This is an optimization exercise on Yosys and OpenROAD, whose aim is small area and a short achievable clock period, not a production implementation. Where RTL was checked, it was by simulation tests only, not by an equivalence proof against the original. Some runs may be left out. An edit can pass the tests and still lose a function that they never use. Only the layout flow was run in run 4; the RTL was not checked for function there. Power figures rest on the tool's default switching activity, not on a simulated workload.

==> flow/config.mk <==
export PLATFORM = sky130hd
export DESIGN_NAME = packet_router
export DESIGN_NICKNAME = packet_router
export VERILOG_FILES = /design/flow/design.v
export SDC_FILE = /design/flow/constraint.sdc
export NUM_CORES = 4
export LEC_CHECK = 0
export CAP_MARGIN = 20
export CORE_MARGIN = 2
export CORE_UTILIZATION = 40
export SLEW_MARGIN = 20
==> flow/constraint.sdc <==
create_clock -name core_clock -period 5.0 [get_ports {iClk}]
set_input_delay 1.0000 -clock core_clock [delete_from_list [all_inputs] [get_ports {iClk}]]
set_output_delay 1.0000 -clock core_clock [all_outputs]
set_load 0.01 [all_outputs]
==> flow/design.v <==
`timescale 1ns/1ps
module packet_router #(
  parameter integer PATH_COUNT = 4,
  parameter integer DATA_WIDTH = 64
)(
  input   wire                                  iClk,
  input   wire                                  iRst,
  input   wire                                  iPktValid,
  input   wire  [DATA_WIDTH-1:0]                iPktData,
  output  wire  [DATA_WIDTH-1:0]                oData,
  output  wire  [PATH_COUNT-1:0]                oDataVld,
  input   wire  [PATH_COUNT-1:0] [31:0]         iRegMatchCriteria
);
reg  [3:0]            ne;         
reg  [3:0]            wp [0:3];   
reg  [3:0]            rp [0:3];   
reg  [DATA_WIDTH-1:0] mem [0:15];  
reg  [1:0]            prev;
reg  [DATA_WIDTH-1:0] dataOut;
reg  [3:0]            dataOutVld;
wire [3:0] wr;
genvar q, k;
generate
  for (q = 0; q < 4; q = q + 1) begin : g_wr
    assign wr[q] = iPktValid & (iRegMatchCriteria[q][31:28] == iPktData[DATA_WIDTH-1:DATA_WIDTH-4]);
  end
endgenerate
reg [3:0] sel;    
reg [1:0] sel_idx;
always @(*) begin
  sel = 4'b0;
  sel_idx = prev + 2'd1;
  if      (ne[prev + 2'd1]) sel_idx = prev + 2'd1;
  else if (ne[prev + 2'd2]) sel_idx = prev + 2'd2;
  else if (ne[prev + 2'd3]) sel_idx = prev + 2'd3;
  else if (ne[prev])        sel_idx = prev;
  sel[sel_idx] = 1'b1;
end
wire [3:0] rd = sel & ne;
wire [DATA_WIDTH-1:0] head [0:3];
generate
  for (q = 0; q < 4; q = q + 1) begin : g_head
    assign head[q] = ({DATA_WIDTH{rp[q][0]}} & mem[4*q+0])
                   | ({DATA_WIDTH{rp[q][1]}} & mem[4*q+1])
                   | ({DATA_WIDTH{rp[q][2]}} & mem[4*q+2])
                   | ({DATA_WIDTH{rp[q][3]}} & mem[4*q+3]);
  end
endgenerate
wire [DATA_WIDTH-1:0] rdata = ({DATA_WIDTH{sel[0]}} & head[0])
                            | ({DATA_WIDTH{sel[1]}} & head[1])
                            | ({DATA_WIDTH{sel[2]}} & head[2])
                            | ({DATA_WIDTH{sel[3]}} & head[3]);
generate
  for (q = 0; q < 4; q = q + 1) begin : g_q
    wire [3:0] rp_nxt = {rp[q][2:0], rp[q][3]};
    wire [3:0] wp_nxt = {wp[q][2:0], wp[q][3]};
    always @(posedge iClk) begin
      if (iRst) begin
        ne[q] <= 1'b0;
        wp[q] <= 4'b0001;
        rp[q] <= 4'b0001;
      end else begin
        ne[q] <= wr[q] | (ne[q] & ~(rd[q] & (rp_nxt == wp[q])));
        if (wr[q]) wp[q] <= wp_nxt;
        if (rd[q]) rp[q] <= rp_nxt;
      end
    end
    for (k = 0; k < 4; k = k + 1) begin : g_slot
      always @(posedge iClk) begin
        if (wr[q] && wp[q][k])
          mem[4*q+k] <= iPktData;
      end
    end
  end
endgenerate
always @(posedge iClk) begin
  if (iRst) begin
    prev       <= 2'd0;
    dataOutVld <= 4'd0;
  end else begin
    prev       <= sel_idx;
    dataOutVld <= rd;
  end
  dataOut <= rdata;
end
assign oData    = dataOut;
assign oDataVld = dataOutVld;
endmodule
==> flow/run.sh <==
#!/bin/bash
# synth_recipe.tcl (not shown) runs the flow's synth.tcl, then flattens the netlist and writes it again
# the make line also repeats each setting of config.mk as NAME=value (left out here)
make -C /OpenROAD-flow-scripts/flow DESIGN_CONFIG=/design/flow/config.mk WORK_HOME=/design/flow/orfs CLKGATE_MAP_FILE= SYNTH_SCRIPT=/design/flow/synth_recipe.tcl finish
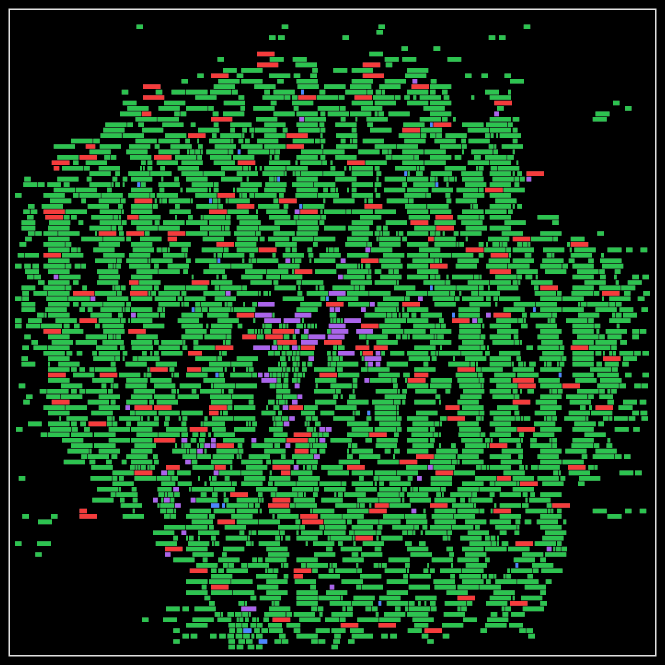
*Drive-strength map, run 1*
Scale: 2 px per um.
size	color	cells	share	most used
drive 2	blue	24	0.93%	clkinv_2
drive 3 to 4	purple	83	3.2%	buf_4
drive 1 or less	green	2334	90%	edfxtp_1
drive 6 and up	red	153	5.9%	clkbuf_16

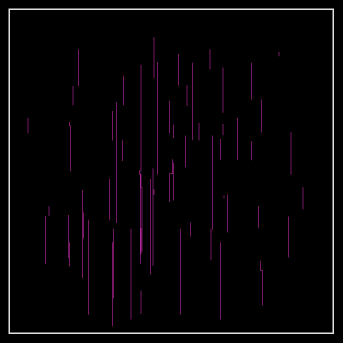
*Metal 4, run 1*
Scale: 1 px per um.
nets with wire on the layer	29
wire length on this layer	2660 um
share of all routed wire	2.6%
main direction	vertical
longest straight run	120 um

==> summary.md, run 1 <==
| Metric | Value |
|---|---|
| Core area | `100000 sq um` |
| Synth async-reset ratio | `0%` |
| Boundary Pins | `263` |
| Last weighted congestion value of the routability-driven placer | `between 0.7 and 0.8` |
| Peak fanout along the critical path | `32` |
| Slew Limit Fails | `0` |
| Area Growth Syn to Fin | `17.2%` |
| Fin. Hold Viols | `0` |
| Final core occ | `47.4%` |
| Starting Density | `40.5%` |
| Die X | `323 um` |
| CTS tree | `built` |
| NetSw | `4.42 mW` |
| Synth Cell Area | `40600 sq um` |
| Clk network pwr share | `41.2%` |
| Reg-to-reg slack, setup | `2.03 ns` |
| Gr usage total | `19.5%` |
| Routed vias | `~23000` |
| Tmin final | `3.62 ns` |
| Num CTS Buffers | `111` |
| Clock sink count | `1130` |
| WL per Instance | `around 26 um` |
| Clock slew at reported path FFs | `0.06 ns` |
| Gr busiest metal | `met2` |
| Root Buffer Master | `clkbuf_16` |
| Via/cell ratio | `5.73` |
| Synthesized Nets | `2527` |
| Setup violators final | `0` |
| Seq cells post-synth | `between 1000 and 1500` |
| RSZ-0062 raised after global routing | `no` |
| WP data required | `5.36 ns` |
| Area of the multi-input gates | `7120 sq um` |
| Die Y | `323 um` |
| Comb power frac | `under 10%` |
| Mapped Cells | `about 2300` |
| Max VDD drop | `0.326 mV` |
| Synth Area per Inst | `between 15 and 20 sq um` |
| Power per standard cell area | `427 nW/um^2` |
| First-pass GRT wire length | `150 mm` |
| Register area share after synthesis | `81.0%` |
| CP arrival | `3.97 ns` |
| CTS Hold Bufs | `0` |
| Count of different cell masters after synthesis | `47` |
| CP Launch Type | `input pin` |
| Sw frac | `21.7%` |
| Skew-Pair Late Insertion Delay | `roughly 0.70 ns` |
| DP HPWL | `about 55 mm` |
| Max-Slew Margin vs Limit | `a little under a quarter` |
| PortBufs | `150` |
| Met3 usage | `about 3.8%` |
| Max-cap violations | `0` |
| Nets | `roughly 2700` |
| Fmax | `between 200 and 300 MHz` |
| Met1 Use GR | `26.6%` |
| Drt drc | `0` |
| Iter 0 DRT Violations | `about 2900` |
| Die ar. | `104000 sq um` |
| Min-delay worst type | `flop to flop` |
| CTS max path bufs | `3` |
| YS warnings | `4` |
| CP endpoint kind | `flop` |
| Status | `no timing/DRC/antenna violations` |
| Initial antenna violation count | `5` |
| Number of flops mapped to enable cells by yosys | `1024` |
| Top_reg_cell synth | `edfxtp_1` |
| Pint | `roughly 16 mW` |
| Post-cts resize count | `0` |
| FF-to-FF path depth | `6` |
| Fin Setup TNS | `0 ns` |
| Final cycle utilization of the critical path | `72.3%` |
| Grt total ovfl | `0` |
| Hold path cells | `2` |
| Slew at the pin closest to its max-slew limit | `1.15 ns` |
| H-Tree Depth | `3` |
| Row Count | `116` |
| Share of power burned in registers | `52.2%` |
| Kind of critical path | `input pin to flop` |
| Vias in the first global route | `22986` |
| Post-CTS Setup Inserts | `0` |
| Share of layout cells above drive strength 1 | `around a tenth` |
| Largest net degree at the start of global routing | `68` |
| Fillers | `between 8000 and 9000` |
| GR Layer Usage met2 | `between 30% and 40%` |
| Antenna Cells | `0` |
| WL final | `102 mm` |
| Setup Skew | `0.0440 ns` |
| Register area | `32900 sq um` |
| Final ANT Viol Nets | `0` |
| Static leakage | `~15 nW` |
| Pre-antenna DRT Iters | `8` |
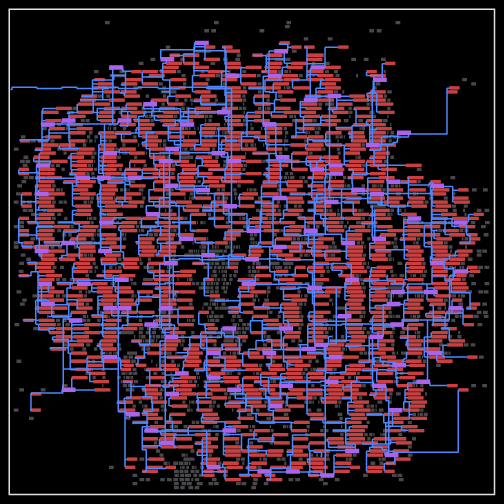
*Clock distribution, run 1*
Scale: 1.5 px per um.
[flip-flops] red | count: 1130
[cells driving clock nets] purple | count: 111
[clock wires] blue | length: 12200 um
routed clock nets	112
flops lie	all over the die

[run 1: registers in the layout (all words and copies together), names as in the netlist]
| register | count |
|---|---|
| dataOut | 64 |
| dataOutVld | 4 |
| mem | 1024 |
| ne | 4 |
| prev | 2 |
| rp | 16 |
| wp | 16 |
[run 1: placed cells by master, fill, tap and decap left out, drive strengths merged, types with 33 or more instances in the layout]
cell           synthesis  layout
a222oi                36      36
clkinv                 0      50
clkdlybuf4s50          0     150
a221oi                64      64
nor2                  33      33
clkbuf               110     139
buf                   42      54
edfxtp              1024    1024
o21ai                 42      42
a22o                  65      65
a22oi                412     412
nand2                227     227
dfxtp                106     106
[run 1: cells in the mapped netlist (17+ instances only)]
library cell / number / area share (%)
a22oi_1: 412 / 7.6
xor2_1: 21 / 0.45
nor2_1: 33 / 0.31
a22o_1: 65 / 1.4
nand2_1: 227 / 2.1
and2_1: 18 / 0.28
o211ai_1: 28 / 0.52
a221oi_1: 64 / 1.4
edfxtp_1: 1024 / 76
clkbuf_1: 110 / 1.0
o21ai_1: 25 / 0.31
dfxtp_1: 106 / 5.2
mux2i_1: 23 / 0.57
buf_1: 22 / 0.20
o21ai_0: 17 / 0.21
a222oi_1: 36 / 0.89
[run 1: kinds of logic (layout without fill, tap and decap cells)]
kind of cell	after synthesis	count (layout)	synth area share (%)
buf+inv	160	422	1.61
simple gates	312	312	3.30
mux	23	23	0.567
compound gates	677	677	12.9
flops	1130	1130	81.0
xor+xnor	30	30	0.647
[run 1: path summary, 6_finish.rpt]
path | from | endpoint
setup / recovery | iPktData[61] | mem[2][33]
hold / removal | mem[5][40] | dataOut[40]
setup reg to reg | prev[0] | dataOut[4]
hold reg to reg | mem[5][40] | dataOut[40]
[run 1: final cells by class]
type	instances	share of cell area, %
timing repair buffer	204	4.38
tap	1357	3.57
inverter	8	0.0631
sequential	1130	69.2
clock inverter	71	1.56
multi-input combinational	1042	15.0
clock buffer	139	6.25
[run 1: power groups by stage]
stage               Sequential, mW  Combinational, mW  Clock [mW]
floorplan                     10.9              0.456           0
global placement              10.8               1.30           0
detailed placement            10.8               1.31           0
CTS                           10.6               1.32        8.52
global route                  10.6               1.41        8.91
finish                        10.6               1.33        8.38
[run 1: through the flow]
stage	hold slack [ns]	power, mW	worst slack (ns)	cells	cell area, sq um
2_1_floorplan	0.488	11.3	1.01	2332	40600
3_3_place_gp	0.512	12.1	0.607	3738	43800
3_5_place_dp	0.520	12.1	0.666	3738	43800
4_1_cts	0.535	20.5	1.40	3948	47500
5_1_grt	0.557	21.0	1.32	3951	47600
6_report	0.528	20.3	1.38	3951	47600
[run 1: layer usage]
| metal | vias up | wire [um] |
|---|---|---|
| li1 | 9843 | - |
| met1 | 11672 | 43100 |
| met2 | 969 | 48400 |
| met3 | 154 | 8210 |
| met4 | 6 | 2660 |
| met5 | - | 41 |
[run 1: worst max-delay path: stages]
cell,delay (ns)
clkdlybuf4s50_1,1.02
inv_1,0.14
a22o_1,0.29
nor4_4,0.64
and2_4,0.50
buf_12,0.28
### M1 wires, run 1

Scale: 1.5 px per um.
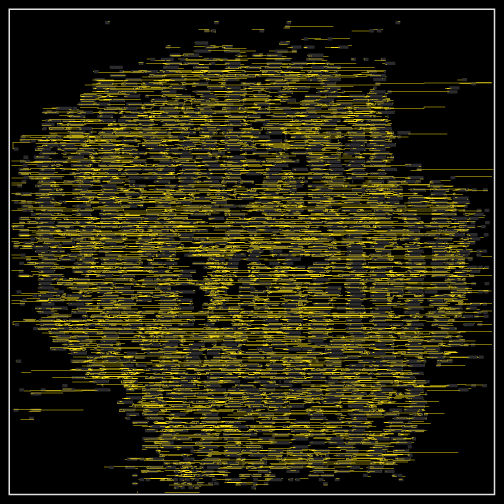

--- run 2 (diff from run 1) ---
--- a/flow/config.mk
+++ b/flow/config.mk
@@ -9,3 +9,4 @@
 export CORE_MARGIN = 2
 export CORE_UTILIZATION = 40
+export SETUP_SLACK_MARGIN = 2.5
 export SLEW_MARGIN = 20
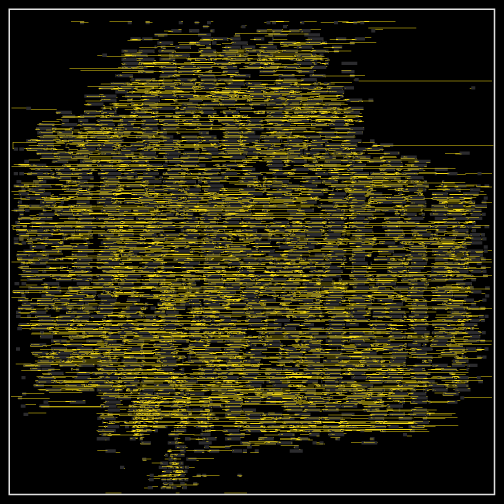
*M1 wires, run 2*
Scale: 1.5 px per um.
wire length on this layer	45.2 mm
share of all routed wire	40%
longest straight run	97.5 um
nets with wire on the layer	2522

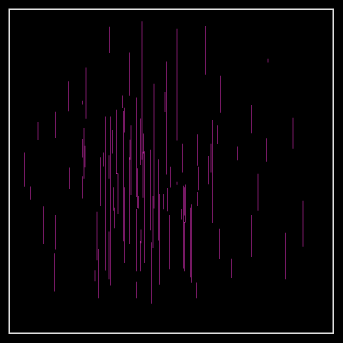
*Metal 4, run 2*
Scale: 1 px per um.
share of all routed wire	3.7%
longest straight run	169 um

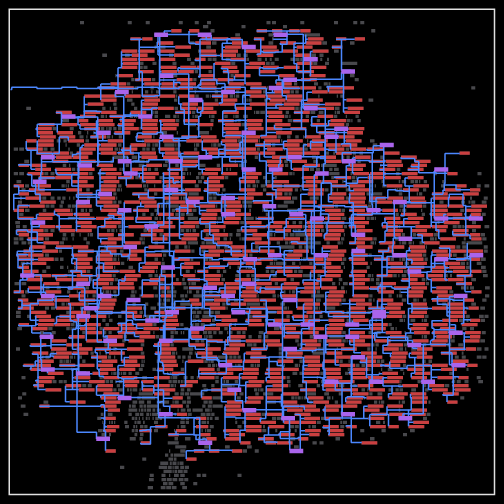
*Clock distribution, run 2*
Scale: 1.5 px per um.
[flip-flops] red | count: 1130
[clock wires] blue | length: 12100 um
[cells driving clock nets] purple | count: 109
routed clock nets	110

==> run 2 against run 1 <==
  * Total power is 1.5% lower
  * Sequential share of layout area is 1.3 points lower
  * Count of clock-buffer cells in the layout is 23 higher
  * Clock skew shrank 0.016 ns
  * First-iteration DRC count rose by 0.24%
  * Non-clock buffer count up 76
  * Critical path depth is 1 lower
  * Global-route usage increased by 2.0 points
  * Clock power fell by 5.6%
  * Die area unchanged
  * Setup slack improved by 1.1 ns
  * Combinational power rose by 14%
  * Critical endpoint is now dataOut[16]
  * Highest routed layer unchanged
==> summary.md, run 2 <==
| Metric | Value |
|---|---|
| Status | `no timing/DRC/antenna violations` |
| Synth top area share | `75.8%` |
| Drt drc | `0` |
| RSZ-0062 raised after global routing | `yes` |
| Kind of critical path | `flop to flop` |
| Routed met1 length | `45.2 mm` |
| Highest metal used | `met5` |
| Clk network pwr share | `39.5%` |
| Register area share after synthesis | `around 81%` |
| Design area | `between 40000 and 50000 sq um` |
| YS warnings | `4` |
| Commonest non-fill, non-tap cells in the layout | `edfxtp_1, a22oi_1, nand2_1` |
| Largest register FFs | `1024` |
| Synth async-reset ratio | `0%` |
| Gr usage total | `21.5%` |
| Die X | `323 um` |
| Sw frac | `22.4%` |
| CP arrival | `3.05 ns` |
| Row Count | `116` |
| Grt total ovfl | `0` |
| Power per standard cell area | `roughly 410 nW/um^2` |
| H-Tree Depth | `3` |
| Starting Density | `40.5%` |
| Clock sink count | `1130` |
| Min-delay worst type | `flop to flop` |
| Worst path buffer plus inverter count | `0` |
| Max VDD drop | `approximately 0.28 mV` |
| CP Launch Type | `flop` |
| Share of layout cells above drive strength 1 | `between 10% and 20%` |
| Slew at the pin closest to its max-slew limit | `~1.1 ns` |
| Pre-antenna DRT Iters | `7` |
| Synth area leader | `edfxtp_1` |
| First-pass GRT wire length | `162 mm` |
| Count of different cell masters after synthesis | `47` |
| Peak fanout along the critical path | `12` |
| Die Y | `323 um` |
| Met3 routed WL | `9.16 mm` |
| Synthesized Nets | `2527` |
| Fin. Hold Viols | `0` |
| Setup ws final | `2.46 ns` |
| WL per Instance | `28.0 um` |
| FF-to-FF path depth | `5` |
| Vias in the first global route | `23528` |
| Dpl cell area | `roughly 44000 sq um` |
| Fin Setup TNS | `0 ns` |
| Hold path cells | `2` |
| Top Registers | `mem (1024), dataOut (64)` |
| Top_reg_cell synth | `edfxtp_1` |
| Ranking of synthesized cells by area | `edfxtp_1, a22oi_1, dfxtp_1` |
| Final core occ | `48.4%` |
| Nets | `2785` |
| Via/cell ratio | `5.82` |
| Routed vias | `23547` |
| Fmax | `between 300 and 400 MHz` |
| Pint | `15.5 mW` |
| Comb power frac | `7.6%` |
| Slew Limit Fails | `0` |
| CTS max path bufs | `3` |
| Slowest-stage cell, CP | `a222oi_1` |
| Die ar. | `roughly 100000 sq um` |
| Synth Cell Area | `40600 sq um` |
| Critical path cell sequence | `nor2b_1 -> a211o_4 -> or2_2 -> a222oi_1 -> o21ai_0` |
| Final ANT Viol Nets | `0` |
| Hold Slack | `0.519 ns` |
| Setup WS pre-CTS | `0.716 ns` |
| Core area | `100000 sq um` |
| Initial antenna violation count | `4` |
| Most common cell after layout, fill and taps aside | `edfxtp_1` |
| Seq cells post-synth | `1130` |
| Final cycle utilization of the critical path | `50.7%` |
| WL final | `~110 mm` |
| Top reg by flops | `mem` |
| NetSw | `4.48 mW` |
| Critical path depth | `5` |
| Tmin final | `2.54 ns` |
| Num CTS Buffers | `109` |
| Root Buffer Master | `clkbuf_16` |
| Skew-Pair Late Insertion Delay | `0.68 ns` |
| Number of flops mapped to enable cells by yosys | `around 1000` |
| CTS tree | `built` |
| Share of power burned in registers | `a little over half` |
| Worst r2r src | `ne[3]` |
| WP data required | `5.52 ns` |
| Iter 0 DRT Violations | `2884` |
| Synth Area per Inst | `17.4 sq um` |
| Area Growth Syn to Fin | `19.5%` |
| Setup Skew | `0.0279 ns` |
| Static leakage | `15.8 nW` |
| Worst setup path startpoint | `ne[3]` |
| CP endpoint kind | `flop` |
| Reg-to-reg slack, setup | `approximately 2.5 ns` |
| DP HPWL | `55.3 mm` |
| Mapped Cells | `around 2300` |
| Setup violators final | `0` |
| Clock slew at reported path FFs | `about 0.060 ns` |
| Post-synth top cells | `edfxtp_1, a22oi_1, nand2_1, clkbuf_1, dfxtp_1` |
| Max-Slew Margin vs Limit | `25.9%` |
| PortBufs | `150` |
## run 2: through the flow
stage	std cells	power, mW
6_report	4044	20.0
5_1_grt	4043	20.6
4_1_cts	4023	20.1
3_5_place_dp	3745	12.2
3_3_place_gp	3745	12.1
2_1_floorplan	2332	11.3
## run 2: routing by layer
metal | vias up | global-route usage [%]
li1 | 10070 | -
met2 | 1132 | 35.5
met1 | 12117 | 28.4
met4 | 4 | 7.91
met5 | - | 0
met3 | 224 | 3.84
## run 2: final cells by class
| cell class | instances | area, sq um |
|---|---|---|
| Antenna cell | 1 | 2.50 |
| Clock buffer | 162 | 3060 |
| Clock inverter | 45 | 390 |
| Fill cell | 8307 | 51800 |
| Inverter | 8 | 30.0 |
| Multi-Input combinational cell | 1061 | 7380 |
| Sequential cell | 1130 | 33000 |
| Tap cell | 1357 | 1700 |
| Timing Repair Buffer | 280 | 2980 |
## run 2: worst reg2reg max path: stages (launching register included)
cell and delay [ns]:
dfxtp_2 0.40, nor2b_1 0.20, a211o_4 0.38, or2_2 0.43, a222oi_1 0.79, o21ai_0 0.18
## run 2: logic make-up (layout without fill, tap and decap cells)
family | Yosys count | in the layout | share of synthesized area (%)
other cells | 0 | 1 | 0
simple gates | 312 | 331 | 3.30
mux | 23 | 23 | 0.567
compound gates | 677 | 677 | 12.9
xor+xnor | 30 | 30 | 0.647
buf+inv | 160 | 495 | 1.61
flops | 1130 | 1130 | 81.0
## run 2: what timing repair did
item | 4_1_cts | 5_1_grt
gates cloned | 20 | 3
gates resized for setup | 114 | 17
hold buffers | 0 | 0
setup endpoints to repair | 1172 | 455
setup buffers | 51 | 17
pin swaps | 18 | 9
## run 2: worst min-delay path by stage
stage	startpoint	end
3_3_place_gp	mem[5][40]	dataOut[40]
5_1_grt	mem[5][35]	dataOut[35]
4_1_cts	mem[5][26]	dataOut[26]
6_report	mem[5][26]	dataOut[26]
3_5_place_dp	mem[5][26]	dataOut[26]
2_1_floorplan	mem[5][54]	dataOut[54]
## run 2: power groups by stage
stage | Combinational (mW) | Sequential (mW) | Clock (mW)
2_1_floorplan | 0.464 | 10.9 | 0
3_3_place_gp | 1.33 | 10.8 | 0
3_5_place_dp | 1.34 | 10.8 | 0
4_1_cts | 1.45 | 10.6 | 8.04
5_1_grt | 1.59 | 10.6 | 8.39
6_report | 1.51 | 10.6 | 7.91
### Drive-strength map, run 2

Scale: 2 px per um.
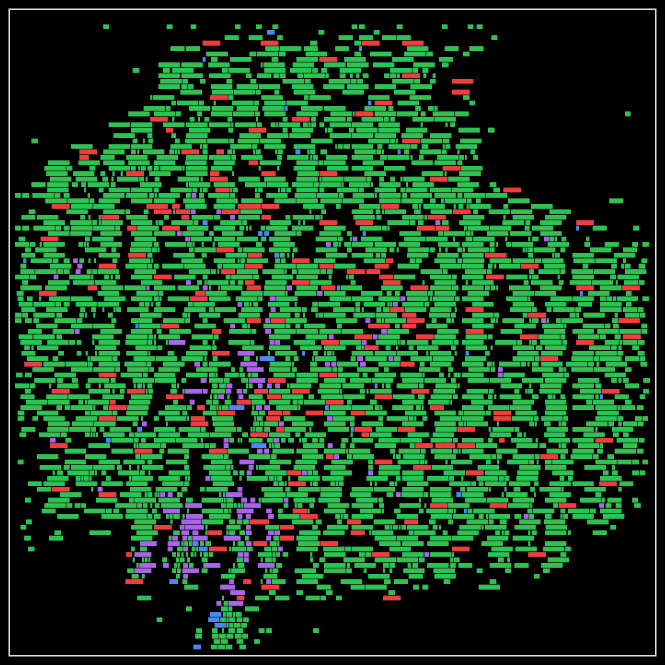

--- run 3 (diff from run 2) ---
--- a/flow/config.mk
+++ b/flow/config.mk
@@ -8,5 +8,5 @@
 export CAP_MARGIN = 20
 export CORE_MARGIN = 2
-export CORE_UTILIZATION = 40
-export SETUP_SLACK_MARGIN = 2.5
+export CORE_UTILIZATION = 55
+export SETUP_SLACK_MARGIN = 3.0
 export SLEW_MARGIN = 20
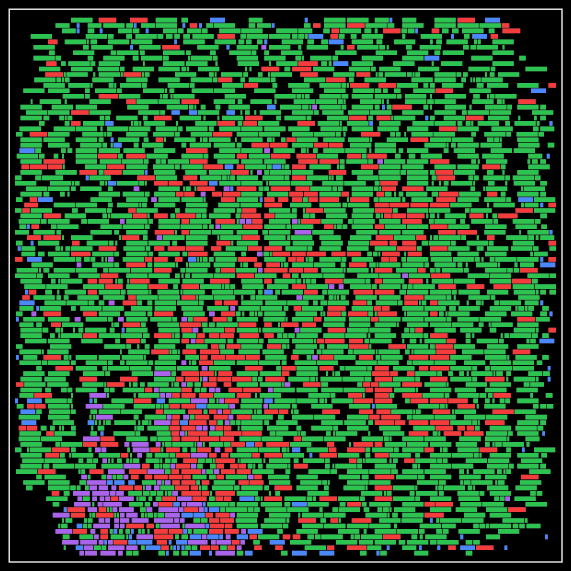
*Drive-strength map, run 3*
Scale: 2 px per um.
size	color	cells	share	most used
drive 6 and up	red	540	18%	clkbuf_16
drive 1 or less	green	2155	72%	edfxtp_1
drive 2	blue	134	4.5%	buf_2
drive 3 to 4	purple	162	5.4%	buf_4

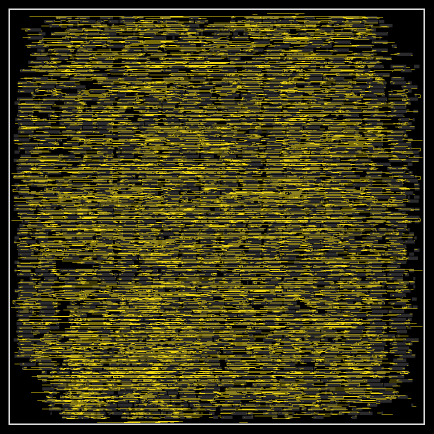
*M1 wires, run 3*
Scale: 1.5 px per um.
main direction	horizontal
nets with wire on the layer	2823

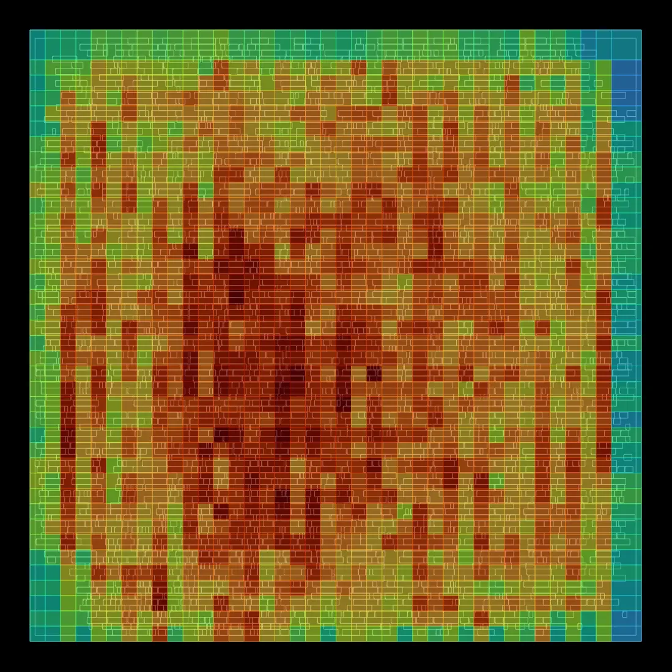
*Routing congestion, run 3*
final core occ: 74.8%
met1 Use GR: 46.9%

==> run 3 against run 2 <==
  * Highest routed layer unchanged
  * Setup slack improved by 0.16 ns
  * Via count increased by 13%
  * Largest cell class unchanged
  * Die area decreased by 27%
  * Core utilization increased by 26 points
  * Synthesized cell count unchanged
  * Routed wire length increased by 23%
==> summary.md, run 3 <==
| Metric | Value |
|---|---|
| WL per Instance | `35.1 um` |
| Design area | `54500 sq um` |
| Synth Cell Area | `40600 sq um` |
| Gr usage total | `35.1%` |
| Setup violators final | `0` |
| Worst path buffer plus inverter count | `2` |
| Register area share after synthesis | `81.0%` |
| Synth top area share | `75.8%` |
| Nets | `3089` |
| WL final | `139 mm` |
| Setup Skew | `0.0215 ns` |
| Top Registers | `mem (1024), dataOut (64)` |
| Count of different cell masters after synthesis | `47` |
| Worst r2r src | `ne[2]` |
| Power per standard cell area | `382 nW/um^2` |
| Drt drc | `0` |
| CP arrival | `between 2 and 3 ns` |
| Synth async-reset ratio | `0%` |
| Die Y | `276 um` |
| WP data required | `5.50 ns` |
| Post-synth top cells | `edfxtp_1, a22oi_1, nand2_1, clkbuf_1, dfxtp_1` |
| Worst setup path startpoint | `ne[2]` |
| Die X | `~280 um` |
| Comb power frac | `9.2%` |
| Fin. Hold Viols | `0` |
| Fin Setup TNS | `0 ns` |
| Clock sink count | `1130` |
| Slew at the pin closest to its max-slew limit | `1.10 ns` |
| CP Launch Type | `flop` |
| Final cycle utilization of the critical path | `47.4%` |
| Most common cell after layout, fill and taps aside | `edfxtp_1` |
| Largest register FFs | `between 1000 and 1500` |
| Tmin final | `2.37 ns` |
| Area of the multi-input gates | `7810 sq um` |
| Die ar. | `between 70000 and 80000 sq um` |
| Top_reg_cell synth | `edfxtp_1` |
| Row Count | `99` |
| Seq cells post-synth | `roughly 1100` |
| Initial antenna violation count | `4` |
| Setup WS pre-CTS | `between 0.8 and 0.9 ns` |
| Vias in the first global route | `25197` |
| YS warnings | `4` |
| Status | `no timing/DRC/antenna violations` |
| Slowest stage delay, CP | `0.72 ns` |
| Hold Crit Start | `mem[5][38]` |
| CTS max path bufs | `3` |
| Core area | `73000 sq um` |
| Via/cell ratio | `6.72` |
| Starting Density | `55.6%` |
| First-pass GRT wire length | `185 mm` |
| Iter 0 DRT Violations | `3712` |
| Max VDD drop | `0.361 mV` |
| NetSw | `4.72 mW` |
| Register area | `33000 sq um` |
| PortBufs | `150` |
| Top reg by flops | `mem` |
| Clk network pwr share | `about two fifths` |
| Pint | `16.1 mW` |
| Fillers | `4083` |
| Sw frac | `22.6%` |
| CP endpoint kind | `flop` |
| Grt total ovfl | `0` |
| Routed vias | `26552` |
| Root Buffer Master | `clkbuf_16` |
| Critical path cell sequence | `buf_4 -> a2111oi_4 -> clkbuf_16 -> or2_4 -> a222oi_1 -> o21ai_1` |
| Commonest non-fill, non-tap cells in the layout | `edfxtp_1, a22oi_1, nand2_1` |
| Fmax | `422 MHz` |
run 3: cell types whose count changed in the layout (fill, tap and decap cells not counted), sizes merged, moves of 5 or more:
cell and delta:
clkinvlp +6, clkdlybuf4s50 -17, clkbuf +26, clkdlybuf4s15 +5
dlygate4sd2 -67, buf +351
run 3: tightest hold or removal path: cells and delay by family, from the launching register on:
family          cells  cell delay [ns]
compound gates      2             0.16
flops               1             0.32
run 3: through the flow:
step / std cells / hold slack [ns] / power [mW]
after floorplan: 2332 / 0.488 / 11.3
after global placement: 3348 / 0.499 / 12.1
after detailed placement: 3348 / 0.508 / 12.1
after CTS: 3864 / 0.519 / 20.6
after global routing: 3950 / 0.540 / 21.3
final: 3952 / 0.517 / 20.8
run 3: worst paths after layout:
kind                                     to  slack, ns  depth (start not counted)
worst min-delay path            dataOut[38]       0.52                          2
worst max-delay path             dataOut[3]       2.63                          6
worst min register to register  dataOut[38]       0.52                          2
worst max register to register   dataOut[3]       2.63                          6
run 3: timing repair:
| action | 4_1_cts | 5_1_grt |
|---|---|---|
| setup buffers | 208 | 58 |
| setup endpoints to repair | 1192 | 1154 |
| hold buffers | 0 | 0 |
| cloned | 98 | 28 |
| pin swaps | 55 | 68 |
| gates resized for setup | 689 | 197 |
run 3: cells by family after synthesis:
family / Yosys count / synth area share, %
compound gates: 677 / 12.9
xor+xnor: 30 / 0.647
buf+inv: 160 / 1.61
flops: 1130 / 81.0
mux: 23 / 0.567
simple gates: 312 / 3.30
run 3: area by class of cell:
| class | instances | share of cell area, % |
|---|---|---|
| clock buffer | 162 | 5.93 |
| clock inverter | 48 | 0.711 |
| multi-input combinational | 1064 | 14.3 |
| antenna | 2 | 0.00918 |
| tap | 959 | 2.20 |
| inverter | 8 | 0.0665 |
| sequential | 1130 | 60.5 |
| timing repair buffer | 579 | 16.3 |
run 3: metal layers:
layer | vias up | track usage (%) | share of wire (%)
met3 | 378 | 7.51 | 11
met1 | 13671 | 46.9 | 35
met4 | 6 | 15.5 | 6.1
met2 | 1772 | 56.0 | 47
li1 | 10725 | - | -
met5 | - | 0 | 0.032
run 3: power groups by stage:
stage	sequential, mW	combinational (mW)	clock (mW)
after floorplan	10.9	0.463	0
after global placement	10.8	1.30	0
after detailed placement	10.8	1.31	0
after CTS	10.6	1.67	8.27
after global routing	10.6	1.97	8.67
final	10.6	1.91	8.28
### Clock distribution, run 3

Scale: 1.5 px per um.
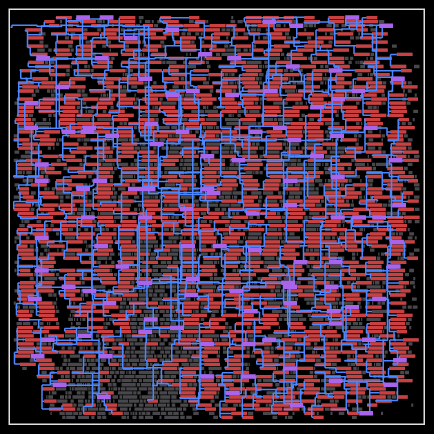

--- run 4 (diff from run 3) ---
--- a/flow/design.v
+++ b/flow/design.v
@@ -16,5 +16,5 @@
 reg  [3:0]            rp [0:3];   
 reg  [DATA_WIDTH-1:0] mem [0:15];  
-reg  [1:0]            prev;
+reg  [3:0]            sel;
 reg  [DATA_WIDTH-1:0] dataOut;
 reg  [3:0]            dataOutVld;
@@ -26,15 +26,4 @@
   end
 endgenerate
-reg [3:0] sel;    
-reg [1:0] sel_idx;
-always @(*) begin
-  sel = 4'b0;
-  sel_idx = prev + 2'd1;
-  if      (ne[prev + 2'd1]) sel_idx = prev + 2'd1;
-  else if (ne[prev + 2'd2]) sel_idx = prev + 2'd2;
-  else if (ne[prev + 2'd3]) sel_idx = prev + 2'd3;
-  else if (ne[prev])        sel_idx = prev;
-  sel[sel_idx] = 1'b1;
-end
 wire [3:0] rd = sel & ne;
 wire [DATA_WIDTH-1:0] head [0:3];
@@ -51,8 +40,10 @@
                             | ({DATA_WIDTH{sel[2]}} & head[2])
                             | ({DATA_WIDTH{sel[3]}} & head[3]);
+wire [3:0] ne_nxt;
 generate
   for (q = 0; q < 4; q = q + 1) begin : g_q
     wire [3:0] rp_nxt = {rp[q][2:0], rp[q][3]};
     wire [3:0] wp_nxt = {wp[q][2:0], wp[q][3]};
+    assign ne_nxt[q] = wr[q] | (ne[q] & ~(rd[q] & (rp_nxt == wp[q])));
     always @(posedge iClk) begin
       if (iRst) begin
@@ -61,12 +52,14 @@
         rp[q] <= 4'b0001;
       end else begin
-        ne[q] <= wr[q] | (ne[q] & ~(rd[q] & (rp_nxt == wp[q])));
+        ne[q] <= ne_nxt[q];
         if (wr[q]) wp[q] <= wp_nxt;
         if (rd[q]) rp[q] <= rp_nxt;
       end
     end
+    wire full = ne[q] & (wp[q] == rp[q]);
+    wire wfree = ~full | sel[q];
     for (k = 0; k < 4; k = k + 1) begin : g_slot
       always @(posedge iClk) begin
-        if (wr[q] && wp[q][k])
+        if (wp[q][k] && wfree)
           mem[4*q+k] <= iPktData;
       end
@@ -74,10 +67,27 @@
   end
 endgenerate
+reg [3:0] sel_nxt;
+integer j;
+always @(*) begin
+  sel_nxt = {sel[2:0], sel[3]};
+  for (j = 3; j >= 0; j = j - 1) begin
+    if (ne_nxt & rot(sel, j + 1))
+      sel_nxt = rot(sel, j + 1);
+  end
+end
+function [3:0] rot(input [3:0] v, input integer n);
+  integer m;
+  begin
+    rot = v;
+    for (m = 0; m < n; m = m + 1)
+      rot = {rot[2:0], rot[3]};
+  end
+endfunction
 always @(posedge iClk) begin
   if (iRst) begin
-    prev       <= 2'd0;
+    sel        <= 4'b0010;
     dataOutVld <= 4'd0;
   end else begin
-    prev       <= sel_idx;
+    sel        <= sel_nxt;
     dataOutVld <= rd;
   end
--- a/flow/config.mk
+++ b/flow/config.mk
@@ -8,5 +8,6 @@
 export CAP_MARGIN = 20
 export CORE_MARGIN = 2
-export CORE_UTILIZATION = 55
+export CORE_UTILIZATION = 60
 export SETUP_SLACK_MARGIN = 3.0
 export SLEW_MARGIN = 20
+export TNS_END_PERCENT = 5
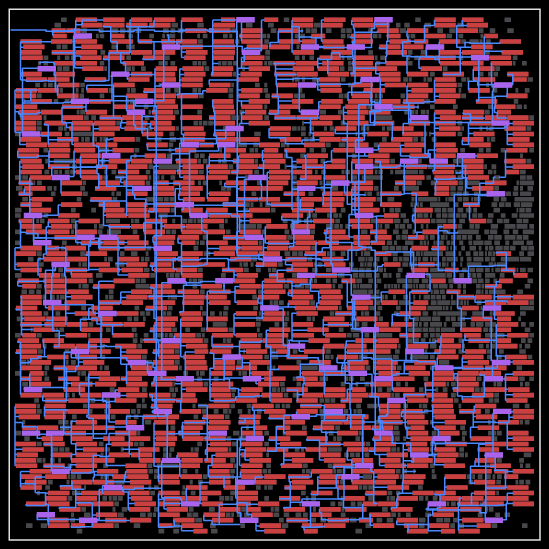
*Clock distribution, run 4*
Scale: 2 px per um.
[cells driving clock nets] purple | count: 107
[flip-flops] red | count: 1132
[clock wires] blue | length: 11400 um
flops lie	all over the die

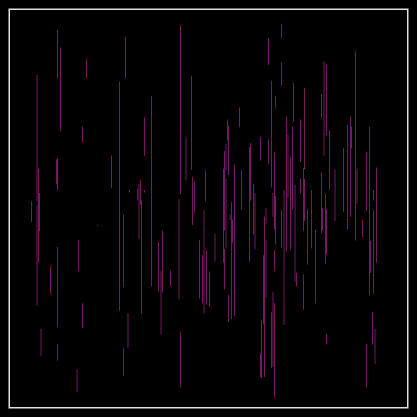
*Metal 4, run 4*
Scale: 1.5 px per um.
share of all routed wire	4.2%
nets with wire on the layer	75
main direction	vertical
wire length on this layer	5040 um

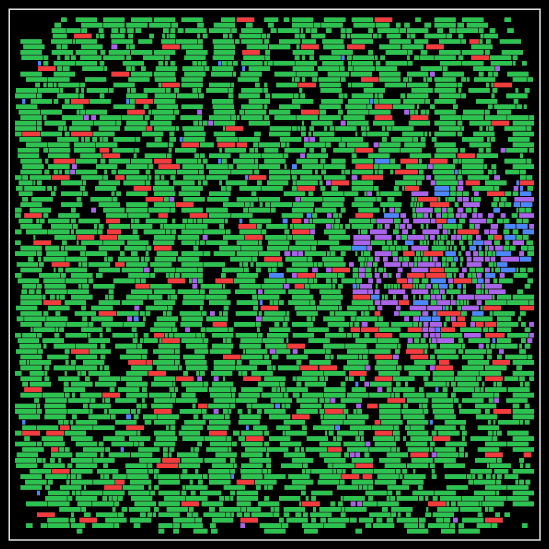
*Drive-strength map, run 4*
Scale: 2 px per um.
size	color	cells	share	most used
drive 6 and up	red	171	6.2%	clkbuf_16
drive 2	blue	70	2.5%	clkinv_2
drive 3 to 4	purple	211	7.7%	buf_4
drive 1 or less	green	2299	84%	edfxtp_1

==> run 4 against run 3 <==
  * Non-clock buffer count down 262
  * Clock skew up 0.0027 ns
  * Area after synthesis is 0.39% higher
  * Sequential share of layout area grew 7.7 points
  * Cell count shrank 8.2%
  * Sequential cell count is 2 higher
  * Register-to-register slack got worse by 0.19 ns
  * First-iteration DRC count decreased by 11%
==> summary.md, run 4 <==
| Metric | Value |
|---|---|
| Status | `no timing/DRC/antenna violations` |
| Register area share after synthesis | `80.8%` |
| Synthesized Nets | `2574` |
| Max VDD drop | `about 0.44 mV` |
| Slowest stage delay, CP | `0.35 ns` |
| Hold Path Sink | `rp[3][2]` |
| Tmin final | `2.56 ns` |
| Clock slew at reported path FFs | `around 0.06 ns` |
| CTS max path bufs | `3` |
| Critical path cell sequence | `xor2_1 -> nor4_2 -> buf_4 -> a21boi_4 -> a221oi_2 -> o211ai_1 -> buf_4 -> a311oi_1 -> a211oi_1 -> o41ai_2` |
| Setup Skew | `between 0.02 and 0.025 ns` |
| Die Y | `265 um` |
| Synth Cell Area | `40800 sq um` |
| Share of layout cells above drive strength 1 | `~16%` |
| Die X | `about 260 um` |
| Power per standard cell area | `431 nW/um^2` |
| Core area | `between 60000 and 70000 sq um` |
| CP Launch Type | `flop` |
| Boundary Pins | `approximately 260` |
| Largest register FFs | `1024` |
| CTS tree | `built` |
| Mapped Cells | `about 2400` |
| Fin. Hold Viols | `0` |
| Static leakage | `16.1 nW` |
| Vias in the first global route | `about 25000` |
| Hold path cells | `2` |
| Clock sink count | `~1100` |
| Slowest-stage cell, CP | `dfxtp_4` |
| Seq cells post-synth | `1132` |
| Starting Density | `60.7%` |
| Peak fanout along the critical path | `5` |
| Cell mode on critical path | `buf_4` |
| Reg-to-reg slack, setup | `between 2 and 2.5 ns` |
| Top_reg_cell synth | `edfxtp_1` |
| Count leader, synth | `edfxtp_1` |
| Slew at the pin closest to its max-slew limit | `1.21 ns` |
| Final ANT Viol Nets | `0` |
| WP data required | `5.57 ns` |
| Num CTS Buffers | `around 110` |
| Final core occ | `72.1%` |
| First-pass GRT wire length | `170 mm` |
| Synth area leader | `edfxtp_1` |
| Setup ws final | `2.44 ns` |
| Fmax | `390 MHz` |
| Max-cap violations | `0` |
| DP HPWL | `53.1 mm` |
| Slew Limit Fails | `0` |
| Fin Setup TNS | `0 ns` |
| Final cycle utilization of the critical path | `about half` |
| CP arrival | `roughly 3.1 ns` |
| Hold Slack | `0.498 ns` |
| YS warnings | `4` |
| Post-synth top cells | `edfxtp_1, a22oi_1, a21oi_1, clkbuf_1, dfxtp_1` |
| Pre-antenna DRT Iters | `5` |
| Ranking of synthesized cells by area | `edfxtp_1, a22oi_1, dfxtp_1` |
| RSZ-0062 raised after global routing | `yes` |
| WL per Instance | `33.4 um` |
| Nets | `2853` |
| Initial antenna violation count | `8` |
| Skew-Pair Late Insertion Delay | `0.68 ns` |
| R2r endpoint | `sel[3]` |
## run 4: cell types whose count changed after synthesis, moves of 15 or more
| cell | previous run | this run |
|---|---|---|
| a21oi_1 | 7 | 271 |
| o21ai_1 | 25 | 0 |
| nand2_1 | 227 | 24 |
| clkbuf_1 | 110 | 140 |
| a22oi_1 | 412 | 514 |
| a22o_1 | 65 | 1 |
| nand3_1 | 1 | 16 |
| a221oi_1 | 64 | 5 |
| o211ai_1 | 28 | 5 |
| a222oi_1 | 36 | 3 |
| or4_1 | 0 | 64 |
## run 4: how the worst max path moves through the flow
| stage | from | end | slack, ns | cells after the start |
|---|---|---|---|---|
| finish | rp[1][3] | sel[3] | 2.44 | 10 |
| global route | rp[1][3] | sel[0] | 2.35 | 11 |
| CTS | rp[2][2] | sel[2] | 2.59 | 9 |
| detailed placement | iPktData[63] | sel[2] | 0.62 | 9 |
| global placement | iPktData[63] | sel[1] | 0.78 | 9 |
| floorplan | iRegMatchCriteria[92] | sel[2] | 2.12 | 9 |
## run 4: worst max-delay path: cells and delay by family, from the launching register on
family	cells	cell delay [ns]
buf+inv	2	0.38
compound gates	6	1.26
simple gates	1	0.29
flops	1	0.35
xor+xnor	1	0.17
## run 4: repair_timing
action	4_1_cts	5_1_grt
endpoints found under the setup margin	1176	1151
buffers inserted	102	9
hold endpoints to repair	0	0
gates cloned	24	2
resized for setup	207	15
hold buffers	0	0
pin swaps	59	9
## run 4: per-layer routing
| layer | vias to the layer above | GRT usage [%] | share of wire, % |
|---|---|---|---|
| li1 | 10327 | - | - |
| met1 | 12761 | 47.5 | 37 |
| met2 | 1640 | 53.3 | 46 |
| met3 | 297 | 8.78 | 13 |
| met4 | 6 | 13.9 | 4.2 |
| met5 | - | 0 | 0.027 |
## run 4: report_power, final
| part | total (mW) | switching [mW] | internal [mW] |
|---|---|---|---|
| registers | 11.0 | 0.226 | 10.8 |
| clock network | 7.98 | 3.41 | 4.58 |
| logic | 1.88 | 1.18 | 0.701 |
| total | 20.9 | 4.82 | 16.1 |
## run 4: cell families after synthesis
logic type                share of synthesized area, %
DFF                                               80.8
AOI/OAI and AO/OA                                 13.7
buffers and inverters                             1.68
and+or+nand+nor                                   2.65
xor gates and xnor gates                         0.903
muxes                                            0.322
## run 4: final cells by class
type                       instances  area [sq um]  share of cell area [%]
timing repair buffer             317          3040                    6.28
timing repair inverter             2          17.5                  0.0362
clock inverter                    49           410                   0.847
inverter                          11          76.3                   0.158
multi-input combinational       1087          7660                    15.8
antenna                            4          10.0                  0.0207
sequential                      1132         33000                    68.2
clock buffer                     153          3100                    6.40
tap                              873          1090                    2.26
## run 4: stage by stage
step / instances / cell area (sq um)
after global routing: 3626 / 48400
final: 3628 / 48400
after detailed placement: 3285 / 43300
after floorplan: 2379 / 40900
after CTS: 3613 / 48300
after global placement: 3285 / 43300
### M1 wires, run 4

Scale: 2 px per um.
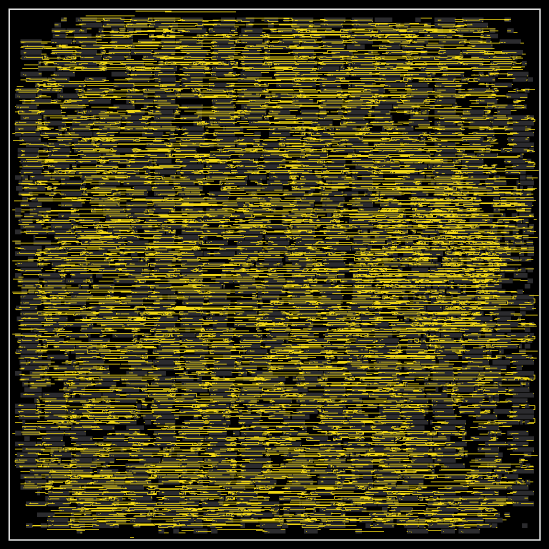

--- run 5 (diff from run 4) ---
--- a/flow/design.v
+++ b/flow/design.v
@@ -12,7 +12,7 @@
   input   wire  [PATH_COUNT-1:0] [31:0]         iRegMatchCriteria
 );
-reg  [3:0]            ne;         
-reg  [3:0]            wp [0:3];   
-reg  [3:0]            rp [0:3];   
+reg  [3:0]            occ [0:3];  
+reg  [3:0]            wp  [0:3];  
+reg  [3:0]            rp  [0:3];  
 reg  [DATA_WIDTH-1:0] mem [0:15];  
 reg  [3:0]            sel;
@@ -26,4 +26,5 @@
   end
 endgenerate
+wire [3:0] ne = {occ[3][0], occ[2][0], occ[1][0], occ[0][0]};
 wire [3:0] rd = sel & ne;
 wire [DATA_WIDTH-1:0] head [0:3];
@@ -43,20 +44,20 @@
 generate
   for (q = 0; q < 4; q = q + 1) begin : g_q
-    wire [3:0] rp_nxt = {rp[q][2:0], rp[q][3]};
-    wire [3:0] wp_nxt = {wp[q][2:0], wp[q][3]};
-    assign ne_nxt[q] = wr[q] | (ne[q] & ~(rd[q] & (rp_nxt == wp[q])));
+    assign ne_nxt[q] = wr[q] | occ[q][1] | (occ[q][0] & ~sel[q]);
     always @(posedge iClk) begin
       if (iRst) begin
-        ne[q] <= 1'b0;
-        wp[q] <= 4'b0001;
-        rp[q] <= 4'b0001;
+        occ[q] <= 4'b0000;
+        wp[q]  <= 4'b0001;
+        rp[q]  <= 4'b0001;
       end else begin
-        ne[q] <= ne_nxt[q];
-        if (wr[q]) wp[q] <= wp_nxt;
-        if (rd[q]) rp[q] <= rp_nxt;
+        if (wr[q] & ~rd[q])
+          occ[q] <= {occ[q][2:0], 1'b1};
+        else if (rd[q] & ~wr[q])
+          occ[q] <= {1'b0, occ[q][3:1]};
+        if (wr[q]) wp[q] <= {wp[q][2:0], wp[q][3]};
+        if (rd[q]) rp[q] <= {rp[q][2:0], rp[q][3]};
       end
     end
-    wire full = ne[q] & (wp[q] == rp[q]);
-    wire wfree = ~full | sel[q];
+    wire wfree = ~occ[q][3] | sel[q];
     for (k = 0; k < 4; k = k + 1) begin : g_slot
       always @(posedge iClk) begin
@@ -67,13 +68,4 @@
   end
 endgenerate
-reg [3:0] sel_nxt;
-integer j;
-always @(*) begin
-  sel_nxt = {sel[2:0], sel[3]};
-  for (j = 3; j >= 0; j = j - 1) begin
-    if (ne_nxt & rot(sel, j + 1))
-      sel_nxt = rot(sel, j + 1);
-  end
-end
 function [3:0] rot(input [3:0] v, input integer n);
   integer m;
@@ -84,4 +76,13 @@
   end
 endfunction
+reg [3:0] sel_nxt;
+integer j;
+always @(*) begin
+  sel_nxt = rot(sel, 1);
+  for (j = 3; j >= 0; j = j - 1) begin
+    if (ne_nxt & rot(sel, j + 1))
+      sel_nxt = rot(sel, j + 1);
+  end
+end
 always @(posedge iClk) begin
   if (iRst) begin
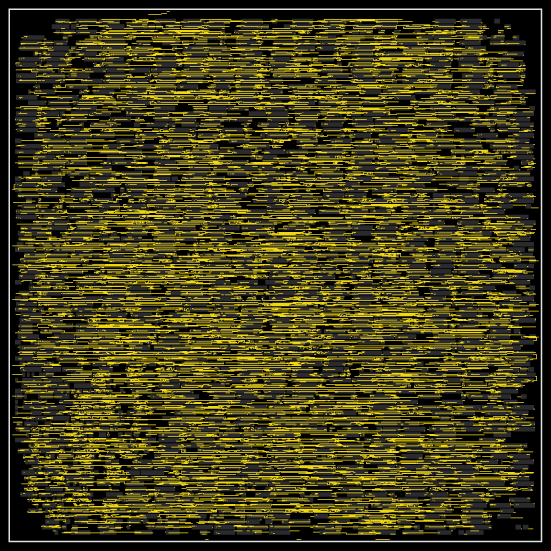
*M1 wires, run 5*
Scale: 2 px per um.
longest straight run	82.8 um
main direction	horizontal
share of all routed wire	37%
wire length on this layer	43.9 mm

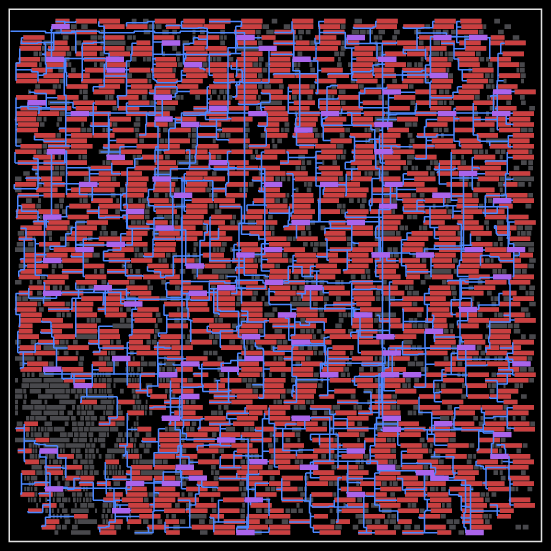
*Clock distribution, run 5*
Scale: 2 px per um.
[clock wires] blue | length: 11500 um
[flip-flops] red | count: 1144
[cells driving clock nets] purple | count: 111
flops lie	all over the die
routed clock nets	112

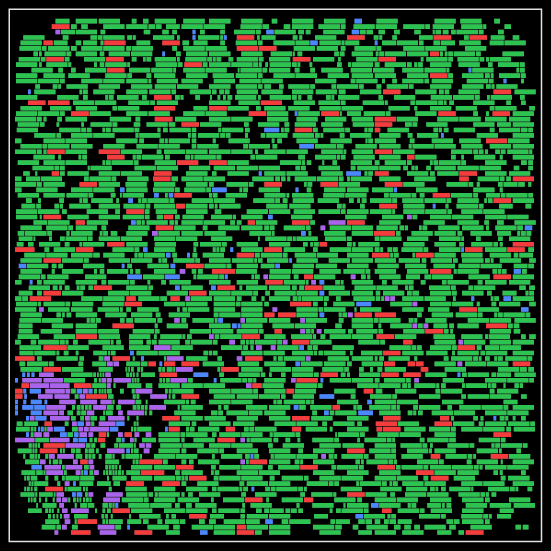
*Drive-strength map, run 5*
Scale: 2 px per um.
size	color	cells	share	most used
drive 3 to 4	purple	128	4.7%	buf_4
drive 1 or less	green	2287	84%	edfxtp_1
drive 6 and up	red	190	7.0%	clkbuf_16
drive 2	blue	119	4.4%	clkinv_2

==> run 5 against run 4 <==
  * Setup slack improved by 0.22 ns
  * Global-route usage is 0.34 points lower
  * Clock power grew 15%
  * Synthesized cell count up 1.4%
  * Largest power group unchanged
  * Sequential power hardly changed
  * Largest cell class unchanged
  * Maximum frequency rose by 9.4%
  * Critical endpoint is now sel[0]
  * Sequential cell count grew 12
==> summary.md, run 5 <==
| Metric | Value |
|---|---|
| Status | `no timing/DRC/antenna violations` |
| Max-cap violations | `0` |
| Max-Slew Margin vs Limit | `18.1%` |
| Share of power burned in registers | `51.2%` |
| Synth Cell Area | `41000 sq um` |
| CP arrival | `between 2 and 3 ns` |
| CTS Hold Bufs | `0` |
| Top delay family on crit path | `compound AO/OA/AOI/OAI gates` |
| Area Growth Syn to Fin | `18.5%` |
| Gr busiest metal | `met2` |
| Share of layout cells above drive strength 1 | `16.0%` |
| Met3 usage | `7.48%` |
| Tmin final | `2.34 ns` |
| Worst r2r src | `sel[0]` |
| Most common cell after layout, fill and taps aside | `edfxtp_1` |
| Synthesized Nets | `2612` |
| Fin. Hold Viols | `0` |
| Gr usage total | `34.1%` |
| Static leakage | `15.9 nW` |
| Worst path buffer plus inverter count | `4` |
| DP HPWL | `~52 mm` |
| Synth area leader | `edfxtp_1` |
| Critical path cell sequence | `buf_16 -> xor2_4 -> nor4_4 -> buf_4 -> buf_6 -> a222oi_1 -> buf_4 -> and3_4 -> a2111oi_4 -> a221o_1 -> a211oi_2` |
| Fin Setup TNS | `0 ns` |
| Final Power | `approximately 21 mW` |
| Boundary Pins | `263` |
| WP data required | `5.53 ns` |
| Count leader, synth | `edfxtp_1` |
| Core area | `between 60000 and 70000 sq um` |
| Slowest-stage cell, CP | `a2111oi_4` |
| Cell mode on critical path | `buf_4` |
| CTS tree | `built` |
| Top_reg_cell synth | `edfxtp_1` |
| Comb power frac | `5.7%` |
| Number of flops mapped to enable cells by yosys | `about 1000` |
| Max VDD drop | `approximately 0.34 mV` |
| GR Layer Usage met2 | `54.7%` |
| Count of different cell masters after synthesis | `46` |
| Num CTS Buffers | `111` |
| Post-synth top cells | `edfxtp_1, a22oi_1, a21oi_1, dfxtp_1, clkbuf_1` |
| Clock slew at reported path FFs | `0.06 ns` |
| Pre-antenna DRT Iters | `7` |
| Hold Crit Start | `occ[0][2]` |
| Initial antenna violation count | `12` |
| Pint | `16.9 mW` |
| Slew Limit Fails | `0` |
| Ranking of synthesized cells by area | `edfxtp_1, a22oi_1, dfxtp_1` |
| H-Tree Depth | `3` |
| First-pass GRT wire length | `170 mm` |
| Slew at the pin closest to its max-slew limit | `1.23 ns` |
| Top reg by flops | `mem` |
| Clk network pwr share | `43.1%` |
| Die X | `~270 um` |
| Last weighted congestion value of the routability-driven placer | `0.757` |
| Die Y | `265 um` |
| Synth async-reset ratio | `0%` |
| NetSw | `~4.4 mW` |
| Setup violators final | `0` |
| Min-delay worst type | `flop to flop` |
| WL per Instance | `33.3 um` |
| WL final | `120 mm` |
| Register area share after synthesis | `80.9%` |
| Peak fanout along the critical path | `5` |
| Root Buffer Master | `clkbuf_16` |
| Mapped Cells | `2413` |
| Kind of critical path | `input pin to flop` |
| Grt total ovfl | `0` |
| Worst setup path startpoint | `iPktData[63]` |
| Seq cells post-synth | `1144` |
| Die ar. | `70400 sq um` |
| Slowest stage delay, CP | `approximately 0.39 ns` |
| PortBufs | `150` |
| Commonest non-fill, non-tap cells in the layout | `edfxtp_1, a22oi_1, a21oi_1` |
| Power per standard cell area | `439 nW/um^2` |
| Setup Skew | `0.0275 ns` |
| Area of the multi-input gates | `about 8000 sq um` |
| RSZ-0062 raised after global routing | `yes` |
| Met1 Use GR | `approximately 47%` |
| YS warnings | `5` |
| Via/cell ratio | `roughly 7.0` |
| Starting Density | `60.8%` |
| Fillers | `4149` |
| Fmax | `427 MHz` |
| Drt drc | `0` |
| Largest register FFs | `1024` |
| Final ANT Viol Nets | `0` |
| Row Count | `95` |
| CP endpoint kind | `flop` |
| CTS max path bufs | `3` |
| CP Launch Type | `input pin` |
| Largest net degree at the start of global routing | `67` |
| Nets | `2824` |
| Synth Area per Inst | `between 15 and 20 sq um` |
| Iter 0 DRT Violations | `~3400` |
| Vias in the first global route | `24559` |
| Top Registers | `mem (1024), dataOut (64)` |
| Routed vias | `25104` |
| Sw frac | `20.8%` |
| Final cycle utilization of the critical path | `a little under half` |
| Register area | `33200 sq um` |
-- run 5: cell count changes after synthesis, sizes merged, moves of 8 or more --
cell	delta
nor2	+13
clkbuf	-29
nand2	+38
dfxtp	+12
a21oi	+28
xnor2	-8
buf	+15
xor2	-18
-- run 5: logic make-up (layout without fill, tap and decap cells) --
kind of cell | count (synthesis) | after routing | share of synthesized area [%]
compound gates | 846 | 846 | 13.7
xor+xnor | 16 | 16 | 0.342
fa+ha+maj | 4 | 4 | 0.122
buf+inv | 163 | 444 | 1.50
flops | 1144 | 1144 | 80.9
mux | 9 | 9 | 0.220
other cells | 0 | 5 | 0
simple gates | 231 | 261 | 3.21
-- run 5: path summary, 6_finish.rpt --
check,end,slack [ns],cells after the start
hold / removal,occ[0][2],0.52,2
setup reg to reg,dataOut[62],2.73,5
hold reg to reg,occ[0][2],0.52,2
setup / recovery,sel[0],2.66,11
-- run 5: power by group through the flow --
stage / sequential, mW / combinational (mW) / clock (mW)
global placement: 11.1 / 1.18 / 0
CTS: 10.9 / 1.20 / 9.23
detailed placement: 11.1 / 1.20 / 0
floorplan: 11.1 / 0.452 / 0
global route: 10.9 / 1.29 / 9.61
finish: 10.9 / 1.22 / 9.19
-- run 5: layout make-up --
| cell class | instances | share of cell area (%) |
|---|---|---|
| Sequential cell | 1144 | 68.5 |
| Clock inverter | 66 | 1.97 |
| Tap cell | 873 | 2.25 |
| Antenna cell | 5 | 0.0258 |
| Clock buffer | 146 | 6.51 |
| Timing Repair Buffer | 224 | 4.46 |
| Multi-Input combinational cell | 1136 | 16.2 |
| Inverter | 8 | 0.0876 |
-- run 5: timing repair --
action,in CTS,in global routing
setup endpoints to repair,1081,783
pin swaps,49,16
resized for setup,305,27
setup buffers,24,7
gates cloned,34,0
-- run 5: worst min-delay path, delay by kind of cell (launching register included) --
kind / cells / cell delay (ns)
DFF: 1 / 0.35
and+or+nand+nor: 1 / 0.07
AOI/OAI and AO/OA: 1 / 0.07
-- run 5: metal layers --
metal  part of all wire, %  routed length [um]  vias up
li1                      -                   -    10313
met1                    37               43900    12839
met2                    48               57300     1687
met3                    12               14600      257
met4                   3.4                4020        8
met5                 0.044                  53        -
-- run 5: stage by stage --
stage                     area, sq um  hold WS (ns)  utilization [%]  instances  worst slack, ns
final                           48600         0.521             72.0       3602             2.66
after global routing            48500         0.560             72.0       3598             2.60
after CTS                       48400         0.528             71.9       3590             2.71
after detailed placement        43400         0.469             64.4       3320            0.737
after global placement          43400         0.452             64.4       3320            0.885
after floorplan                 41000         0.440                -       2413             2.28
### Routing congestion, run 5

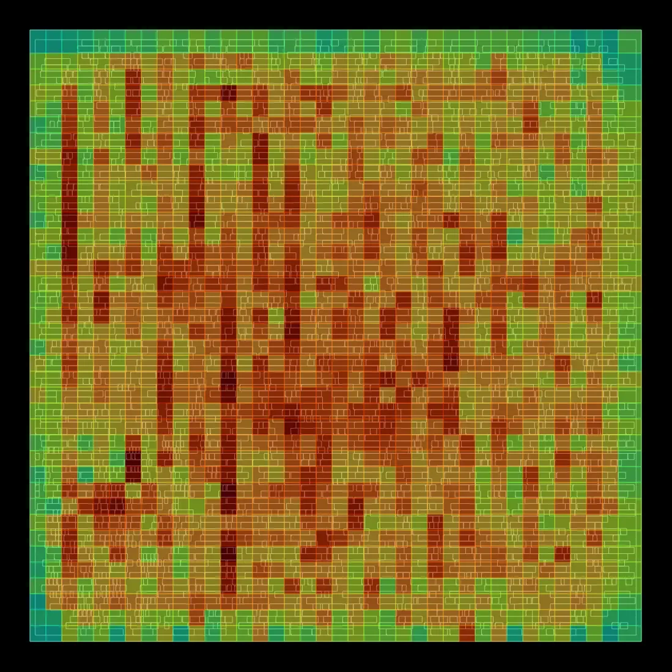

--- run 6 (diff from run 5) ---
--- a/flow/config.mk
+++ b/flow/config.mk
@@ -11,3 +11,3 @@
 export SETUP_SLACK_MARGIN = 3.0
 export SLEW_MARGIN = 20
-export TNS_END_PERCENT = 5
+export TNS_END_PERCENT = 25
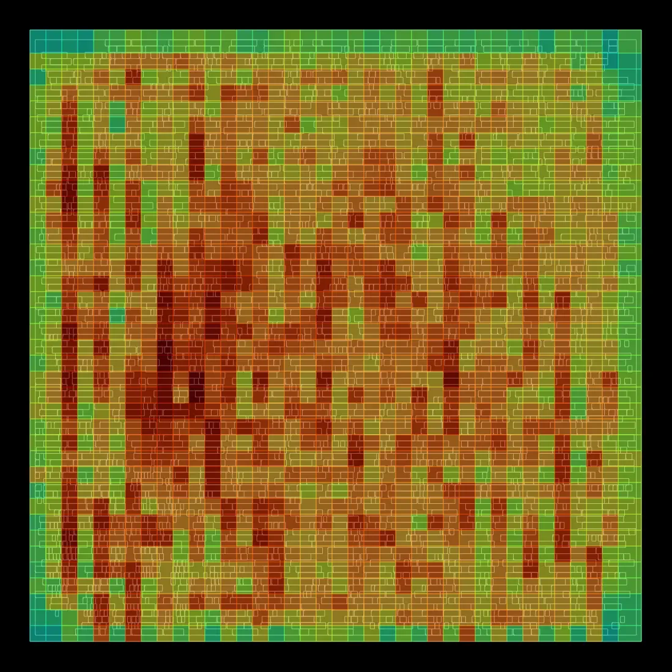
*Routing congestion, run 6*
final core occ: 72.1%
WL per Instance: 34.1 um

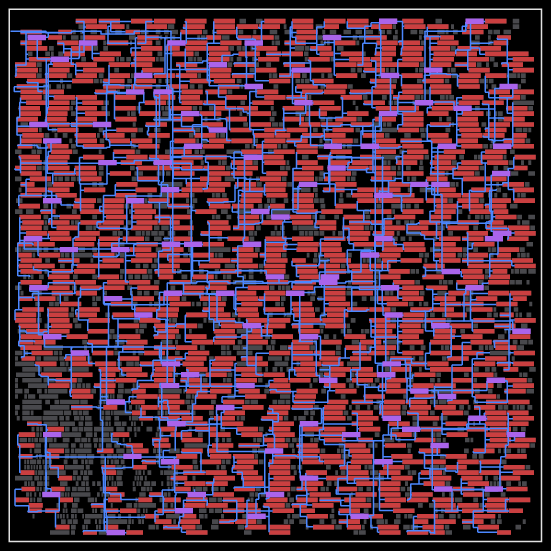
*Clock distribution, run 6*
Scale: 2 px per um.
[clock wires] blue | length: 11500 um
[cells driving clock nets] purple | count: 109
[flip-flops] red | count: 1144
routed clock nets	110

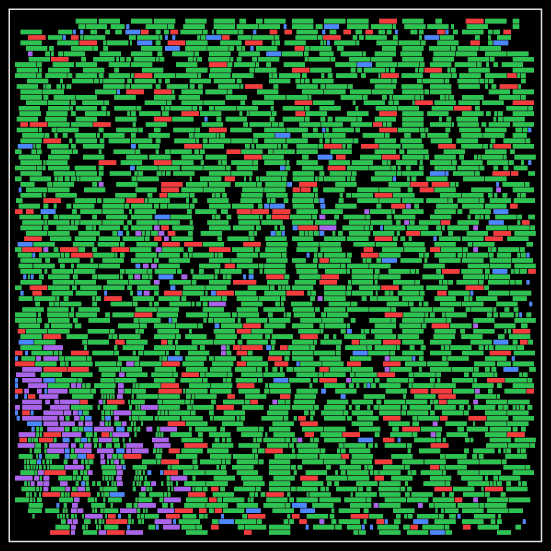
*Drive-strength map, run 6*
Scale: 2 px per um.
size	color	cells	share	most used
drive 6 and up	red	226	8.3%	clkbuf_16
drive 3 to 4	purple	145	5.3%	buf_4
drive 2	blue	142	5.2%	buf_2
drive 1 or less	green	2226	81%	edfxtp_1

==> run 6 against run 5 <==
  * Area after synthesis unchanged
  * Clock power decreased by 8.8%
  * Still clean on timing, DRC and antenna
  * Sequential cell count unchanged
  * Core utilization increased by 0.095 points
  * Critical path depth decreased by 2
  * Non-clock buffer count rose by 19
==> summary.md, run 6 <==
| Metric | Value |
|---|---|
| Status | `no timing/DRC/antenna violations` |
| YS warnings | `5` |
| Top Registers | `mem (1024), dataOut (64)` |
| Synth Area per Inst | `17.0 sq um` |
| Synth async-reset ratio | `0%` |
| Mapped Cells | `roughly 2400` |
| Vias in the first global route | `24461` |
| Drt drc | `0` |
| Fillers | `4174` |
| DP HPWL | `52.3 mm` |
| Kind of critical path | `input pin to flop` |
| Starting Density | `60.8%` |
| Synth area leader | `edfxtp_1` |
| Nets | `about 2800` |
| Synth Cell Area | `~41000 sq um` |
| FF-to-FF path depth | `4` |
| Setup ws final | `2.68 ns` |
| Max-cap violations | `0` |
| Largest register FFs | `approximately 1000` |
| Die X | `265 um` |
| PortBufs | `150` |
| Clock sink count | `1144` |
| Hold path cells | `2` |
| NetSw | `4.39 mW` |
| Synth top area share | `between 70% and 80%` |
| CP Launch Type | `input pin` |
| Design area | `just under 50000 sq um` |
| Min-delay worst type | `flop to flop` |
| Setup WS pre-CTS | `0.803 ns` |
| Comb power frac | `6.3%` |
| Routed vias | `approximately 25000` |
| Sw frac | `21.3%` |
| Reg-to-reg slack, setup | `about 2.7 ns` |
| Most common cell after layout, fill and taps aside | `edfxtp_1` |
| Grt total ovfl | `0` |
| Number of flops mapped to enable cells by yosys | `1024` |
| H-Tree Depth | `3` |
| Hold Crit Start | `occ[0][3]` |
| Synthesized Nets | `2612` |
| Row Count | `95` |
| Initial antenna violation count | `17` |
| R2r endpoint | `mem[0][14]` |
| RSZ-0062 raised after global routing | `yes` |
| First-pass GRT wire length | `between 150 and 200 mm` |
| Share of layout cells above drive strength 1 | `18.7%` |
| Largest net degree at the start of global routing | `57` |
| Tmin final | `roughly 2.3 ns` |
| Setup Skew | `0.0297 ns` |
| Core area | `67400 sq um` |
| Ranking of synthesized cells by area | `edfxtp_1, a22oi_1, dfxtp_1` |
| CTS tree | `built` |
| Hold Path Sink | `occ[0][3]` |
| Clock slew at reported path FFs | `0.06 ns` |
| Commonest non-fill, non-tap cells in the layout | `edfxtp_1, a22oi_1, a21oi_1` |
| Fin Setup TNS | `0 ns` |
| Last weighted congestion value of the routability-driven placer | `~0.8` |
| CTS Hold Bufs | `0` |
| Die ar. | `about 70000 sq um` |
| Num CTS Buffers | `109` |
| CP endpoint kind | `flop` |
| Skew-Pair Late Insertion Delay | `0.68 ns` |
| CP arrival | `between 2 and 3 ns` |
| Setup violators final | `0` |
| Static leakage | `15.9 nW` |
| CTS max path bufs | `3` |
| Final ANT Viol Nets | `0` |
| Top reg by flops | `mem` |
| Area Growth Syn to Fin | `18.6%` |
| Root Buffer Master | `clkbuf_16` |
| Final Power | `20.6 mW` |
| Register area share after synthesis | `80.9%` |
| Iter 0 DRT Violations | `3592` |
| Top_reg_cell synth | `edfxtp_1` |
| Seq cells post-synth | `roughly 1100` |
| Max-Slew Margin vs Limit | `32.3%` |
| Boundary Pins | `263` |
| Via/cell ratio | `a little under 7` |
| Pint | `16.2 mW` |
| Power per standard cell area | `424 nW/um^2` |
| Clk network pwr share | `40.7%` |
| Slew at the pin closest to its max-slew limit | `1.02 ns` |
| Share of power burned in registers | `53.0%` |
| Max VDD drop | `0.326 mV` |
| Post-synth top cells | `edfxtp_1, a22oi_1, a21oi_1, dfxtp_1, clkbuf_1` |
| Final cycle utilization of the critical path | `46.5%` |
| Pre-antenna DRT Iters | `6` |
| Count of different cell masters after synthesis | `46` |
| Fmax | `431 MHz` |
| Die Y | `265 um` |
| Gr usage total | `35.2%` |
| Peak fanout along the critical path | `6` |
| WP data required | `5.59 ns` |
[run 6: final cells by class]
type / count / area, sq um / area share [%]
Clock inverter: 52 / 533 / 1.10
Multi-Input combinational cell: 1138 / 8000 / 16.4
Tap cell: 873 / 1090 / 2.25
Clock buffer: 154 / 3160 / 6.50
Inverter: 8 / 48.8 / 0.100
Sequential cell: 1144 / 33300 / 68.4
Timing Repair Buffer: 243 / 2480 / 5.11
Antenna cell: 10 / 25.0 / 0.0515
[run 6: metrics by stage]
step / util [%] / instances / hold slack [ns]
after floorplan: - / 2413 / 0.440
after global placement: 64.4 / 3320 / 0.455
after detailed placement: 64.4 / 3320 / 0.472
after CTS: 71.5 / 3593 / 0.537
after global routing: 72.1 / 3615 / 0.569
final: 72.1 / 3622 / 0.538
[run 6: cell families after synthesis]
group	Yosys count	synth area share, %
AND/OR/NAND/NOR	231	3.21
XOR/XNOR	16	0.342
buffers and inverters	163	1.50
flip-flops	1144	80.9
AO/OA/AOI/OAI	846	13.7
adder cells (fa/ha/maj)	4	0.122
multiplexers	9	0.220
[run 6: power groups by stage]
| stage | registers (mW) | logic [mW] | clock network [mW] |
|---|---|---|---|
| 2_1_floorplan | 11.1 | 0.455 | 0 |
| 3_3_place_gp | 11.1 | 1.18 | 0 |
| 3_5_place_dp | 11.1 | 1.20 | 0 |
| 4_1_cts | 10.9 | 1.22 | 8.44 |
| 5_1_grt | 10.9 | 1.37 | 8.80 |
| 6_report | 10.9 | 1.30 | 8.38 |
[run 6: worst max-delay path, cell delays in order]
cell and delay (ns):
buf_16 0.14, xor2_4 0.18, nor4_4 0.08, a22o_1 0.26
or4_4 0.59, a2111oi_4 0.31, buf_4 0.19, a21oi_1 0.06
a21oi_1 0.12
[run 6: how the worst max path moves through the flow]
stage	to	slack [ns]	from	cells after the start
global route	sel[2]	2.60	iRegMatchCriteria[126]	10
finish	sel[2]	2.68	iPktData[60]	9
global placement	occ[0][2]	0.87	iPktData[62]	10
CTS	oData[20]	2.73	dataOut[20]	1
floorplan	sel[0]	2.29	iPktValid	7
detailed placement	occ[0][2]	0.80	iPktData[62]	10
[run 6: timing repair]
action / CTS / global route
gates cloned: 36 / 1
hold endpoints to repair: 0 / 0
setup endpoints to repair: 1192 / 607
setup buffers: 31 / 18
pin swaps: 48 / 9
resized for setup: 364 / 253
[run 6: metal layers]
layer  wire [um]  up-vias  global-route usage (%)
met2       57900     1625                    54.6
met4        5560       14                    17.1
met3       14400      296                    7.81
li1            -    10373                       -
met1       45700    12759                    48.0
met5          93        -                       0
### M1 wires, run 6

Scale: 2 px per um.
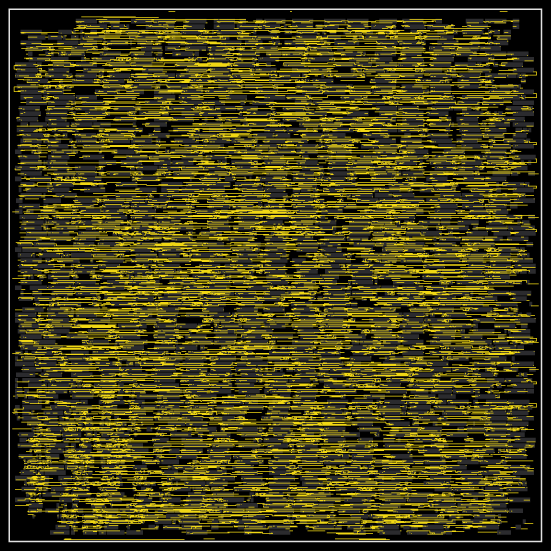

--- run 7 (diff from run 6) ---
--- a/flow/design.v
+++ b/flow/design.v
@@ -68,19 +68,18 @@
   end
 endgenerate
-function [3:0] rot(input [3:0] v, input integer n);
-  integer m;
-  begin
-    rot = v;
-    for (m = 0; m < n; m = m + 1)
-      rot = {rot[2:0], rot[3]};
-  end
-endfunction
-reg [3:0] sel_nxt;
-integer j;
+wire [3:0] n = ne_nxt;
+reg  [3:0] sel_nxt;
+integer p, j;
 always @(*) begin
-  sel_nxt = rot(sel, 1);
-  for (j = 3; j >= 0; j = j - 1) begin
-    if (ne_nxt & rot(sel, j + 1))
-      sel_nxt = rot(sel, j + 1);
+  for (j = 0; j < 4; j = j + 1) begin
+    sel_nxt[j] = 1'b0;
+    for (p = 0; p < 4; p = p + 1) begin
+      case ((j - p) & 3)
+        1: sel_nxt[j] = sel_nxt[j] | (sel[p] & (n[j] | ~(n[(p+2)&3] | n[(p+3)&3] | n[p])));
+        2: sel_nxt[j] = sel_nxt[j] | (sel[p] & n[j] & ~n[(p+1)&3]);
+        3: sel_nxt[j] = sel_nxt[j] | (sel[p] & n[j] & ~n[(p+1)&3] & ~n[(p+2)&3]);
+        default: sel_nxt[j] = sel_nxt[j] | (sel[p] & n[j] & ~n[(p+1)&3] & ~n[(p+2)&3] & ~n[(p+3)&3]);
+      endcase
+    end
   end
 end
--- a/flow/config.mk
+++ b/flow/config.mk
@@ -9,4 +9,6 @@
 export CORE_MARGIN = 2
 export CORE_UTILIZATION = 60
+export CTS_CLUSTER_DIAMETER = 80
+export CTS_CLUSTER_SIZE = 25
 export SETUP_SLACK_MARGIN = 3.0
 export SLEW_MARGIN = 20
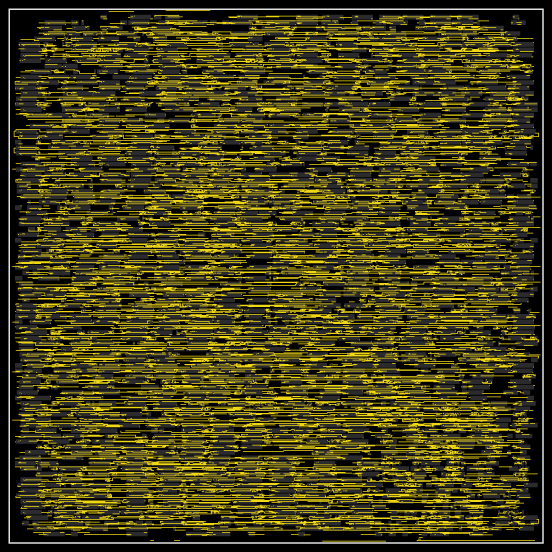
*M1 wires, run 7*
Scale: 2 px per um.
nets with wire on the layer	2579
longest straight run	118 um

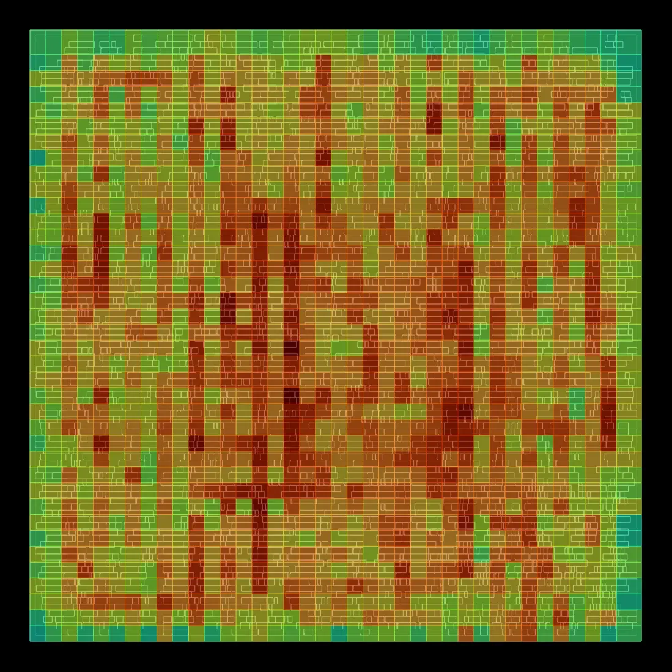
*Routing congestion, run 7*
WL per Instance: 32.7 um
gr usage total: 33.0%
met3 usage: 7.09%
GR Layer Usage met2: 53.3%
final core occ: 67.1%

==> run 7 against run 6 <==
  * Cell count is 1.3% lower
  * Global-route usage shrank 2.2 points
  * Non-clock buffer count decreased by 25
  * Largest power group unchanged
  * Clock skew fell by 0.0024 ns
  * Hold slack gained 0.0020 ns
  * Total power shrank 19%
  * Cell area is 5.6% lower
  * Register-to-register slack improved by 0.09 ns
  * Core utilization down 5.0 points
  * Maximum frequency up 6.6%
  * Still clean on timing, DRC and antenna
  * Die area increased by 0.54%
  * Clock power shrank 42%
==> summary.md, run 7 <==
| Metric | Value |
|---|---|
| Status | `no timing/DRC/antenna violations` |
| Register area share after synthesis | `about 80%` |
| Design area | `roughly 46000 sq um` |
| Num CTS Buffers | `52` |
| Most common cell after layout, fill and taps aside | `edfxtp_1` |
| YS warnings | `5` |
| Max-cap violations | `0` |
| Fin Setup TNS | `0 ns` |
| Top reg by flops | `mem` |
| First-pass GRT wire length | `164 mm` |
| Core area | `68300 sq um` |
| Synth Cell Area | `slightly above 40000 sq um` |
| Peak fanout along the critical path | `21` |
| Dpl cell area | `approximately 44000 sq um` |
| PortBufs | `150` |
| Hold path cells | `2` |
| Initial antenna violation count | `10` |
| Grt total ovfl | `0` |
| CP Launch Type | `flop` |
| Tmin final | `2.18 ns` |
| Setup Skew | `between 0.02 and 0.03 ns` |
| Die Y | `around 270 um` |
| Synth async-reset ratio | `0%` |
| Fin. Hold Viols | `0` |
| Max VDD drop | `0.386 mV` |
| Area of the multi-input gates | `7830 sq um` |
| RSZ-0062 raised after global routing | `yes` |
| Synth Area per Inst | `16.5 sq um` |
| Clock slew at reported path FFs | `0.09 ns` |
| Pre-antenna DRT Iters | `6` |
| Synth area leader | `edfxtp_1` |
| Synth top area share | `74.6%` |
| H-Tree Depth | `2` |
| Largest register FFs | `just over 1000` |
| Final cycle utilization of the critical path | `a little over two fifths` |
| CP endpoint kind | `flop` |
| Seq cells post-synth | `1144` |
| Count leader, synth | `edfxtp_1` |
| Synthesized Nets | `2700` |
| Slew Limit Fails | `0` |
| Fmax | `roughly 460 MHz` |
| Commonest non-fill, non-tap cells in the layout | `edfxtp_1, a22oi_1, nand2_1` |
| Area Growth Syn to Fin | `11.4%` |
| Last weighted congestion value of the routability-driven placer | `around 0.74` |
| Mapped Cells | `2501` |
| Via/cell ratio | `6.79` |
| FF-to-FF path depth | `2` |
| Setup violators final | `0` |
| Clk network pwr share | `29.2%` |
| Sw frac | `21.1%` |
| CP arrival | `2.44 ns` |
| Register area | `33300 sq um` |
| Top_reg_cell synth | `edfxtp_1` |
| Count of different cell masters after synthesis | `42` |
| Iter 0 DRT Violations | `2983` |
| Power per standard cell area | `363 nW/um^2` |
| Max-Slew Margin vs Limit | `about a fifth` |
| Row Count | `96` |
| Starting Density | `around three fifths` |
| Post-synth top cells | `edfxtp_1, a22oi_1, nand2_1, dfxtp_1, clkbuf_1` |
| Share of power burned in registers | `65.0%` |
| CTS tree | `built` |
| Share of layout cells above drive strength 1 | `12.7%` |
| Root Buffer Master | `clkbuf_16` |
| Fillers | `around 4700` |
| Number of flops mapped to enable cells by yosys | `between 1000 and 1500` |
| Routed vias | `24286` |
| Die ar. | `70800 sq um` |
| Clock sink count | `1144` |
| Nets | `2842` |
| Die X | `266 um` |
| Pint | `13.2 mW` |
| Top Registers | `mem (1024), dataOut (64)` |
| Static leakage | `15.3 nW` |
| Comb power frac | `between 5 and 6%` |
| Kind of critical path | `flop to flop` |
| Ranking of synthesized cells by area | `edfxtp_1, a22oi_1, dfxtp_1` |
| NetSw | `roughly 3.5 mW` |
| Final ANT Viol Nets | `0` |
| CTS max path bufs | `3` |
| Min-delay worst type | `flop to flop` |
| Skew-Pair Late Insertion Delay | `0.65 ns` |
| Vias in the first global route | `23109` |
| WL final | `117 mm` |
| Boundary Pins | `263` |
| Drt drc | `0` |
| Largest net degree at the start of global routing | `67` |
| DP HPWL | `just over 50 mm` |
| Slew at the pin closest to its max-slew limit | `approximately 1.2 ns` |
| WP data required | `between 5 and 6 ns` |
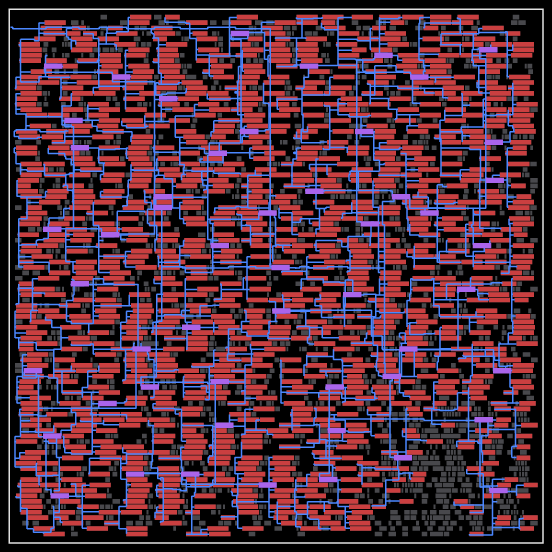
*Clock distribution, run 7*
Scale: 2 px per um.
[clock wires] blue | length: 10400 um
[cells driving clock nets] purple | count: 52
[flip-flops] red | count: 1144
flops lie	all over the die

==> run 7: cell types whose count changed after synthesis, moves of 10 or more <==
cell	change
a21oi_1	-270
nand2_1	+284
clkbuf_1	-10
or4_1	-64
mux2i_1	+11
a22oi_1	+126
buf_1	+12
nor2_1	+17
==> run 7: layout make-up <==
class,instances,area share [%]
Sequential cell,1144,72.6
Inverter,3,0.0245
Multi-Input combinational cell,1224,17.1
Tap cell,882,2.40
Antenna cell,7,0.0382
Timing Repair Buffer,218,4.57
Clock inverter,7,0.112
Clock buffer,90,3.24
==> run 7: kinds of logic (layout without fill, tap and decap cells) <==
logic type / Yosys count / after routing / synth area share [%]
flip-flops: 1144 / 1144 / 80.5
XOR/XNOR: 13 / 13 / 0.276
buffers and inverters: 161 / 318 / 1.48
multiplexers: 20 / 20 / 0.486
AO/OA/AOI/OAI: 693 / 693 / 12.5
AND/OR/NAND/NOR: 466 / 494 / 4.69
adder cells (fa/ha/maj): 4 / 4 / 0.121
other: 0 / 7 / 0
==> run 7: worst max-delay path: stages (launching register included) <==
cell	delay, ns
dfxtp_4	0.60
nand2b_4	0.38
and2_2	0.79
==> run 7: final timing paths <==
path	from	endpoint	slack, ns
worst min-delay path	occ[2][2]	occ[2][2]	0.54
worst max-delay path	sel[0]	mem[3][36]	2.82
worst max register to register	sel[0]	mem[3][36]	2.82
worst min register to register	occ[2][2]	occ[2][2]	0.54
==> run 7: power by group through the flow <==
stage	clock network, mW	registers, mW	logic (mW)
after floorplan	0	11.0	0.386
after detailed placement	0	11.0	0.910
final	4.87	10.8	0.962
after CTS	4.91	10.8	0.930
after global routing	5.22	10.9	1.04
after global placement	0	11.0	0.890
==> run 7: timing repair <==
action,in CTS,in global routing
resized for setup,227,239
cloned,26,2
pin swaps,29,2
setup buffers,24,2
hold buffers,0,0
endpoints found under the setup margin,1018,573
==> run 7: through the flow <==
stage	total power, mW	instances	hold WS, ns	setup slack [ns]	util, %
after CTS	16.6	3564	0.541	2.72	67.0
final	16.7	3575	0.540	2.82	67.1
after floorplan	11.4	2501	0.449	2.36	-
after global placement	11.9	3417	0.465	1.07	63.8
after detailed placement	11.9	3417	0.489	0.947	63.8
after global routing	17.1	3571	0.577	2.79	67.1
==> run 7: routing by layer <==
| metal | vias to the layer above | GRT usage [%] | wire length (um) |
|---|---|---|---|
| met4 | 6 | 9.00 | 3410 |
| met1 | 12484 | 46.2 | 45000 |
| li1 | 10212 | - | - |
| met2 | 1398 | 53.3 | 55700 |
| met5 | - | 0 | 35 |
| met3 | 186 | 7.09 | 12700 |
### Metal 4, run 7

Scale: 1.5 px per um.
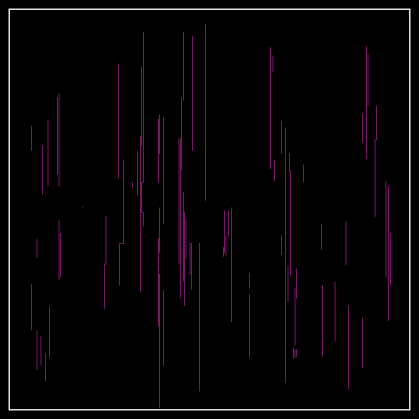

--- run 8 (diff from run 7) ---
--- a/flow/config.mk
+++ b/flow/config.mk
@@ -9,6 +9,4 @@
 export CORE_MARGIN = 2
 export CORE_UTILIZATION = 60
-export CTS_CLUSTER_DIAMETER = 80
-export CTS_CLUSTER_SIZE = 25
 export SETUP_SLACK_MARGIN = 3.0
 export SLEW_MARGIN = 20
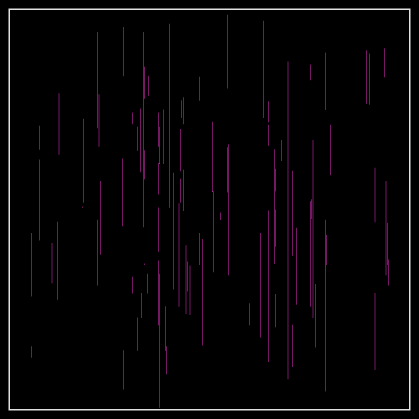
*Metal 4, run 8*
Scale: 1.5 px per um.
share of all routed wire	3.0%
longest straight run	212 um

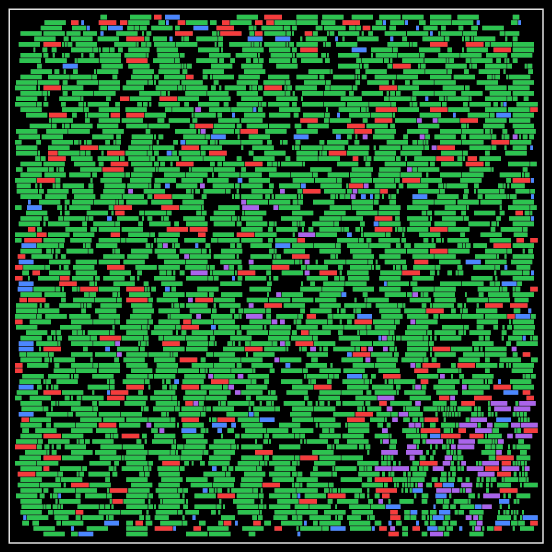
*Drive-strength map, run 8*
Scale: 2 px per um.
size	color	cells	share	most used
drive 1 or less	green	2369	85%	edfxtp_1
drive 6 and up	red	202	7.2%	clkbuf_16
drive 2	blue	118	4.2%	dfxtp_2
drive 3 to 4	purple	113	4.0%	buf_4

==> run 8 against run 7 <==
  * Still clean on timing, DRC and antenna
  * Via count increased by 1.9%
  * Sequential share of layout area shrank 3.2 points
  * Maximum frequency is 0.63% higher
  * Cell count grew 3.3%
  * Core utilization grew 3.0 points
  * Critical path type is now flop to output pin
  * Largest power group unchanged
  * Highest routed layer unchanged
==> summary.md, run 8 <==
| Metric | Value |
|---|---|
| Status | `no timing/DRC/antenna violations` |
| Nets | `2905` |
| Synth top area share | `74.6%` |
| Simple-gate share of the synthesized area | `approximately 4.7%` |
| Mapped Cells | `2501` |
| Critical path depth | `1` |
| Root Buffer Master | `clkbuf_16` |
| Final ANT Viol Nets | `0` |
| Dpl cell area | `about 44000 sq um` |
| Main combinational cell family by area after synthesis | `compound AO/OA/AOI/OAI gates` |
| CTS tree | `built` |
| Die X | `266 um` |
| Worst path buffer plus inverter count | `1` |
| Skew-Pair Late Insertion Delay | `0.67 ns` |
| Top Registers | `mem (1024), dataOut (64)` |
| Num CTS Buffers | `110` |
| Post-synthesis mux area share | `0.486%` |
| Peak fanout along the critical path | `1` |
| Routed vias | `24753` |
| Last weighted congestion value of the routability-driven placer | `0.736` |
| Design area | `roughly 48000 sq um` |
| Ranking of synthesized cells by area | `edfxtp_1, a22oi_1, dfxtp_1` |
| Top reg by flops | `mem` |
| Fillers | `between 4000 and 5000` |
| Fin Setup TNS | `0 ns` |
| Max-cap violations | `0` |
| Tmin final | `2.17 ns` |
| WL per Instance | `32.6 um` |
| Cells after DPL | `about 3400` |
| Final cycle utilization of the critical path | `43.3%` |
| WL final | `~120 mm` |
| FF-to-FF path depth | `2` |
| Static leakage | `16.3 nW` |
| Iter 0 DRT Violations | `3305` |
| Slew at the pin closest to its max-slew limit | `1.22 ns` |
| CP arrival | `1.17 ns` |
| Post-synth top cells | `edfxtp_1, a22oi_1, nand2_1, dfxtp_1, clkbuf_1` |
| Min-delay worst type | `flop to flop` |
| Setup Skew | `0.0233 ns` |
| Fin. Hold Viols | `0` |
| Final Power | `20.0 mW` |
| Area Growth Syn to Fin | `16.4%` |
| Row Count | `96` |
| Drt drc | `0` |
| Gr usage total | `33.7%` |
| Core area | `slightly below 70000 sq um` |
| Setup violators final | `0` |
| Initial antenna violation count | `8` |
| Kind of critical path | `flop to output pin` |
| Commonest non-fill, non-tap cells in the layout | `edfxtp_1, a22oi_1, nand2_1` |
| Slowest stage delay, CP | `0.38 ns` |
| Most common cell after layout, fill and taps aside | `edfxtp_1` |
| Starting Density | `about three fifths` |
| Power per standard cell area | `416 nW/um^2` |
| Slew Limit Fails | `0` |
| DP HPWL | `just over 50 mm` |
| CP endpoint kind | `output pin` |
| WP data required | `4.00 ns` |
| Layout Cells excl Fill | `3692` |
| YS warnings | `5` |
| Max-Slew Margin vs Limit | `between 15 and 20%` |
| Slowest-stage cell, CP | `dfxtp_4` |
| Top delay family on crit path | `flip-flops` |
| Largest net degree at the start of global routing | `67` |
| RSZ-0062 raised after global routing | `yes` |
| Grt total ovfl | `0` |
| Clock slew at reported path FFs | `0.06 ns` |
| Count leader, synth | `edfxtp_1` |
| Synth async-reset ratio | `0%` |
| CTS max path bufs | `3` |
| XOR/XNOR Fraction of Synth Area | `less than 1%` |
| Fmax | `462 MHz` |
| H-Tree Depth | `3` |
| Max VDD drop | `0.359 mV` |
| Hold path cells | `2` |
| Clock sink count | `1144` |
| Share of layout cells above drive strength 1 | `approximately 15%` |
| Number of flops mapped to enable cells by yosys | `roughly 1000` |
| Synth area leader | `edfxtp_1` |
| Via/cell ratio | `~6.7` |
| Register area share after synthesis | `80.5%` |
| PortBufs | `150` |
| Boundary Pins | `263` |
| Top_reg_cell synth | `edfxtp_1` |
| Pre-antenna DRT Iters | `7` |
| Count of different cell masters after synthesis | `42` |
| Compound-Gate Fraction of Synth Area | `roughly an eighth` |
| Critical path cell sequence | `buf_6` |
| Largest register FFs | `1024` |
| Synth Area in Adders | `less than 1%` |
| Synth Cell Area | `~41000 sq um` |
| Die Y | `266 um` |
| CP Launch Type | `flop` |
| Die ar. | `70800 sq um` |
| Synthesized Nets | `2700` |
| Vias in the first global route | `roughly 24000` |
| First-pass GRT wire length | `168 mm` |
| Seq cells post-synth | `1144` |
| Synth Area per Inst | `16.5 sq um` |
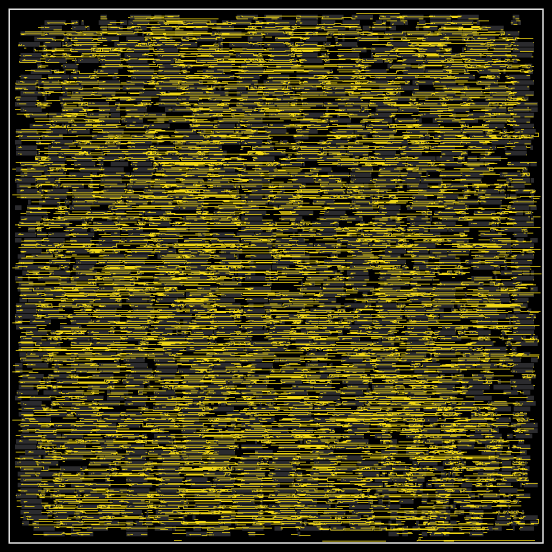
*M1 wires, run 8*
Scale: 2 px per um.
share of all routed wire	38%
wire length on this layer	45.6 mm
longest straight run	69.0 um

[run 8: cell counts after synthesis]
Identical to the previous run, type by type.
[run 8: area by class of cell]
cell class	count	area, sq um	share of cell area (%)
Tap cell	882	1100	2.30
Multi-Input combinational cell	1224	7820	16.3
Inverter	3	11.3	0.0235
Clock inverter	57	514	1.07
Antenna cell	8	20.0	0.0417
Sequential cell	1144	33300	69.4
Timing Repair Buffer	223	2150	4.47
Clock buffer	151	3070	6.40
[run 8: cell families after synthesis]
| group | after synthesis |
|---|---|
| AO/OA/AOI/OAI | 693 |
| XOR/XNOR | 13 |
| adder cells (fa/ha/maj) | 4 |
| buffers and inverters | 161 |
| flip-flops | 1144 |
| multiplexers | 20 |
| AND/OR/NAND/NOR | 466 |
[run 8: final timing paths]
path	to	slack, ns	startpoint
max reg2reg	mem[7][50]	2.84	sel[1]
max	oData[14]	2.83	dataOut[14]
min reg2reg	occ[3][2]	0.53	occ[3][2]
min	occ[3][2]	0.53	occ[3][2]
[run 8: metal layers]
layer	global-route usage [%]	up-vias	wire (um)
li1	-	10392	-
met1	47.5	12685	45600
met2	53.7	1464	57300
met3	6.89	208	13700
met4	10.6	4	3570
met5	0	-	27
[run 8: metrics by stage]
step,setup slack (ns),utilization [%],hold slack (ns)
finish,2.83,70.2,0.531
global route,2.82,70.2,0.569
CTS,2.70,70.0,0.532
detailed placement,0.947,63.8,0.489
global placement,1.07,63.8,0.465
floorplan,2.36,-,0.449
[run 8: what timing repair did]
| item | 4_1_cts | 5_1_grt |
|---|---|---|
| pin swaps | 28 | 0 |
| cloned | 28 | 0 |
| gates resized for setup | 247 | 205 |
| hold buffers | 0 | 0 |
| setup endpoints to repair | 1012 | 553 |
| buffers inserted | 24 | 7 |
| endpoints found under the hold margin | 0 | 0 |
[run 8: report_power, final]
group	total [mW]	internal, mW	switching [mW]
combinational	0.957	0.389	0.568
clock	8.17	4.75	3.42
sequential	10.8	10.7	0.130
total	20.0	15.9	4.12
### Routing congestion, run 8

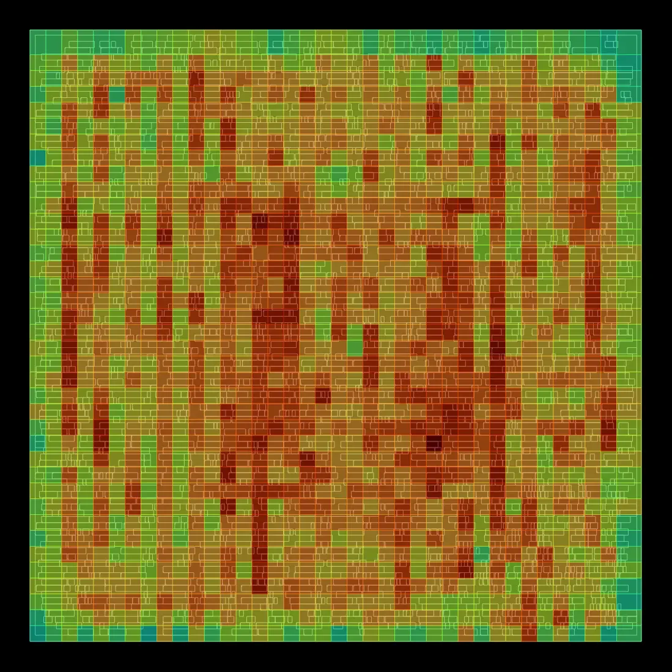

--- run 9 (diff from run 8) ---
--- a/flow/design.v
+++ b/flow/design.v
@@ -28,17 +28,17 @@
 wire [3:0] ne = {occ[3][0], occ[2][0], occ[1][0], occ[0][0]};
 wire [3:0] rd = sel & ne;
-wire [DATA_WIDTH-1:0] head [0:3];
+wire [15:0] rsel;
 generate
-  for (q = 0; q < 4; q = q + 1) begin : g_head
-    assign head[q] = ({DATA_WIDTH{rp[q][0]}} & mem[4*q+0])
-                   | ({DATA_WIDTH{rp[q][1]}} & mem[4*q+1])
-                   | ({DATA_WIDTH{rp[q][2]}} & mem[4*q+2])
-                   | ({DATA_WIDTH{rp[q][3]}} & mem[4*q+3]);
+  for (q = 0; q < 4; q = q + 1) begin : g_rsel
+    assign rsel[4*q+3:4*q] = rp[q] & {4{sel[q]}};
   end
 endgenerate
-wire [DATA_WIDTH-1:0] rdata = ({DATA_WIDTH{sel[0]}} & head[0])
-                            | ({DATA_WIDTH{sel[1]}} & head[1])
-                            | ({DATA_WIDTH{sel[2]}} & head[2])
-                            | ({DATA_WIDTH{sel[3]}} & head[3]);
+reg [DATA_WIDTH-1:0] rdata;
+integer e;
+always @(*) begin
+  rdata = {DATA_WIDTH{1'b0}};
+  for (e = 0; e < 16; e = e + 1)
+    rdata = rdata | ({DATA_WIDTH{rsel[e]}} & mem[e]);
+end
 wire [3:0] ne_nxt;
 generate
--- a/flow/config.mk
+++ b/flow/config.mk
@@ -9,4 +9,6 @@
 export CORE_MARGIN = 2
 export CORE_UTILIZATION = 60
+export CTS_CLUSTER_DIAMETER = 80
+export CTS_CLUSTER_SIZE = 25
 export SETUP_SLACK_MARGIN = 3.0
 export SLEW_MARGIN = 20
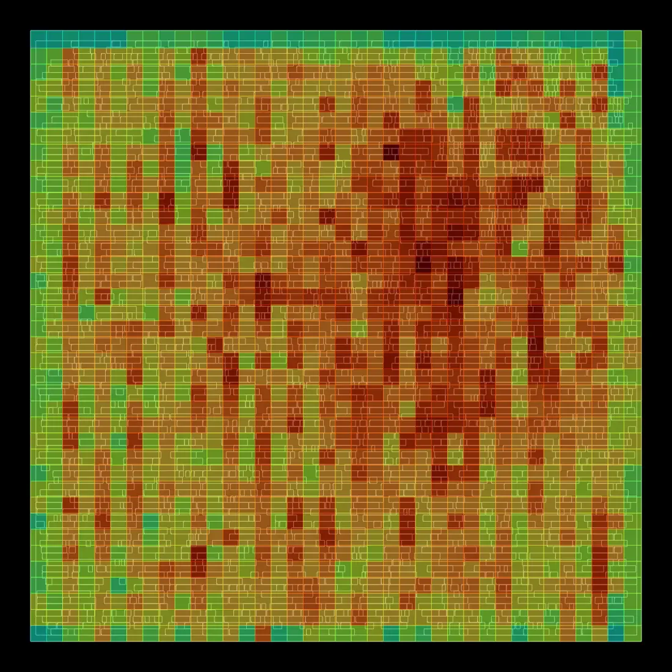
*Routing congestion, run 9*
gr busiest metal: met2
met3 usage: 6.99%
WL per Instance: 36.4 um

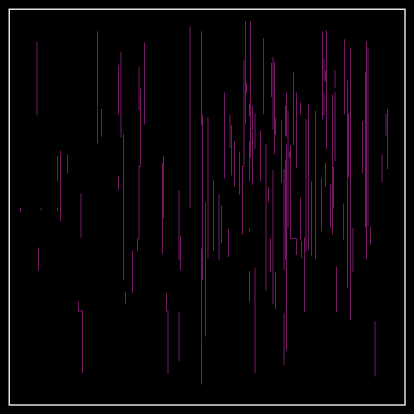
*Metal 4, run 9*
Scale: 1.5 px per um.
longest straight run	182 um
wire length on this layer	5360 um
main direction	vertical
nets with wire on the layer	78
share of all routed wire	4.4%

==> run 9 against run 8 <==
  * Non-clock buffer count increased by 64
  * Hold slack got worse by 0.054 ns
  * Via count decreased by 5.5%
  * Clock power decreased by 41%
  * First-iteration DRC count increased by 25%
==> summary.md, run 9 <==
| Metric | Value |
|---|---|
| CTS max path bufs | `3` |
| Skew-Pair Late Insertion Delay | `0.65 ns` |
| Gr usage total | `34.7%` |
| Peak fanout along the critical path | `1` |
| CP Launch Type | `flop` |
| Setup ws final | `2.86 ns` |
| Slew Limit Fails | `0` |
| Slowest stage delay, CP | `0.38 ns` |
| Drt drc | `0` |
| Top delay family on crit path | `flip-flops` |
| Power per standard cell area | `around 360 nW/um^2` |
| Critical path cell sequence | `buf_6` |
| Vias in the first global route | `22045` |
| Hold Crit Start | `mem[5][22]` |
| Register area share after synthesis | `82.5%` |
| Ranking of synthesized cells by area | `edfxtp_1, dfxtp_1, a22oi_1` |
| Largest net degree at the start of global routing | `between 50 and 60` |
| Mapped Cells | `2175` |
| Max-Slew Margin vs Limit | `34.6%` |
| RSZ-0062 raised after global routing | `yes` |
| Num CTS Buffers | `between 50 and 60` |
| Synth async-reset ratio | `0%` |
| Synth Cell Area | `40200 sq um` |
| Crit path to | `oData[53]` |
| Die Y | `263 um` |
| Kind of critical path | `flop to output pin` |
| Routed vias | `23393` |
| CP arrival | `1.14 ns` |
| Slew at the pin closest to its max-slew limit | `0.981 ns` |
| WP data required | `4.00 ns` |
| CTS Hold Bufs | `0` |
| Slowest-stage cell, CP | `dfxtp_2` |
| Number of flops mapped to enable cells by yosys | `1024` |
| Die ar. | `69100 sq um` |
| Fmax | `466 MHz` |
| Synth top area share | `roughly 77%` |
| Share of layout cells above drive strength 1 | `17.4%` |
| Setup violators final | `0` |
| Comb power frac | `between 5 and 6%` |
| Core area | `roughly 66000 sq um` |
| Post-synth top cells | `edfxtp_1, a22oi_1, dfxtp_1, clkbuf_1, a222oi_1` |
| Final ANT Viol Nets | `0` |
| Worst r2r src | `sel[2]` |
| FF-to-FF path depth | `2` |
| Min-delay worst type | `flop to flop` |
| CTS tree | `built` |
| Max-cap violations | `0` |
| Sw frac | `between 20% and 30%` |
| Final Power | `16.6 mW` |
| Reg-to-reg slack, setup | `2.86 ns` |
| Pint | `13.1 mW` |
| Fillers | `4317` |
| Clock slew at reported path FFs | `approximately 0.10 ns` |
| Commonest non-fill, non-tap cells in the layout | `edfxtp_1, a22oi_1, a222oi_1` |
| Area Growth Syn to Fin | `13.7%` |
| Count of different cell masters after synthesis | `51` |
| Iter 0 DRT Violations | `4143` |
| Clock sink count | `1144` |
| Fin. Hold Viols | `0` |
| Via/cell ratio | `7.04` |
| Top reg by flops | `mem` |
| Setup WS pre-CTS | `1.09 ns` |
| R2r endpoint | `mem[10][24]` |
| Grt total ovfl | `0` |
| Synthesized Nets | `2374` |
| Top Registers | `mem (1024), dataOut (64)` |
| Register area | `33200 sq um` |
| Seq cells post-synth | `1144` |
| Pre-antenna DRT Iters | `7` |
| Last weighted congestion value of the routability-driven placer | `0.737` |
| Tmin final | `between 2 and 2.5 ns` |
| Static leakage | `15.0 nW` |
| Final cycle utilization of the critical path | `42.9%` |
| Share of power burned in registers | `65.1%` |
| First-pass GRT wire length | `167 mm` |
| Clk network pwr share | `29.1%` |
| DP HPWL | `53.8 mm` |
| Root Buffer Master | `clkbuf_16` |
| Worst setup path startpoint | `dataOut[53]` |
| Max VDD drop | `0.375 mV` |
| Status | `no timing/DRC/antenna violations` |
| Area of the multi-input gates | `6970 sq um` |
| PortBufs | `150` |
| Worst path buffer plus inverter count | `1` |
| Largest register FFs | `1024` |
| Row Count | `94` |
| Critical path depth | `1` |
| Setup Skew | `0.0399 ns` |
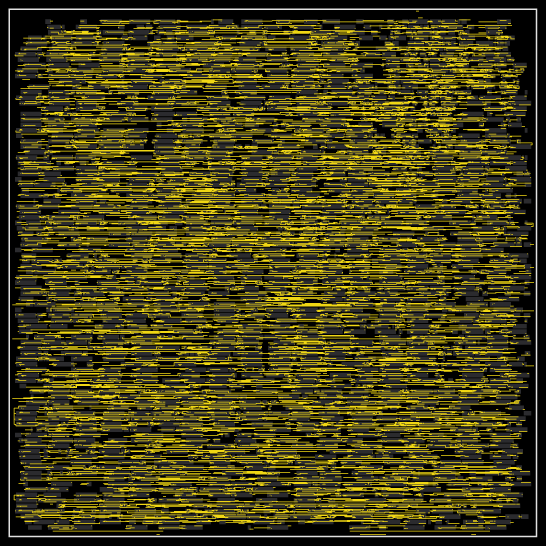
*M1 wires, run 9*
Scale: 2 px per um.
wire length on this layer	44.8 mm
main direction	horizontal
nets with wire on the layer	2390

run 9: through the flow:
step | cells | cell area (sq um) | hold WS [ns] | util [%]
6_report | 3322 | 45700 | 0.477 | 69.2
5_1_grt | 3318 | 45700 | 0.507 | 69.1
4_1_cts | 3291 | 45500 | 0.484 | 68.8
3_5_place_dp | 3109 | 42800 | 0.461 | 64.8
3_3_place_gp | 3109 | 42800 | 0.463 | 64.8
2_1_floorplan | 2175 | 40200 | 0.444 | -
run 9: final cells by class:
class / instances / share of cell area [%]
diodes: 5 / 0.0274
repair buffers: 287 / 6.10
flip-flops and latches: 1144 / 72.7
inverters: 28 / 0.241
clock inverters: 3 / 0.0766
well taps: 864 / 2.36
multi-input cells: 899 / 15.2
clock buffers: 92 / 3.22
run 9: kinds of logic after synthesis:
logic type               count (synthesis)  synth area share [%]
flip-flops                            1144                  82.5
adder cells (fa/ha/maj)                  4                 0.125
multiplexers                            24                 0.598
AO/OA/AOI/OAI                          566                  11.7
buffers and inverters                  169                  1.65
AND/OR/NAND/NOR                        255                  3.19
XOR/XNOR                                13                 0.283
run 9: worst min path at each step:
stage,cells past startpoint,to
5_1_grt,2,dataOut[16]
4_1_cts,2,dataOut[8]
3_5_place_dp,2,dataOut[8]
3_3_place_gp,2,dataOut[44]
6_report,2,dataOut[22]
2_1_floorplan,2,dataOut[10]
run 9: repair_timing:
item	4_1_cts	5_1_grt
setup endpoints to repair	1106	460
gates cloned	41	1
pin swaps	43	20
resized for setup	352	172
buffers inserted	46	25
run 9: power groups by stage:
stage          Sequential, mW  Combinational, mW  Clock (mW)
2_1_floorplan            11.0              0.339           0
3_3_place_gp             11.0              0.888           0
3_5_place_dp             11.0              0.906           0
4_1_cts                  10.8              0.936        4.85
5_1_grt                  10.8               1.03        5.17
6_report                 10.8              0.972        4.84
run 9: layer usage:
metal / vias up / global-route usage, % / share of wire (%)
met5: - / 0 / 0.045
met4: 8 / 13.4 / 4.4
met3: 263 / 6.99 / 12
met2: 1546 / 54.7 / 47
met1: 12023 / 48.5 / 37
li1: 9553 / - / -
### Drive-strength map, run 9

Scale: 2 px per um.
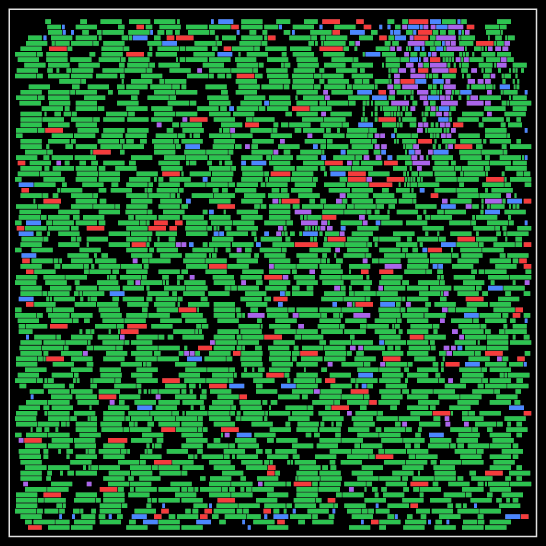

--- run 10 (diff from run 9) ---
--- a/flow/design.v
+++ b/flow/design.v
@@ -42,7 +42,13 @@
 end
 wire [3:0] ne_nxt;
+wire [3:0] occ_nxt [0:3];
+wire [3:0] wp_nxt  [0:3];
+reg  [3:0] wen     [0:3];  
 generate
   for (q = 0; q < 4; q = q + 1) begin : g_q
     assign ne_nxt[q] = wr[q] | occ[q][1] | (occ[q][0] & ~sel[q]);
+    assign occ_nxt[q] = (wr[q] & ~rd[q]) ? {occ[q][2:0], 1'b1} :
+                        (rd[q] & ~wr[q]) ? {1'b0, occ[q][3:1]} : occ[q];
+    assign wp_nxt[q] = wr[q] ? {wp[q][2:0], wp[q][3]} : wp[q];
     always @(posedge iClk) begin
       if (iRst) begin
@@ -51,16 +57,12 @@
         rp[q]  <= 4'b0001;
       end else begin
-        if (wr[q] & ~rd[q])
-          occ[q] <= {occ[q][2:0], 1'b1};
-        else if (rd[q] & ~wr[q])
-          occ[q] <= {1'b0, occ[q][3:1]};
-        if (wr[q]) wp[q] <= {wp[q][2:0], wp[q][3]};
+        occ[q] <= occ_nxt[q];
+        wp[q]  <= wp_nxt[q];
         if (rd[q]) rp[q] <= {rp[q][2:0], rp[q][3]};
       end
     end
-    wire wfree = ~occ[q][3] | sel[q];
     for (k = 0; k < 4; k = k + 1) begin : g_slot
       always @(posedge iClk) begin
-        if (wp[q][k] && wfree)
+        if (wen[q][k])
           mem[4*q+k] <= iPktData;
       end
@@ -84,10 +86,15 @@
   end
 end
+integer r;
 always @(posedge iClk) begin
   if (iRst) begin
     sel        <= 4'b0010;
+    for (r = 0; r < 4; r = r + 1)
+      wen[r]   <= 4'b0001;
     dataOutVld <= 4'd0;
   end else begin
     sel        <= sel_nxt;
+    for (r = 0; r < 4; r = r + 1)
+      wen[r]   <= wp_nxt[r] & {4{~occ_nxt[r][3] | sel_nxt[r]}};
     dataOutVld <= rd;
   end
--- a/flow/config.mk
+++ b/flow/config.mk
@@ -8,5 +8,5 @@
 export CAP_MARGIN = 20
 export CORE_MARGIN = 2
-export CORE_UTILIZATION = 60
+export CORE_UTILIZATION = 70
 export CTS_CLUSTER_DIAMETER = 80
 export CTS_CLUSTER_SIZE = 25
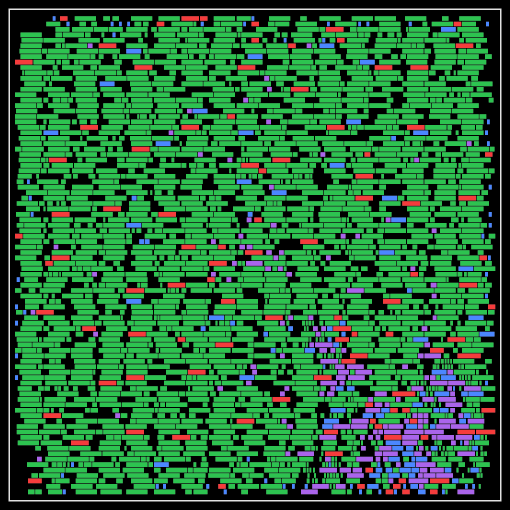
*Drive-strength map, run 10*
Scale: 2 px per um.
size	color	cells	share	most used
drive 3 to 4	purple	167	7.0%	buf_4
drive 6 and up	red	105	4.4%	clkbuf_16
drive 1 or less	green	1973	82%	edfxtp_1
drive 2	blue	150	6.3%	buf_2

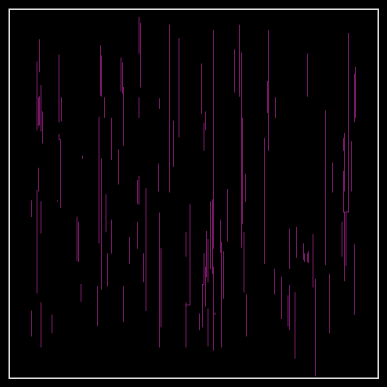
*Metal 4, run 10*
Scale: 1.5 px per um.
longest straight run	146 um
share of all routed wire	3.6%
main direction	vertical
nets with wire on the layer	65

==> run 10 against run 9 <==
  * Combinational power decreased by 7.4%
  * Total power increased by 0.49%
  * Still clean on timing, DRC and antenna
  * First-iteration DRC count decreased by 9.1%
  * Sequential power about the same
  * Routed wire length decreased by 9.5%
  * Via count decreased by 0.94%
  * Hold slack improved by 0.0028 ns
  * Maximum frequency decreased by 0.71%
  * Critical path depth unchanged
==> summary.md, run 10 <==
| Metric | Value |
|---|---|
| DP HPWL | `~52 mm` |
| Tmin final | `2.16 ns` |
| Grt total ovfl | `0` |
| Clock slew at reported path FFs | `approximately 0.10 ns` |
| Skew-Pair Late Insertion Delay | `0.66 ns` |
| Row Count | `88` |
| Status | `no timing/DRC/antenna violations` |
| Gr usage total | `36.3%` |
| Clock sink count | `between 1000 and 1500` |
| Count leader, synth | `edfxtp_1` |
| Synth Area in Adders | `0.246%` |
| Routed vias | `about 23000` |
| Setup Skew | `0.0281 ns` |
| Fin. Hold Viols | `0` |
| Peak fanout along the critical path | `1` |
| Top delay family on crit path | `flip-flops` |
| Post-synth top cells | `edfxtp_1, a22oi_1, dfxtp_1, a222oi_1, clkbuf_1` |
| Max-cap violations | `0` |
| YS warnings | `6` |
| Boundary Pins | `263` |
| Hold Slack | `0.480 ns` |
| CP Launch Type | `flop` |
| Iter 0 DRT Violations | `3764` |
| Share of layout cells above drive strength 1 | `17.6%` |
| Root Buffer Master | `clkbuf_16` |
| Largest register FFs | `1024` |
| Synth Area per Inst | `around 19 sq um` |
| Starting Density | `70.6%` |
| Number of flops mapped to enable cells by yosys | `roughly 1000` |
| Seq cells post-synth | `1160` |
| WL final | `roughly 110 mm` |
| Num CTS Buffers | `52` |
| Max VDD drop | `about 0.38 mV` |
| Synth async-reset ratio | `0%` |
| Pre-antenna DRT Iters | `7` |
| CTS tree | `built` |
| XOR/XNOR Fraction of Synth Area | `0.345%` |
| Core area | `about 58000 sq um` |
| Last weighted congestion value of the routability-driven placer | `0.819` |
| Vias in the first global route | `22682` |
| Top Registers | `mem (1024), dataOut (64)` |
| Nets | `2556` |
| Power per standard cell area | `366 nW/um^2` |
| Count of different cell masters after synthesis | `a little under 50` |
| Commonest non-fill, non-tap cells in the layout | `edfxtp_1, a22oi_1, a222oi_1` |
| Synth top area share | `75.6%` |
| Die X | `245 um` |
| Main combinational cell family by area after synthesis | `compound AO/OA/AOI/OAI gates` |
| Simple-gate share of the synthesized area | `about 2.8%` |
| Synth Cell Area | `slightly above 40000 sq um` |
| Setup violators final | `0` |
| Dpl cell area | `43200 sq um` |
| WL per Instance | `34.5 um` |
| Die ar. | `60000 sq um` |
| Highest metal used | `met5` |
| Fin Setup TNS | `0 ns` |
| Area Growth Syn to Fin | `12.3%` |
| Worst path buffer plus inverter count | `1` |
| Mapped Cells | `2162` |
| Kind of critical path | `flop to output pin` |
| Synthesized Nets | `2365` |
| Final Power | `16.7 mW` |
| Slew at the pin closest to its max-slew limit | `1.14 ns` |
| Slowest stage delay, CP | `about 0.40 ns` |
| Fmax | `463 MHz` |
| Synth area leader | `edfxtp_1` |
| H-Tree Depth | `2` |
| Register area share after synthesis | `82.3%` |
| CP endpoint kind | `output pin` |
| Largest net degree at the start of global routing | `52` |
| Top_reg_cell synth | `edfxtp_1` |
| Metal2 WL | `52.7 mm` |
| Met3 routed WL | `14.6 mm` |
| Drt drc | `0` |
| Routed met1 length | `38.1 mm` |
| Max-Slew Margin vs Limit | `24.2%` |
| RSZ-0062 raised after global routing | `yes` |
| PortBufs | `150` |
| WP data required | `4.00 ns` |
| Top reg by flops | `mem` |
| Post-synthesis mux area share | `0.295%` |
| Final core occ | `between 70 and 80%` |
| Slowest-stage cell, CP | `dfxtp_4` |
| Most common cell after layout, fill and taps aside | `edfxtp_1` |
| Design area | `45700 sq um` |
| Die Y | `245 um` |
| Min-delay worst type | `flop to flop` |
| Final cycle utilization of the critical path | `about 43%` |
| Static leakage | `roughly 15 nW` |
| CP arrival | `1.16 ns` |
| First-pass GRT wire length | `153 mm` |
| Via/cell ratio | `approximately 7.3` |
| Compound-Gate Fraction of Synth Area | `12.5%` |
| Final ANT Viol Nets | `0` |
| Slew Limit Fails | `0` |
| Ranking of synthesized cells by area | `edfxtp_1, dfxtp_1, a22oi_1` |
| CTS max path bufs | `3` |
| Initial antenna violation count | `8` |
| Critical path cell sequence | `buf_6` |
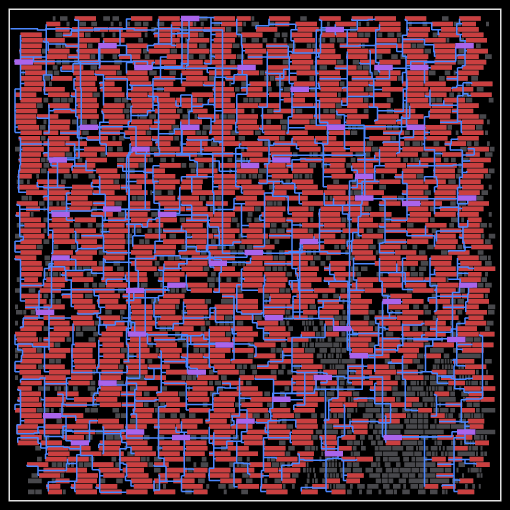
*Clock distribution, run 10*
Scale: 2 px per um.
[cells driving clock nets] purple | count: 52
[clock wires] blue | length: 9930 um
[flip-flops] red | count: 1160
flops lie	all over the die

-- run 10: changes by cell type after synthesis, sizes merged, moves of 12 or more --
cell | before | now
nand4 | 21 | 8
clkbuf | 105 | 90
nand3 | 90 | 64
o2111a | 23 | 49
and2 | 32 | 16
a222oi | 104 | 118
a22oi | 171 | 186
mux2i | 24 | 12
a22o | 103 | 81
inv | 27 | 12
dfxtp | 120 | 136
a221oi | 86 | 74
-- run 10: per-stage QoR --
| stage | setup WS, ns | std cells |
|---|---|---|
| after floorplan | 2.43 | 2162 |
| after global placement | 0.952 | 2989 |
| after detailed placement | 0.826 | 2989 |
| after CTS | 2.82 | 3134 |
| after global routing | 2.80 | 3163 |
| final | 2.84 | 3166 |
-- run 10: power breakdown --
part	internal, mW	total [mW]	switching [mW]
Sequential	10.8	11.0	0.159
Clock	2.03	4.83	2.80
Combinational	0.375	0.900	0.524
-- run 10: path summary, 6_finish.rpt --
kind | from | end | slack (ns) | depth (start not counted)
max | dataOut[21] | oData[21] | 2.84 | 1
min | mem[7][8] | dataOut[8] | 0.48 | 2
max reg2reg | sel[3] | dataOut[58] | 2.94 | 6
min reg2reg | mem[7][8] | dataOut[8] | 0.48 | 2
-- run 10: cell families (layout without fill, tap and decap cells) --
family                   after synthesis  after routing
flip-flops                          1160           1160
adder cells (fa/ha/maj)                8              8
multiplexers                          12             12
other                                  0              6
XOR/XNOR                              16             16
AO/OA/AOI/OAI                        595            595
AND/OR/NAND/NOR                      225            237
buffers and inverters                146            367
-- run 10: layout make-up --
type	instances	area, sq um
Clock buffer	92	1470
Inverter	12	60.1
Antenna cell	6	15.0
Multi-Input combinational cell	868	7190
Tap cell	765	957
Clock inverter	4	37.5
Timing Repair Buffer	259	2310
Fill cell	2990	11900
Sequential cell	1160	33600
-- run 10: what timing repair did --
item                       4_1_cts  5_1_grt
cloned                          11        3
setup endpoints to repair      184      144
buffers inserted                38       23
resized for setup              459       61
hold buffers                     0        0
pin swaps                       41       32
-- run 10: layer usage --
layer  track usage [%]  vias to the layer above
li1                  -                     9460
met1              50.0                    11717
met2              58.1                     1742
met3              7.73                      248
met4              13.8                        6
met5                 0                        -

## Gallery

Routing congestion.
(a)
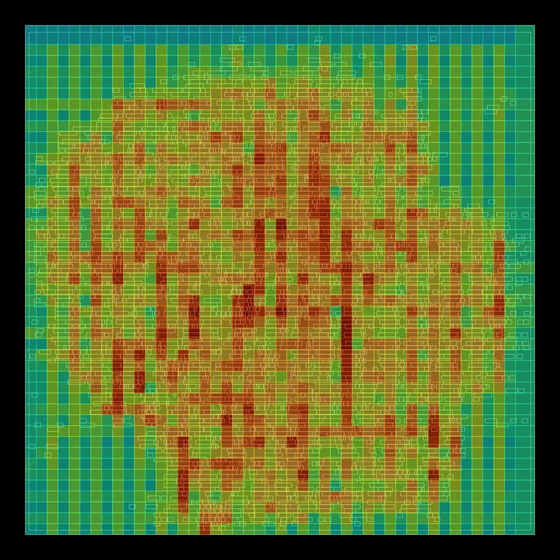
(b)
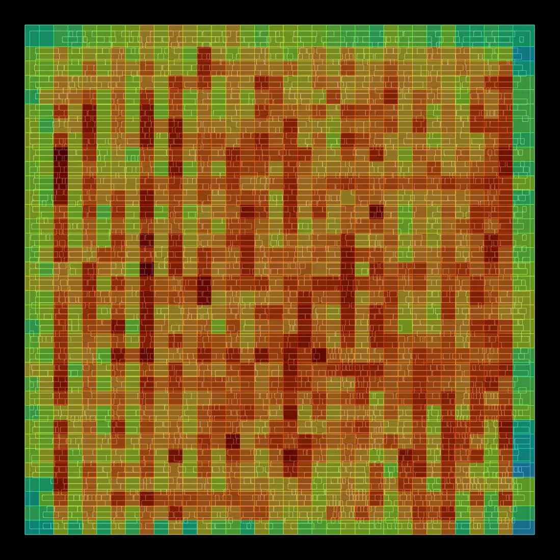
(c)
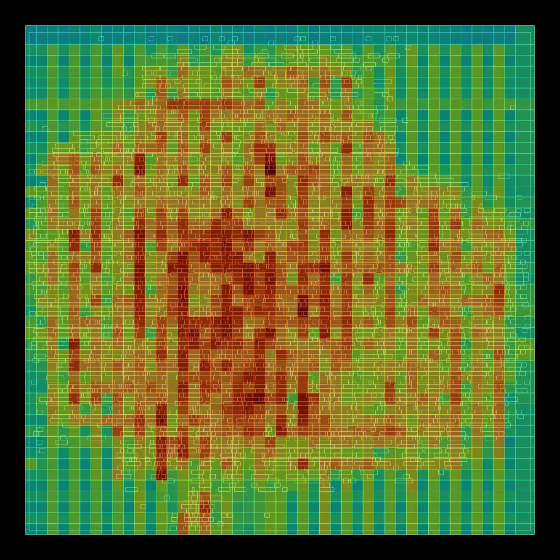
(d)
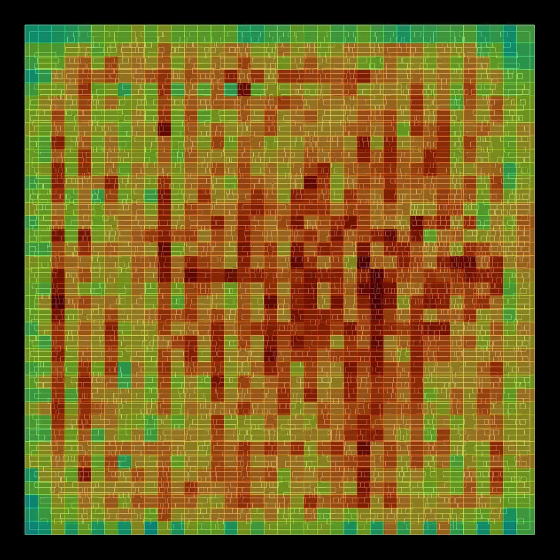
run 1 -> (a)
run 2 -> (c)
run 10 -> (b)
run 4 -> (d)


==> layout pictures side by side <==
Metal 4.
Scale: 1.5 px per um.
shot_01.png
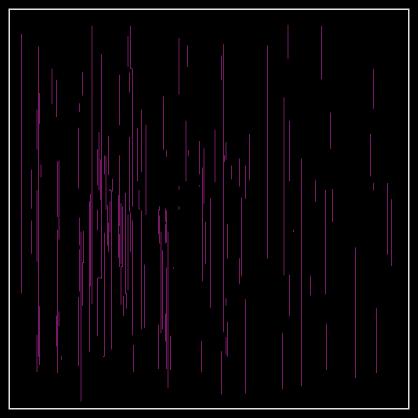
shot_02.png
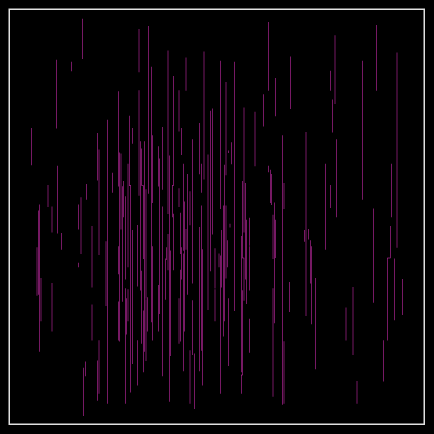
shot_03.png
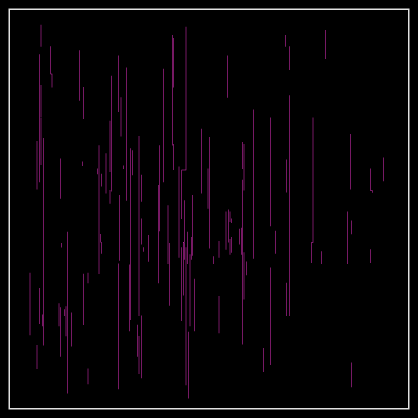
- shot_01.png = run 6
- shot_02.png = run 3
- shot_03.png = run 5

-- re-timing with driven ports --
In the flow no input, the clock included, has a driving cell. The finished layouts below were timed again as built, in two steps.
Step 1 sets driving cells, clkbuf_16 on the clock port and buf_2 on the other inputs (assumed; they add their load-dependent delay and slew).
Step 2 moves the port delays by t, midway between the first and last clock arrival at a register: inputs arrive t later, outputs are due t later. That takes back most of the time a late clock gives input paths.
Three values: no drivers, after step 1, after step 2; two values: the first two.
run | t, ns | setup slack, ns | hold slack, ns | worst register clock-pin slew, ns
run 1 | 0.742 | 1.385 / 1.415 / 0.674 | 0.528 / 0.528 / 0.528 | 0.07 / 0.07
run 2 | 0.739 | 2.464 / 2.464 / 1.812 | 0.519 / 0.519 / 0.519 | 0.06 / 0.06
run 3 | 0.742 | 2.629 / 2.629 / 1.994 | 0.517 / 0.517 / 0.517 | 0.07 / 0.07
run 4 | 0.730 | 2.437 / 2.437 / 1.828 | 0.498 / 0.498 / 0.498 | 0.07 / 0.07
run 5 | 0.738 | 2.656 / 2.581 / 1.843 | 0.521 / 0.521 / 0.521 | 0.06 / 0.06
run 6 | 0.730 | 2.677 / 2.554 / 1.823 | 0.538 / 0.538 / 0.538 | 0.07 / 0.07
run 7 | 0.708 | 2.821 / 2.782 / 2.272 | 0.540 / 0.540 / 0.540 | 0.11 / 0.11
run 8 | 0.728 | 2.835 / 2.767 / 2.261 | 0.531 / 0.531 / 0.531 | 0.07 / 0.07
run 9 | 0.695 | 2.856 / 2.790 / 2.214 | 0.477 / 0.477 / 0.477 | 0.10 / 0.10
run 10 | 0.704 | 2.841 / 2.776 / 2.222 | 0.480 / 0.480 / 0.480 | 0.10 / 0.10
After both steps setup and hold are still met in every run listed. For run 6, which loses most, drivers alone change the setup slack by -0.123 ns; drivers and shift together by -0.854 ns.
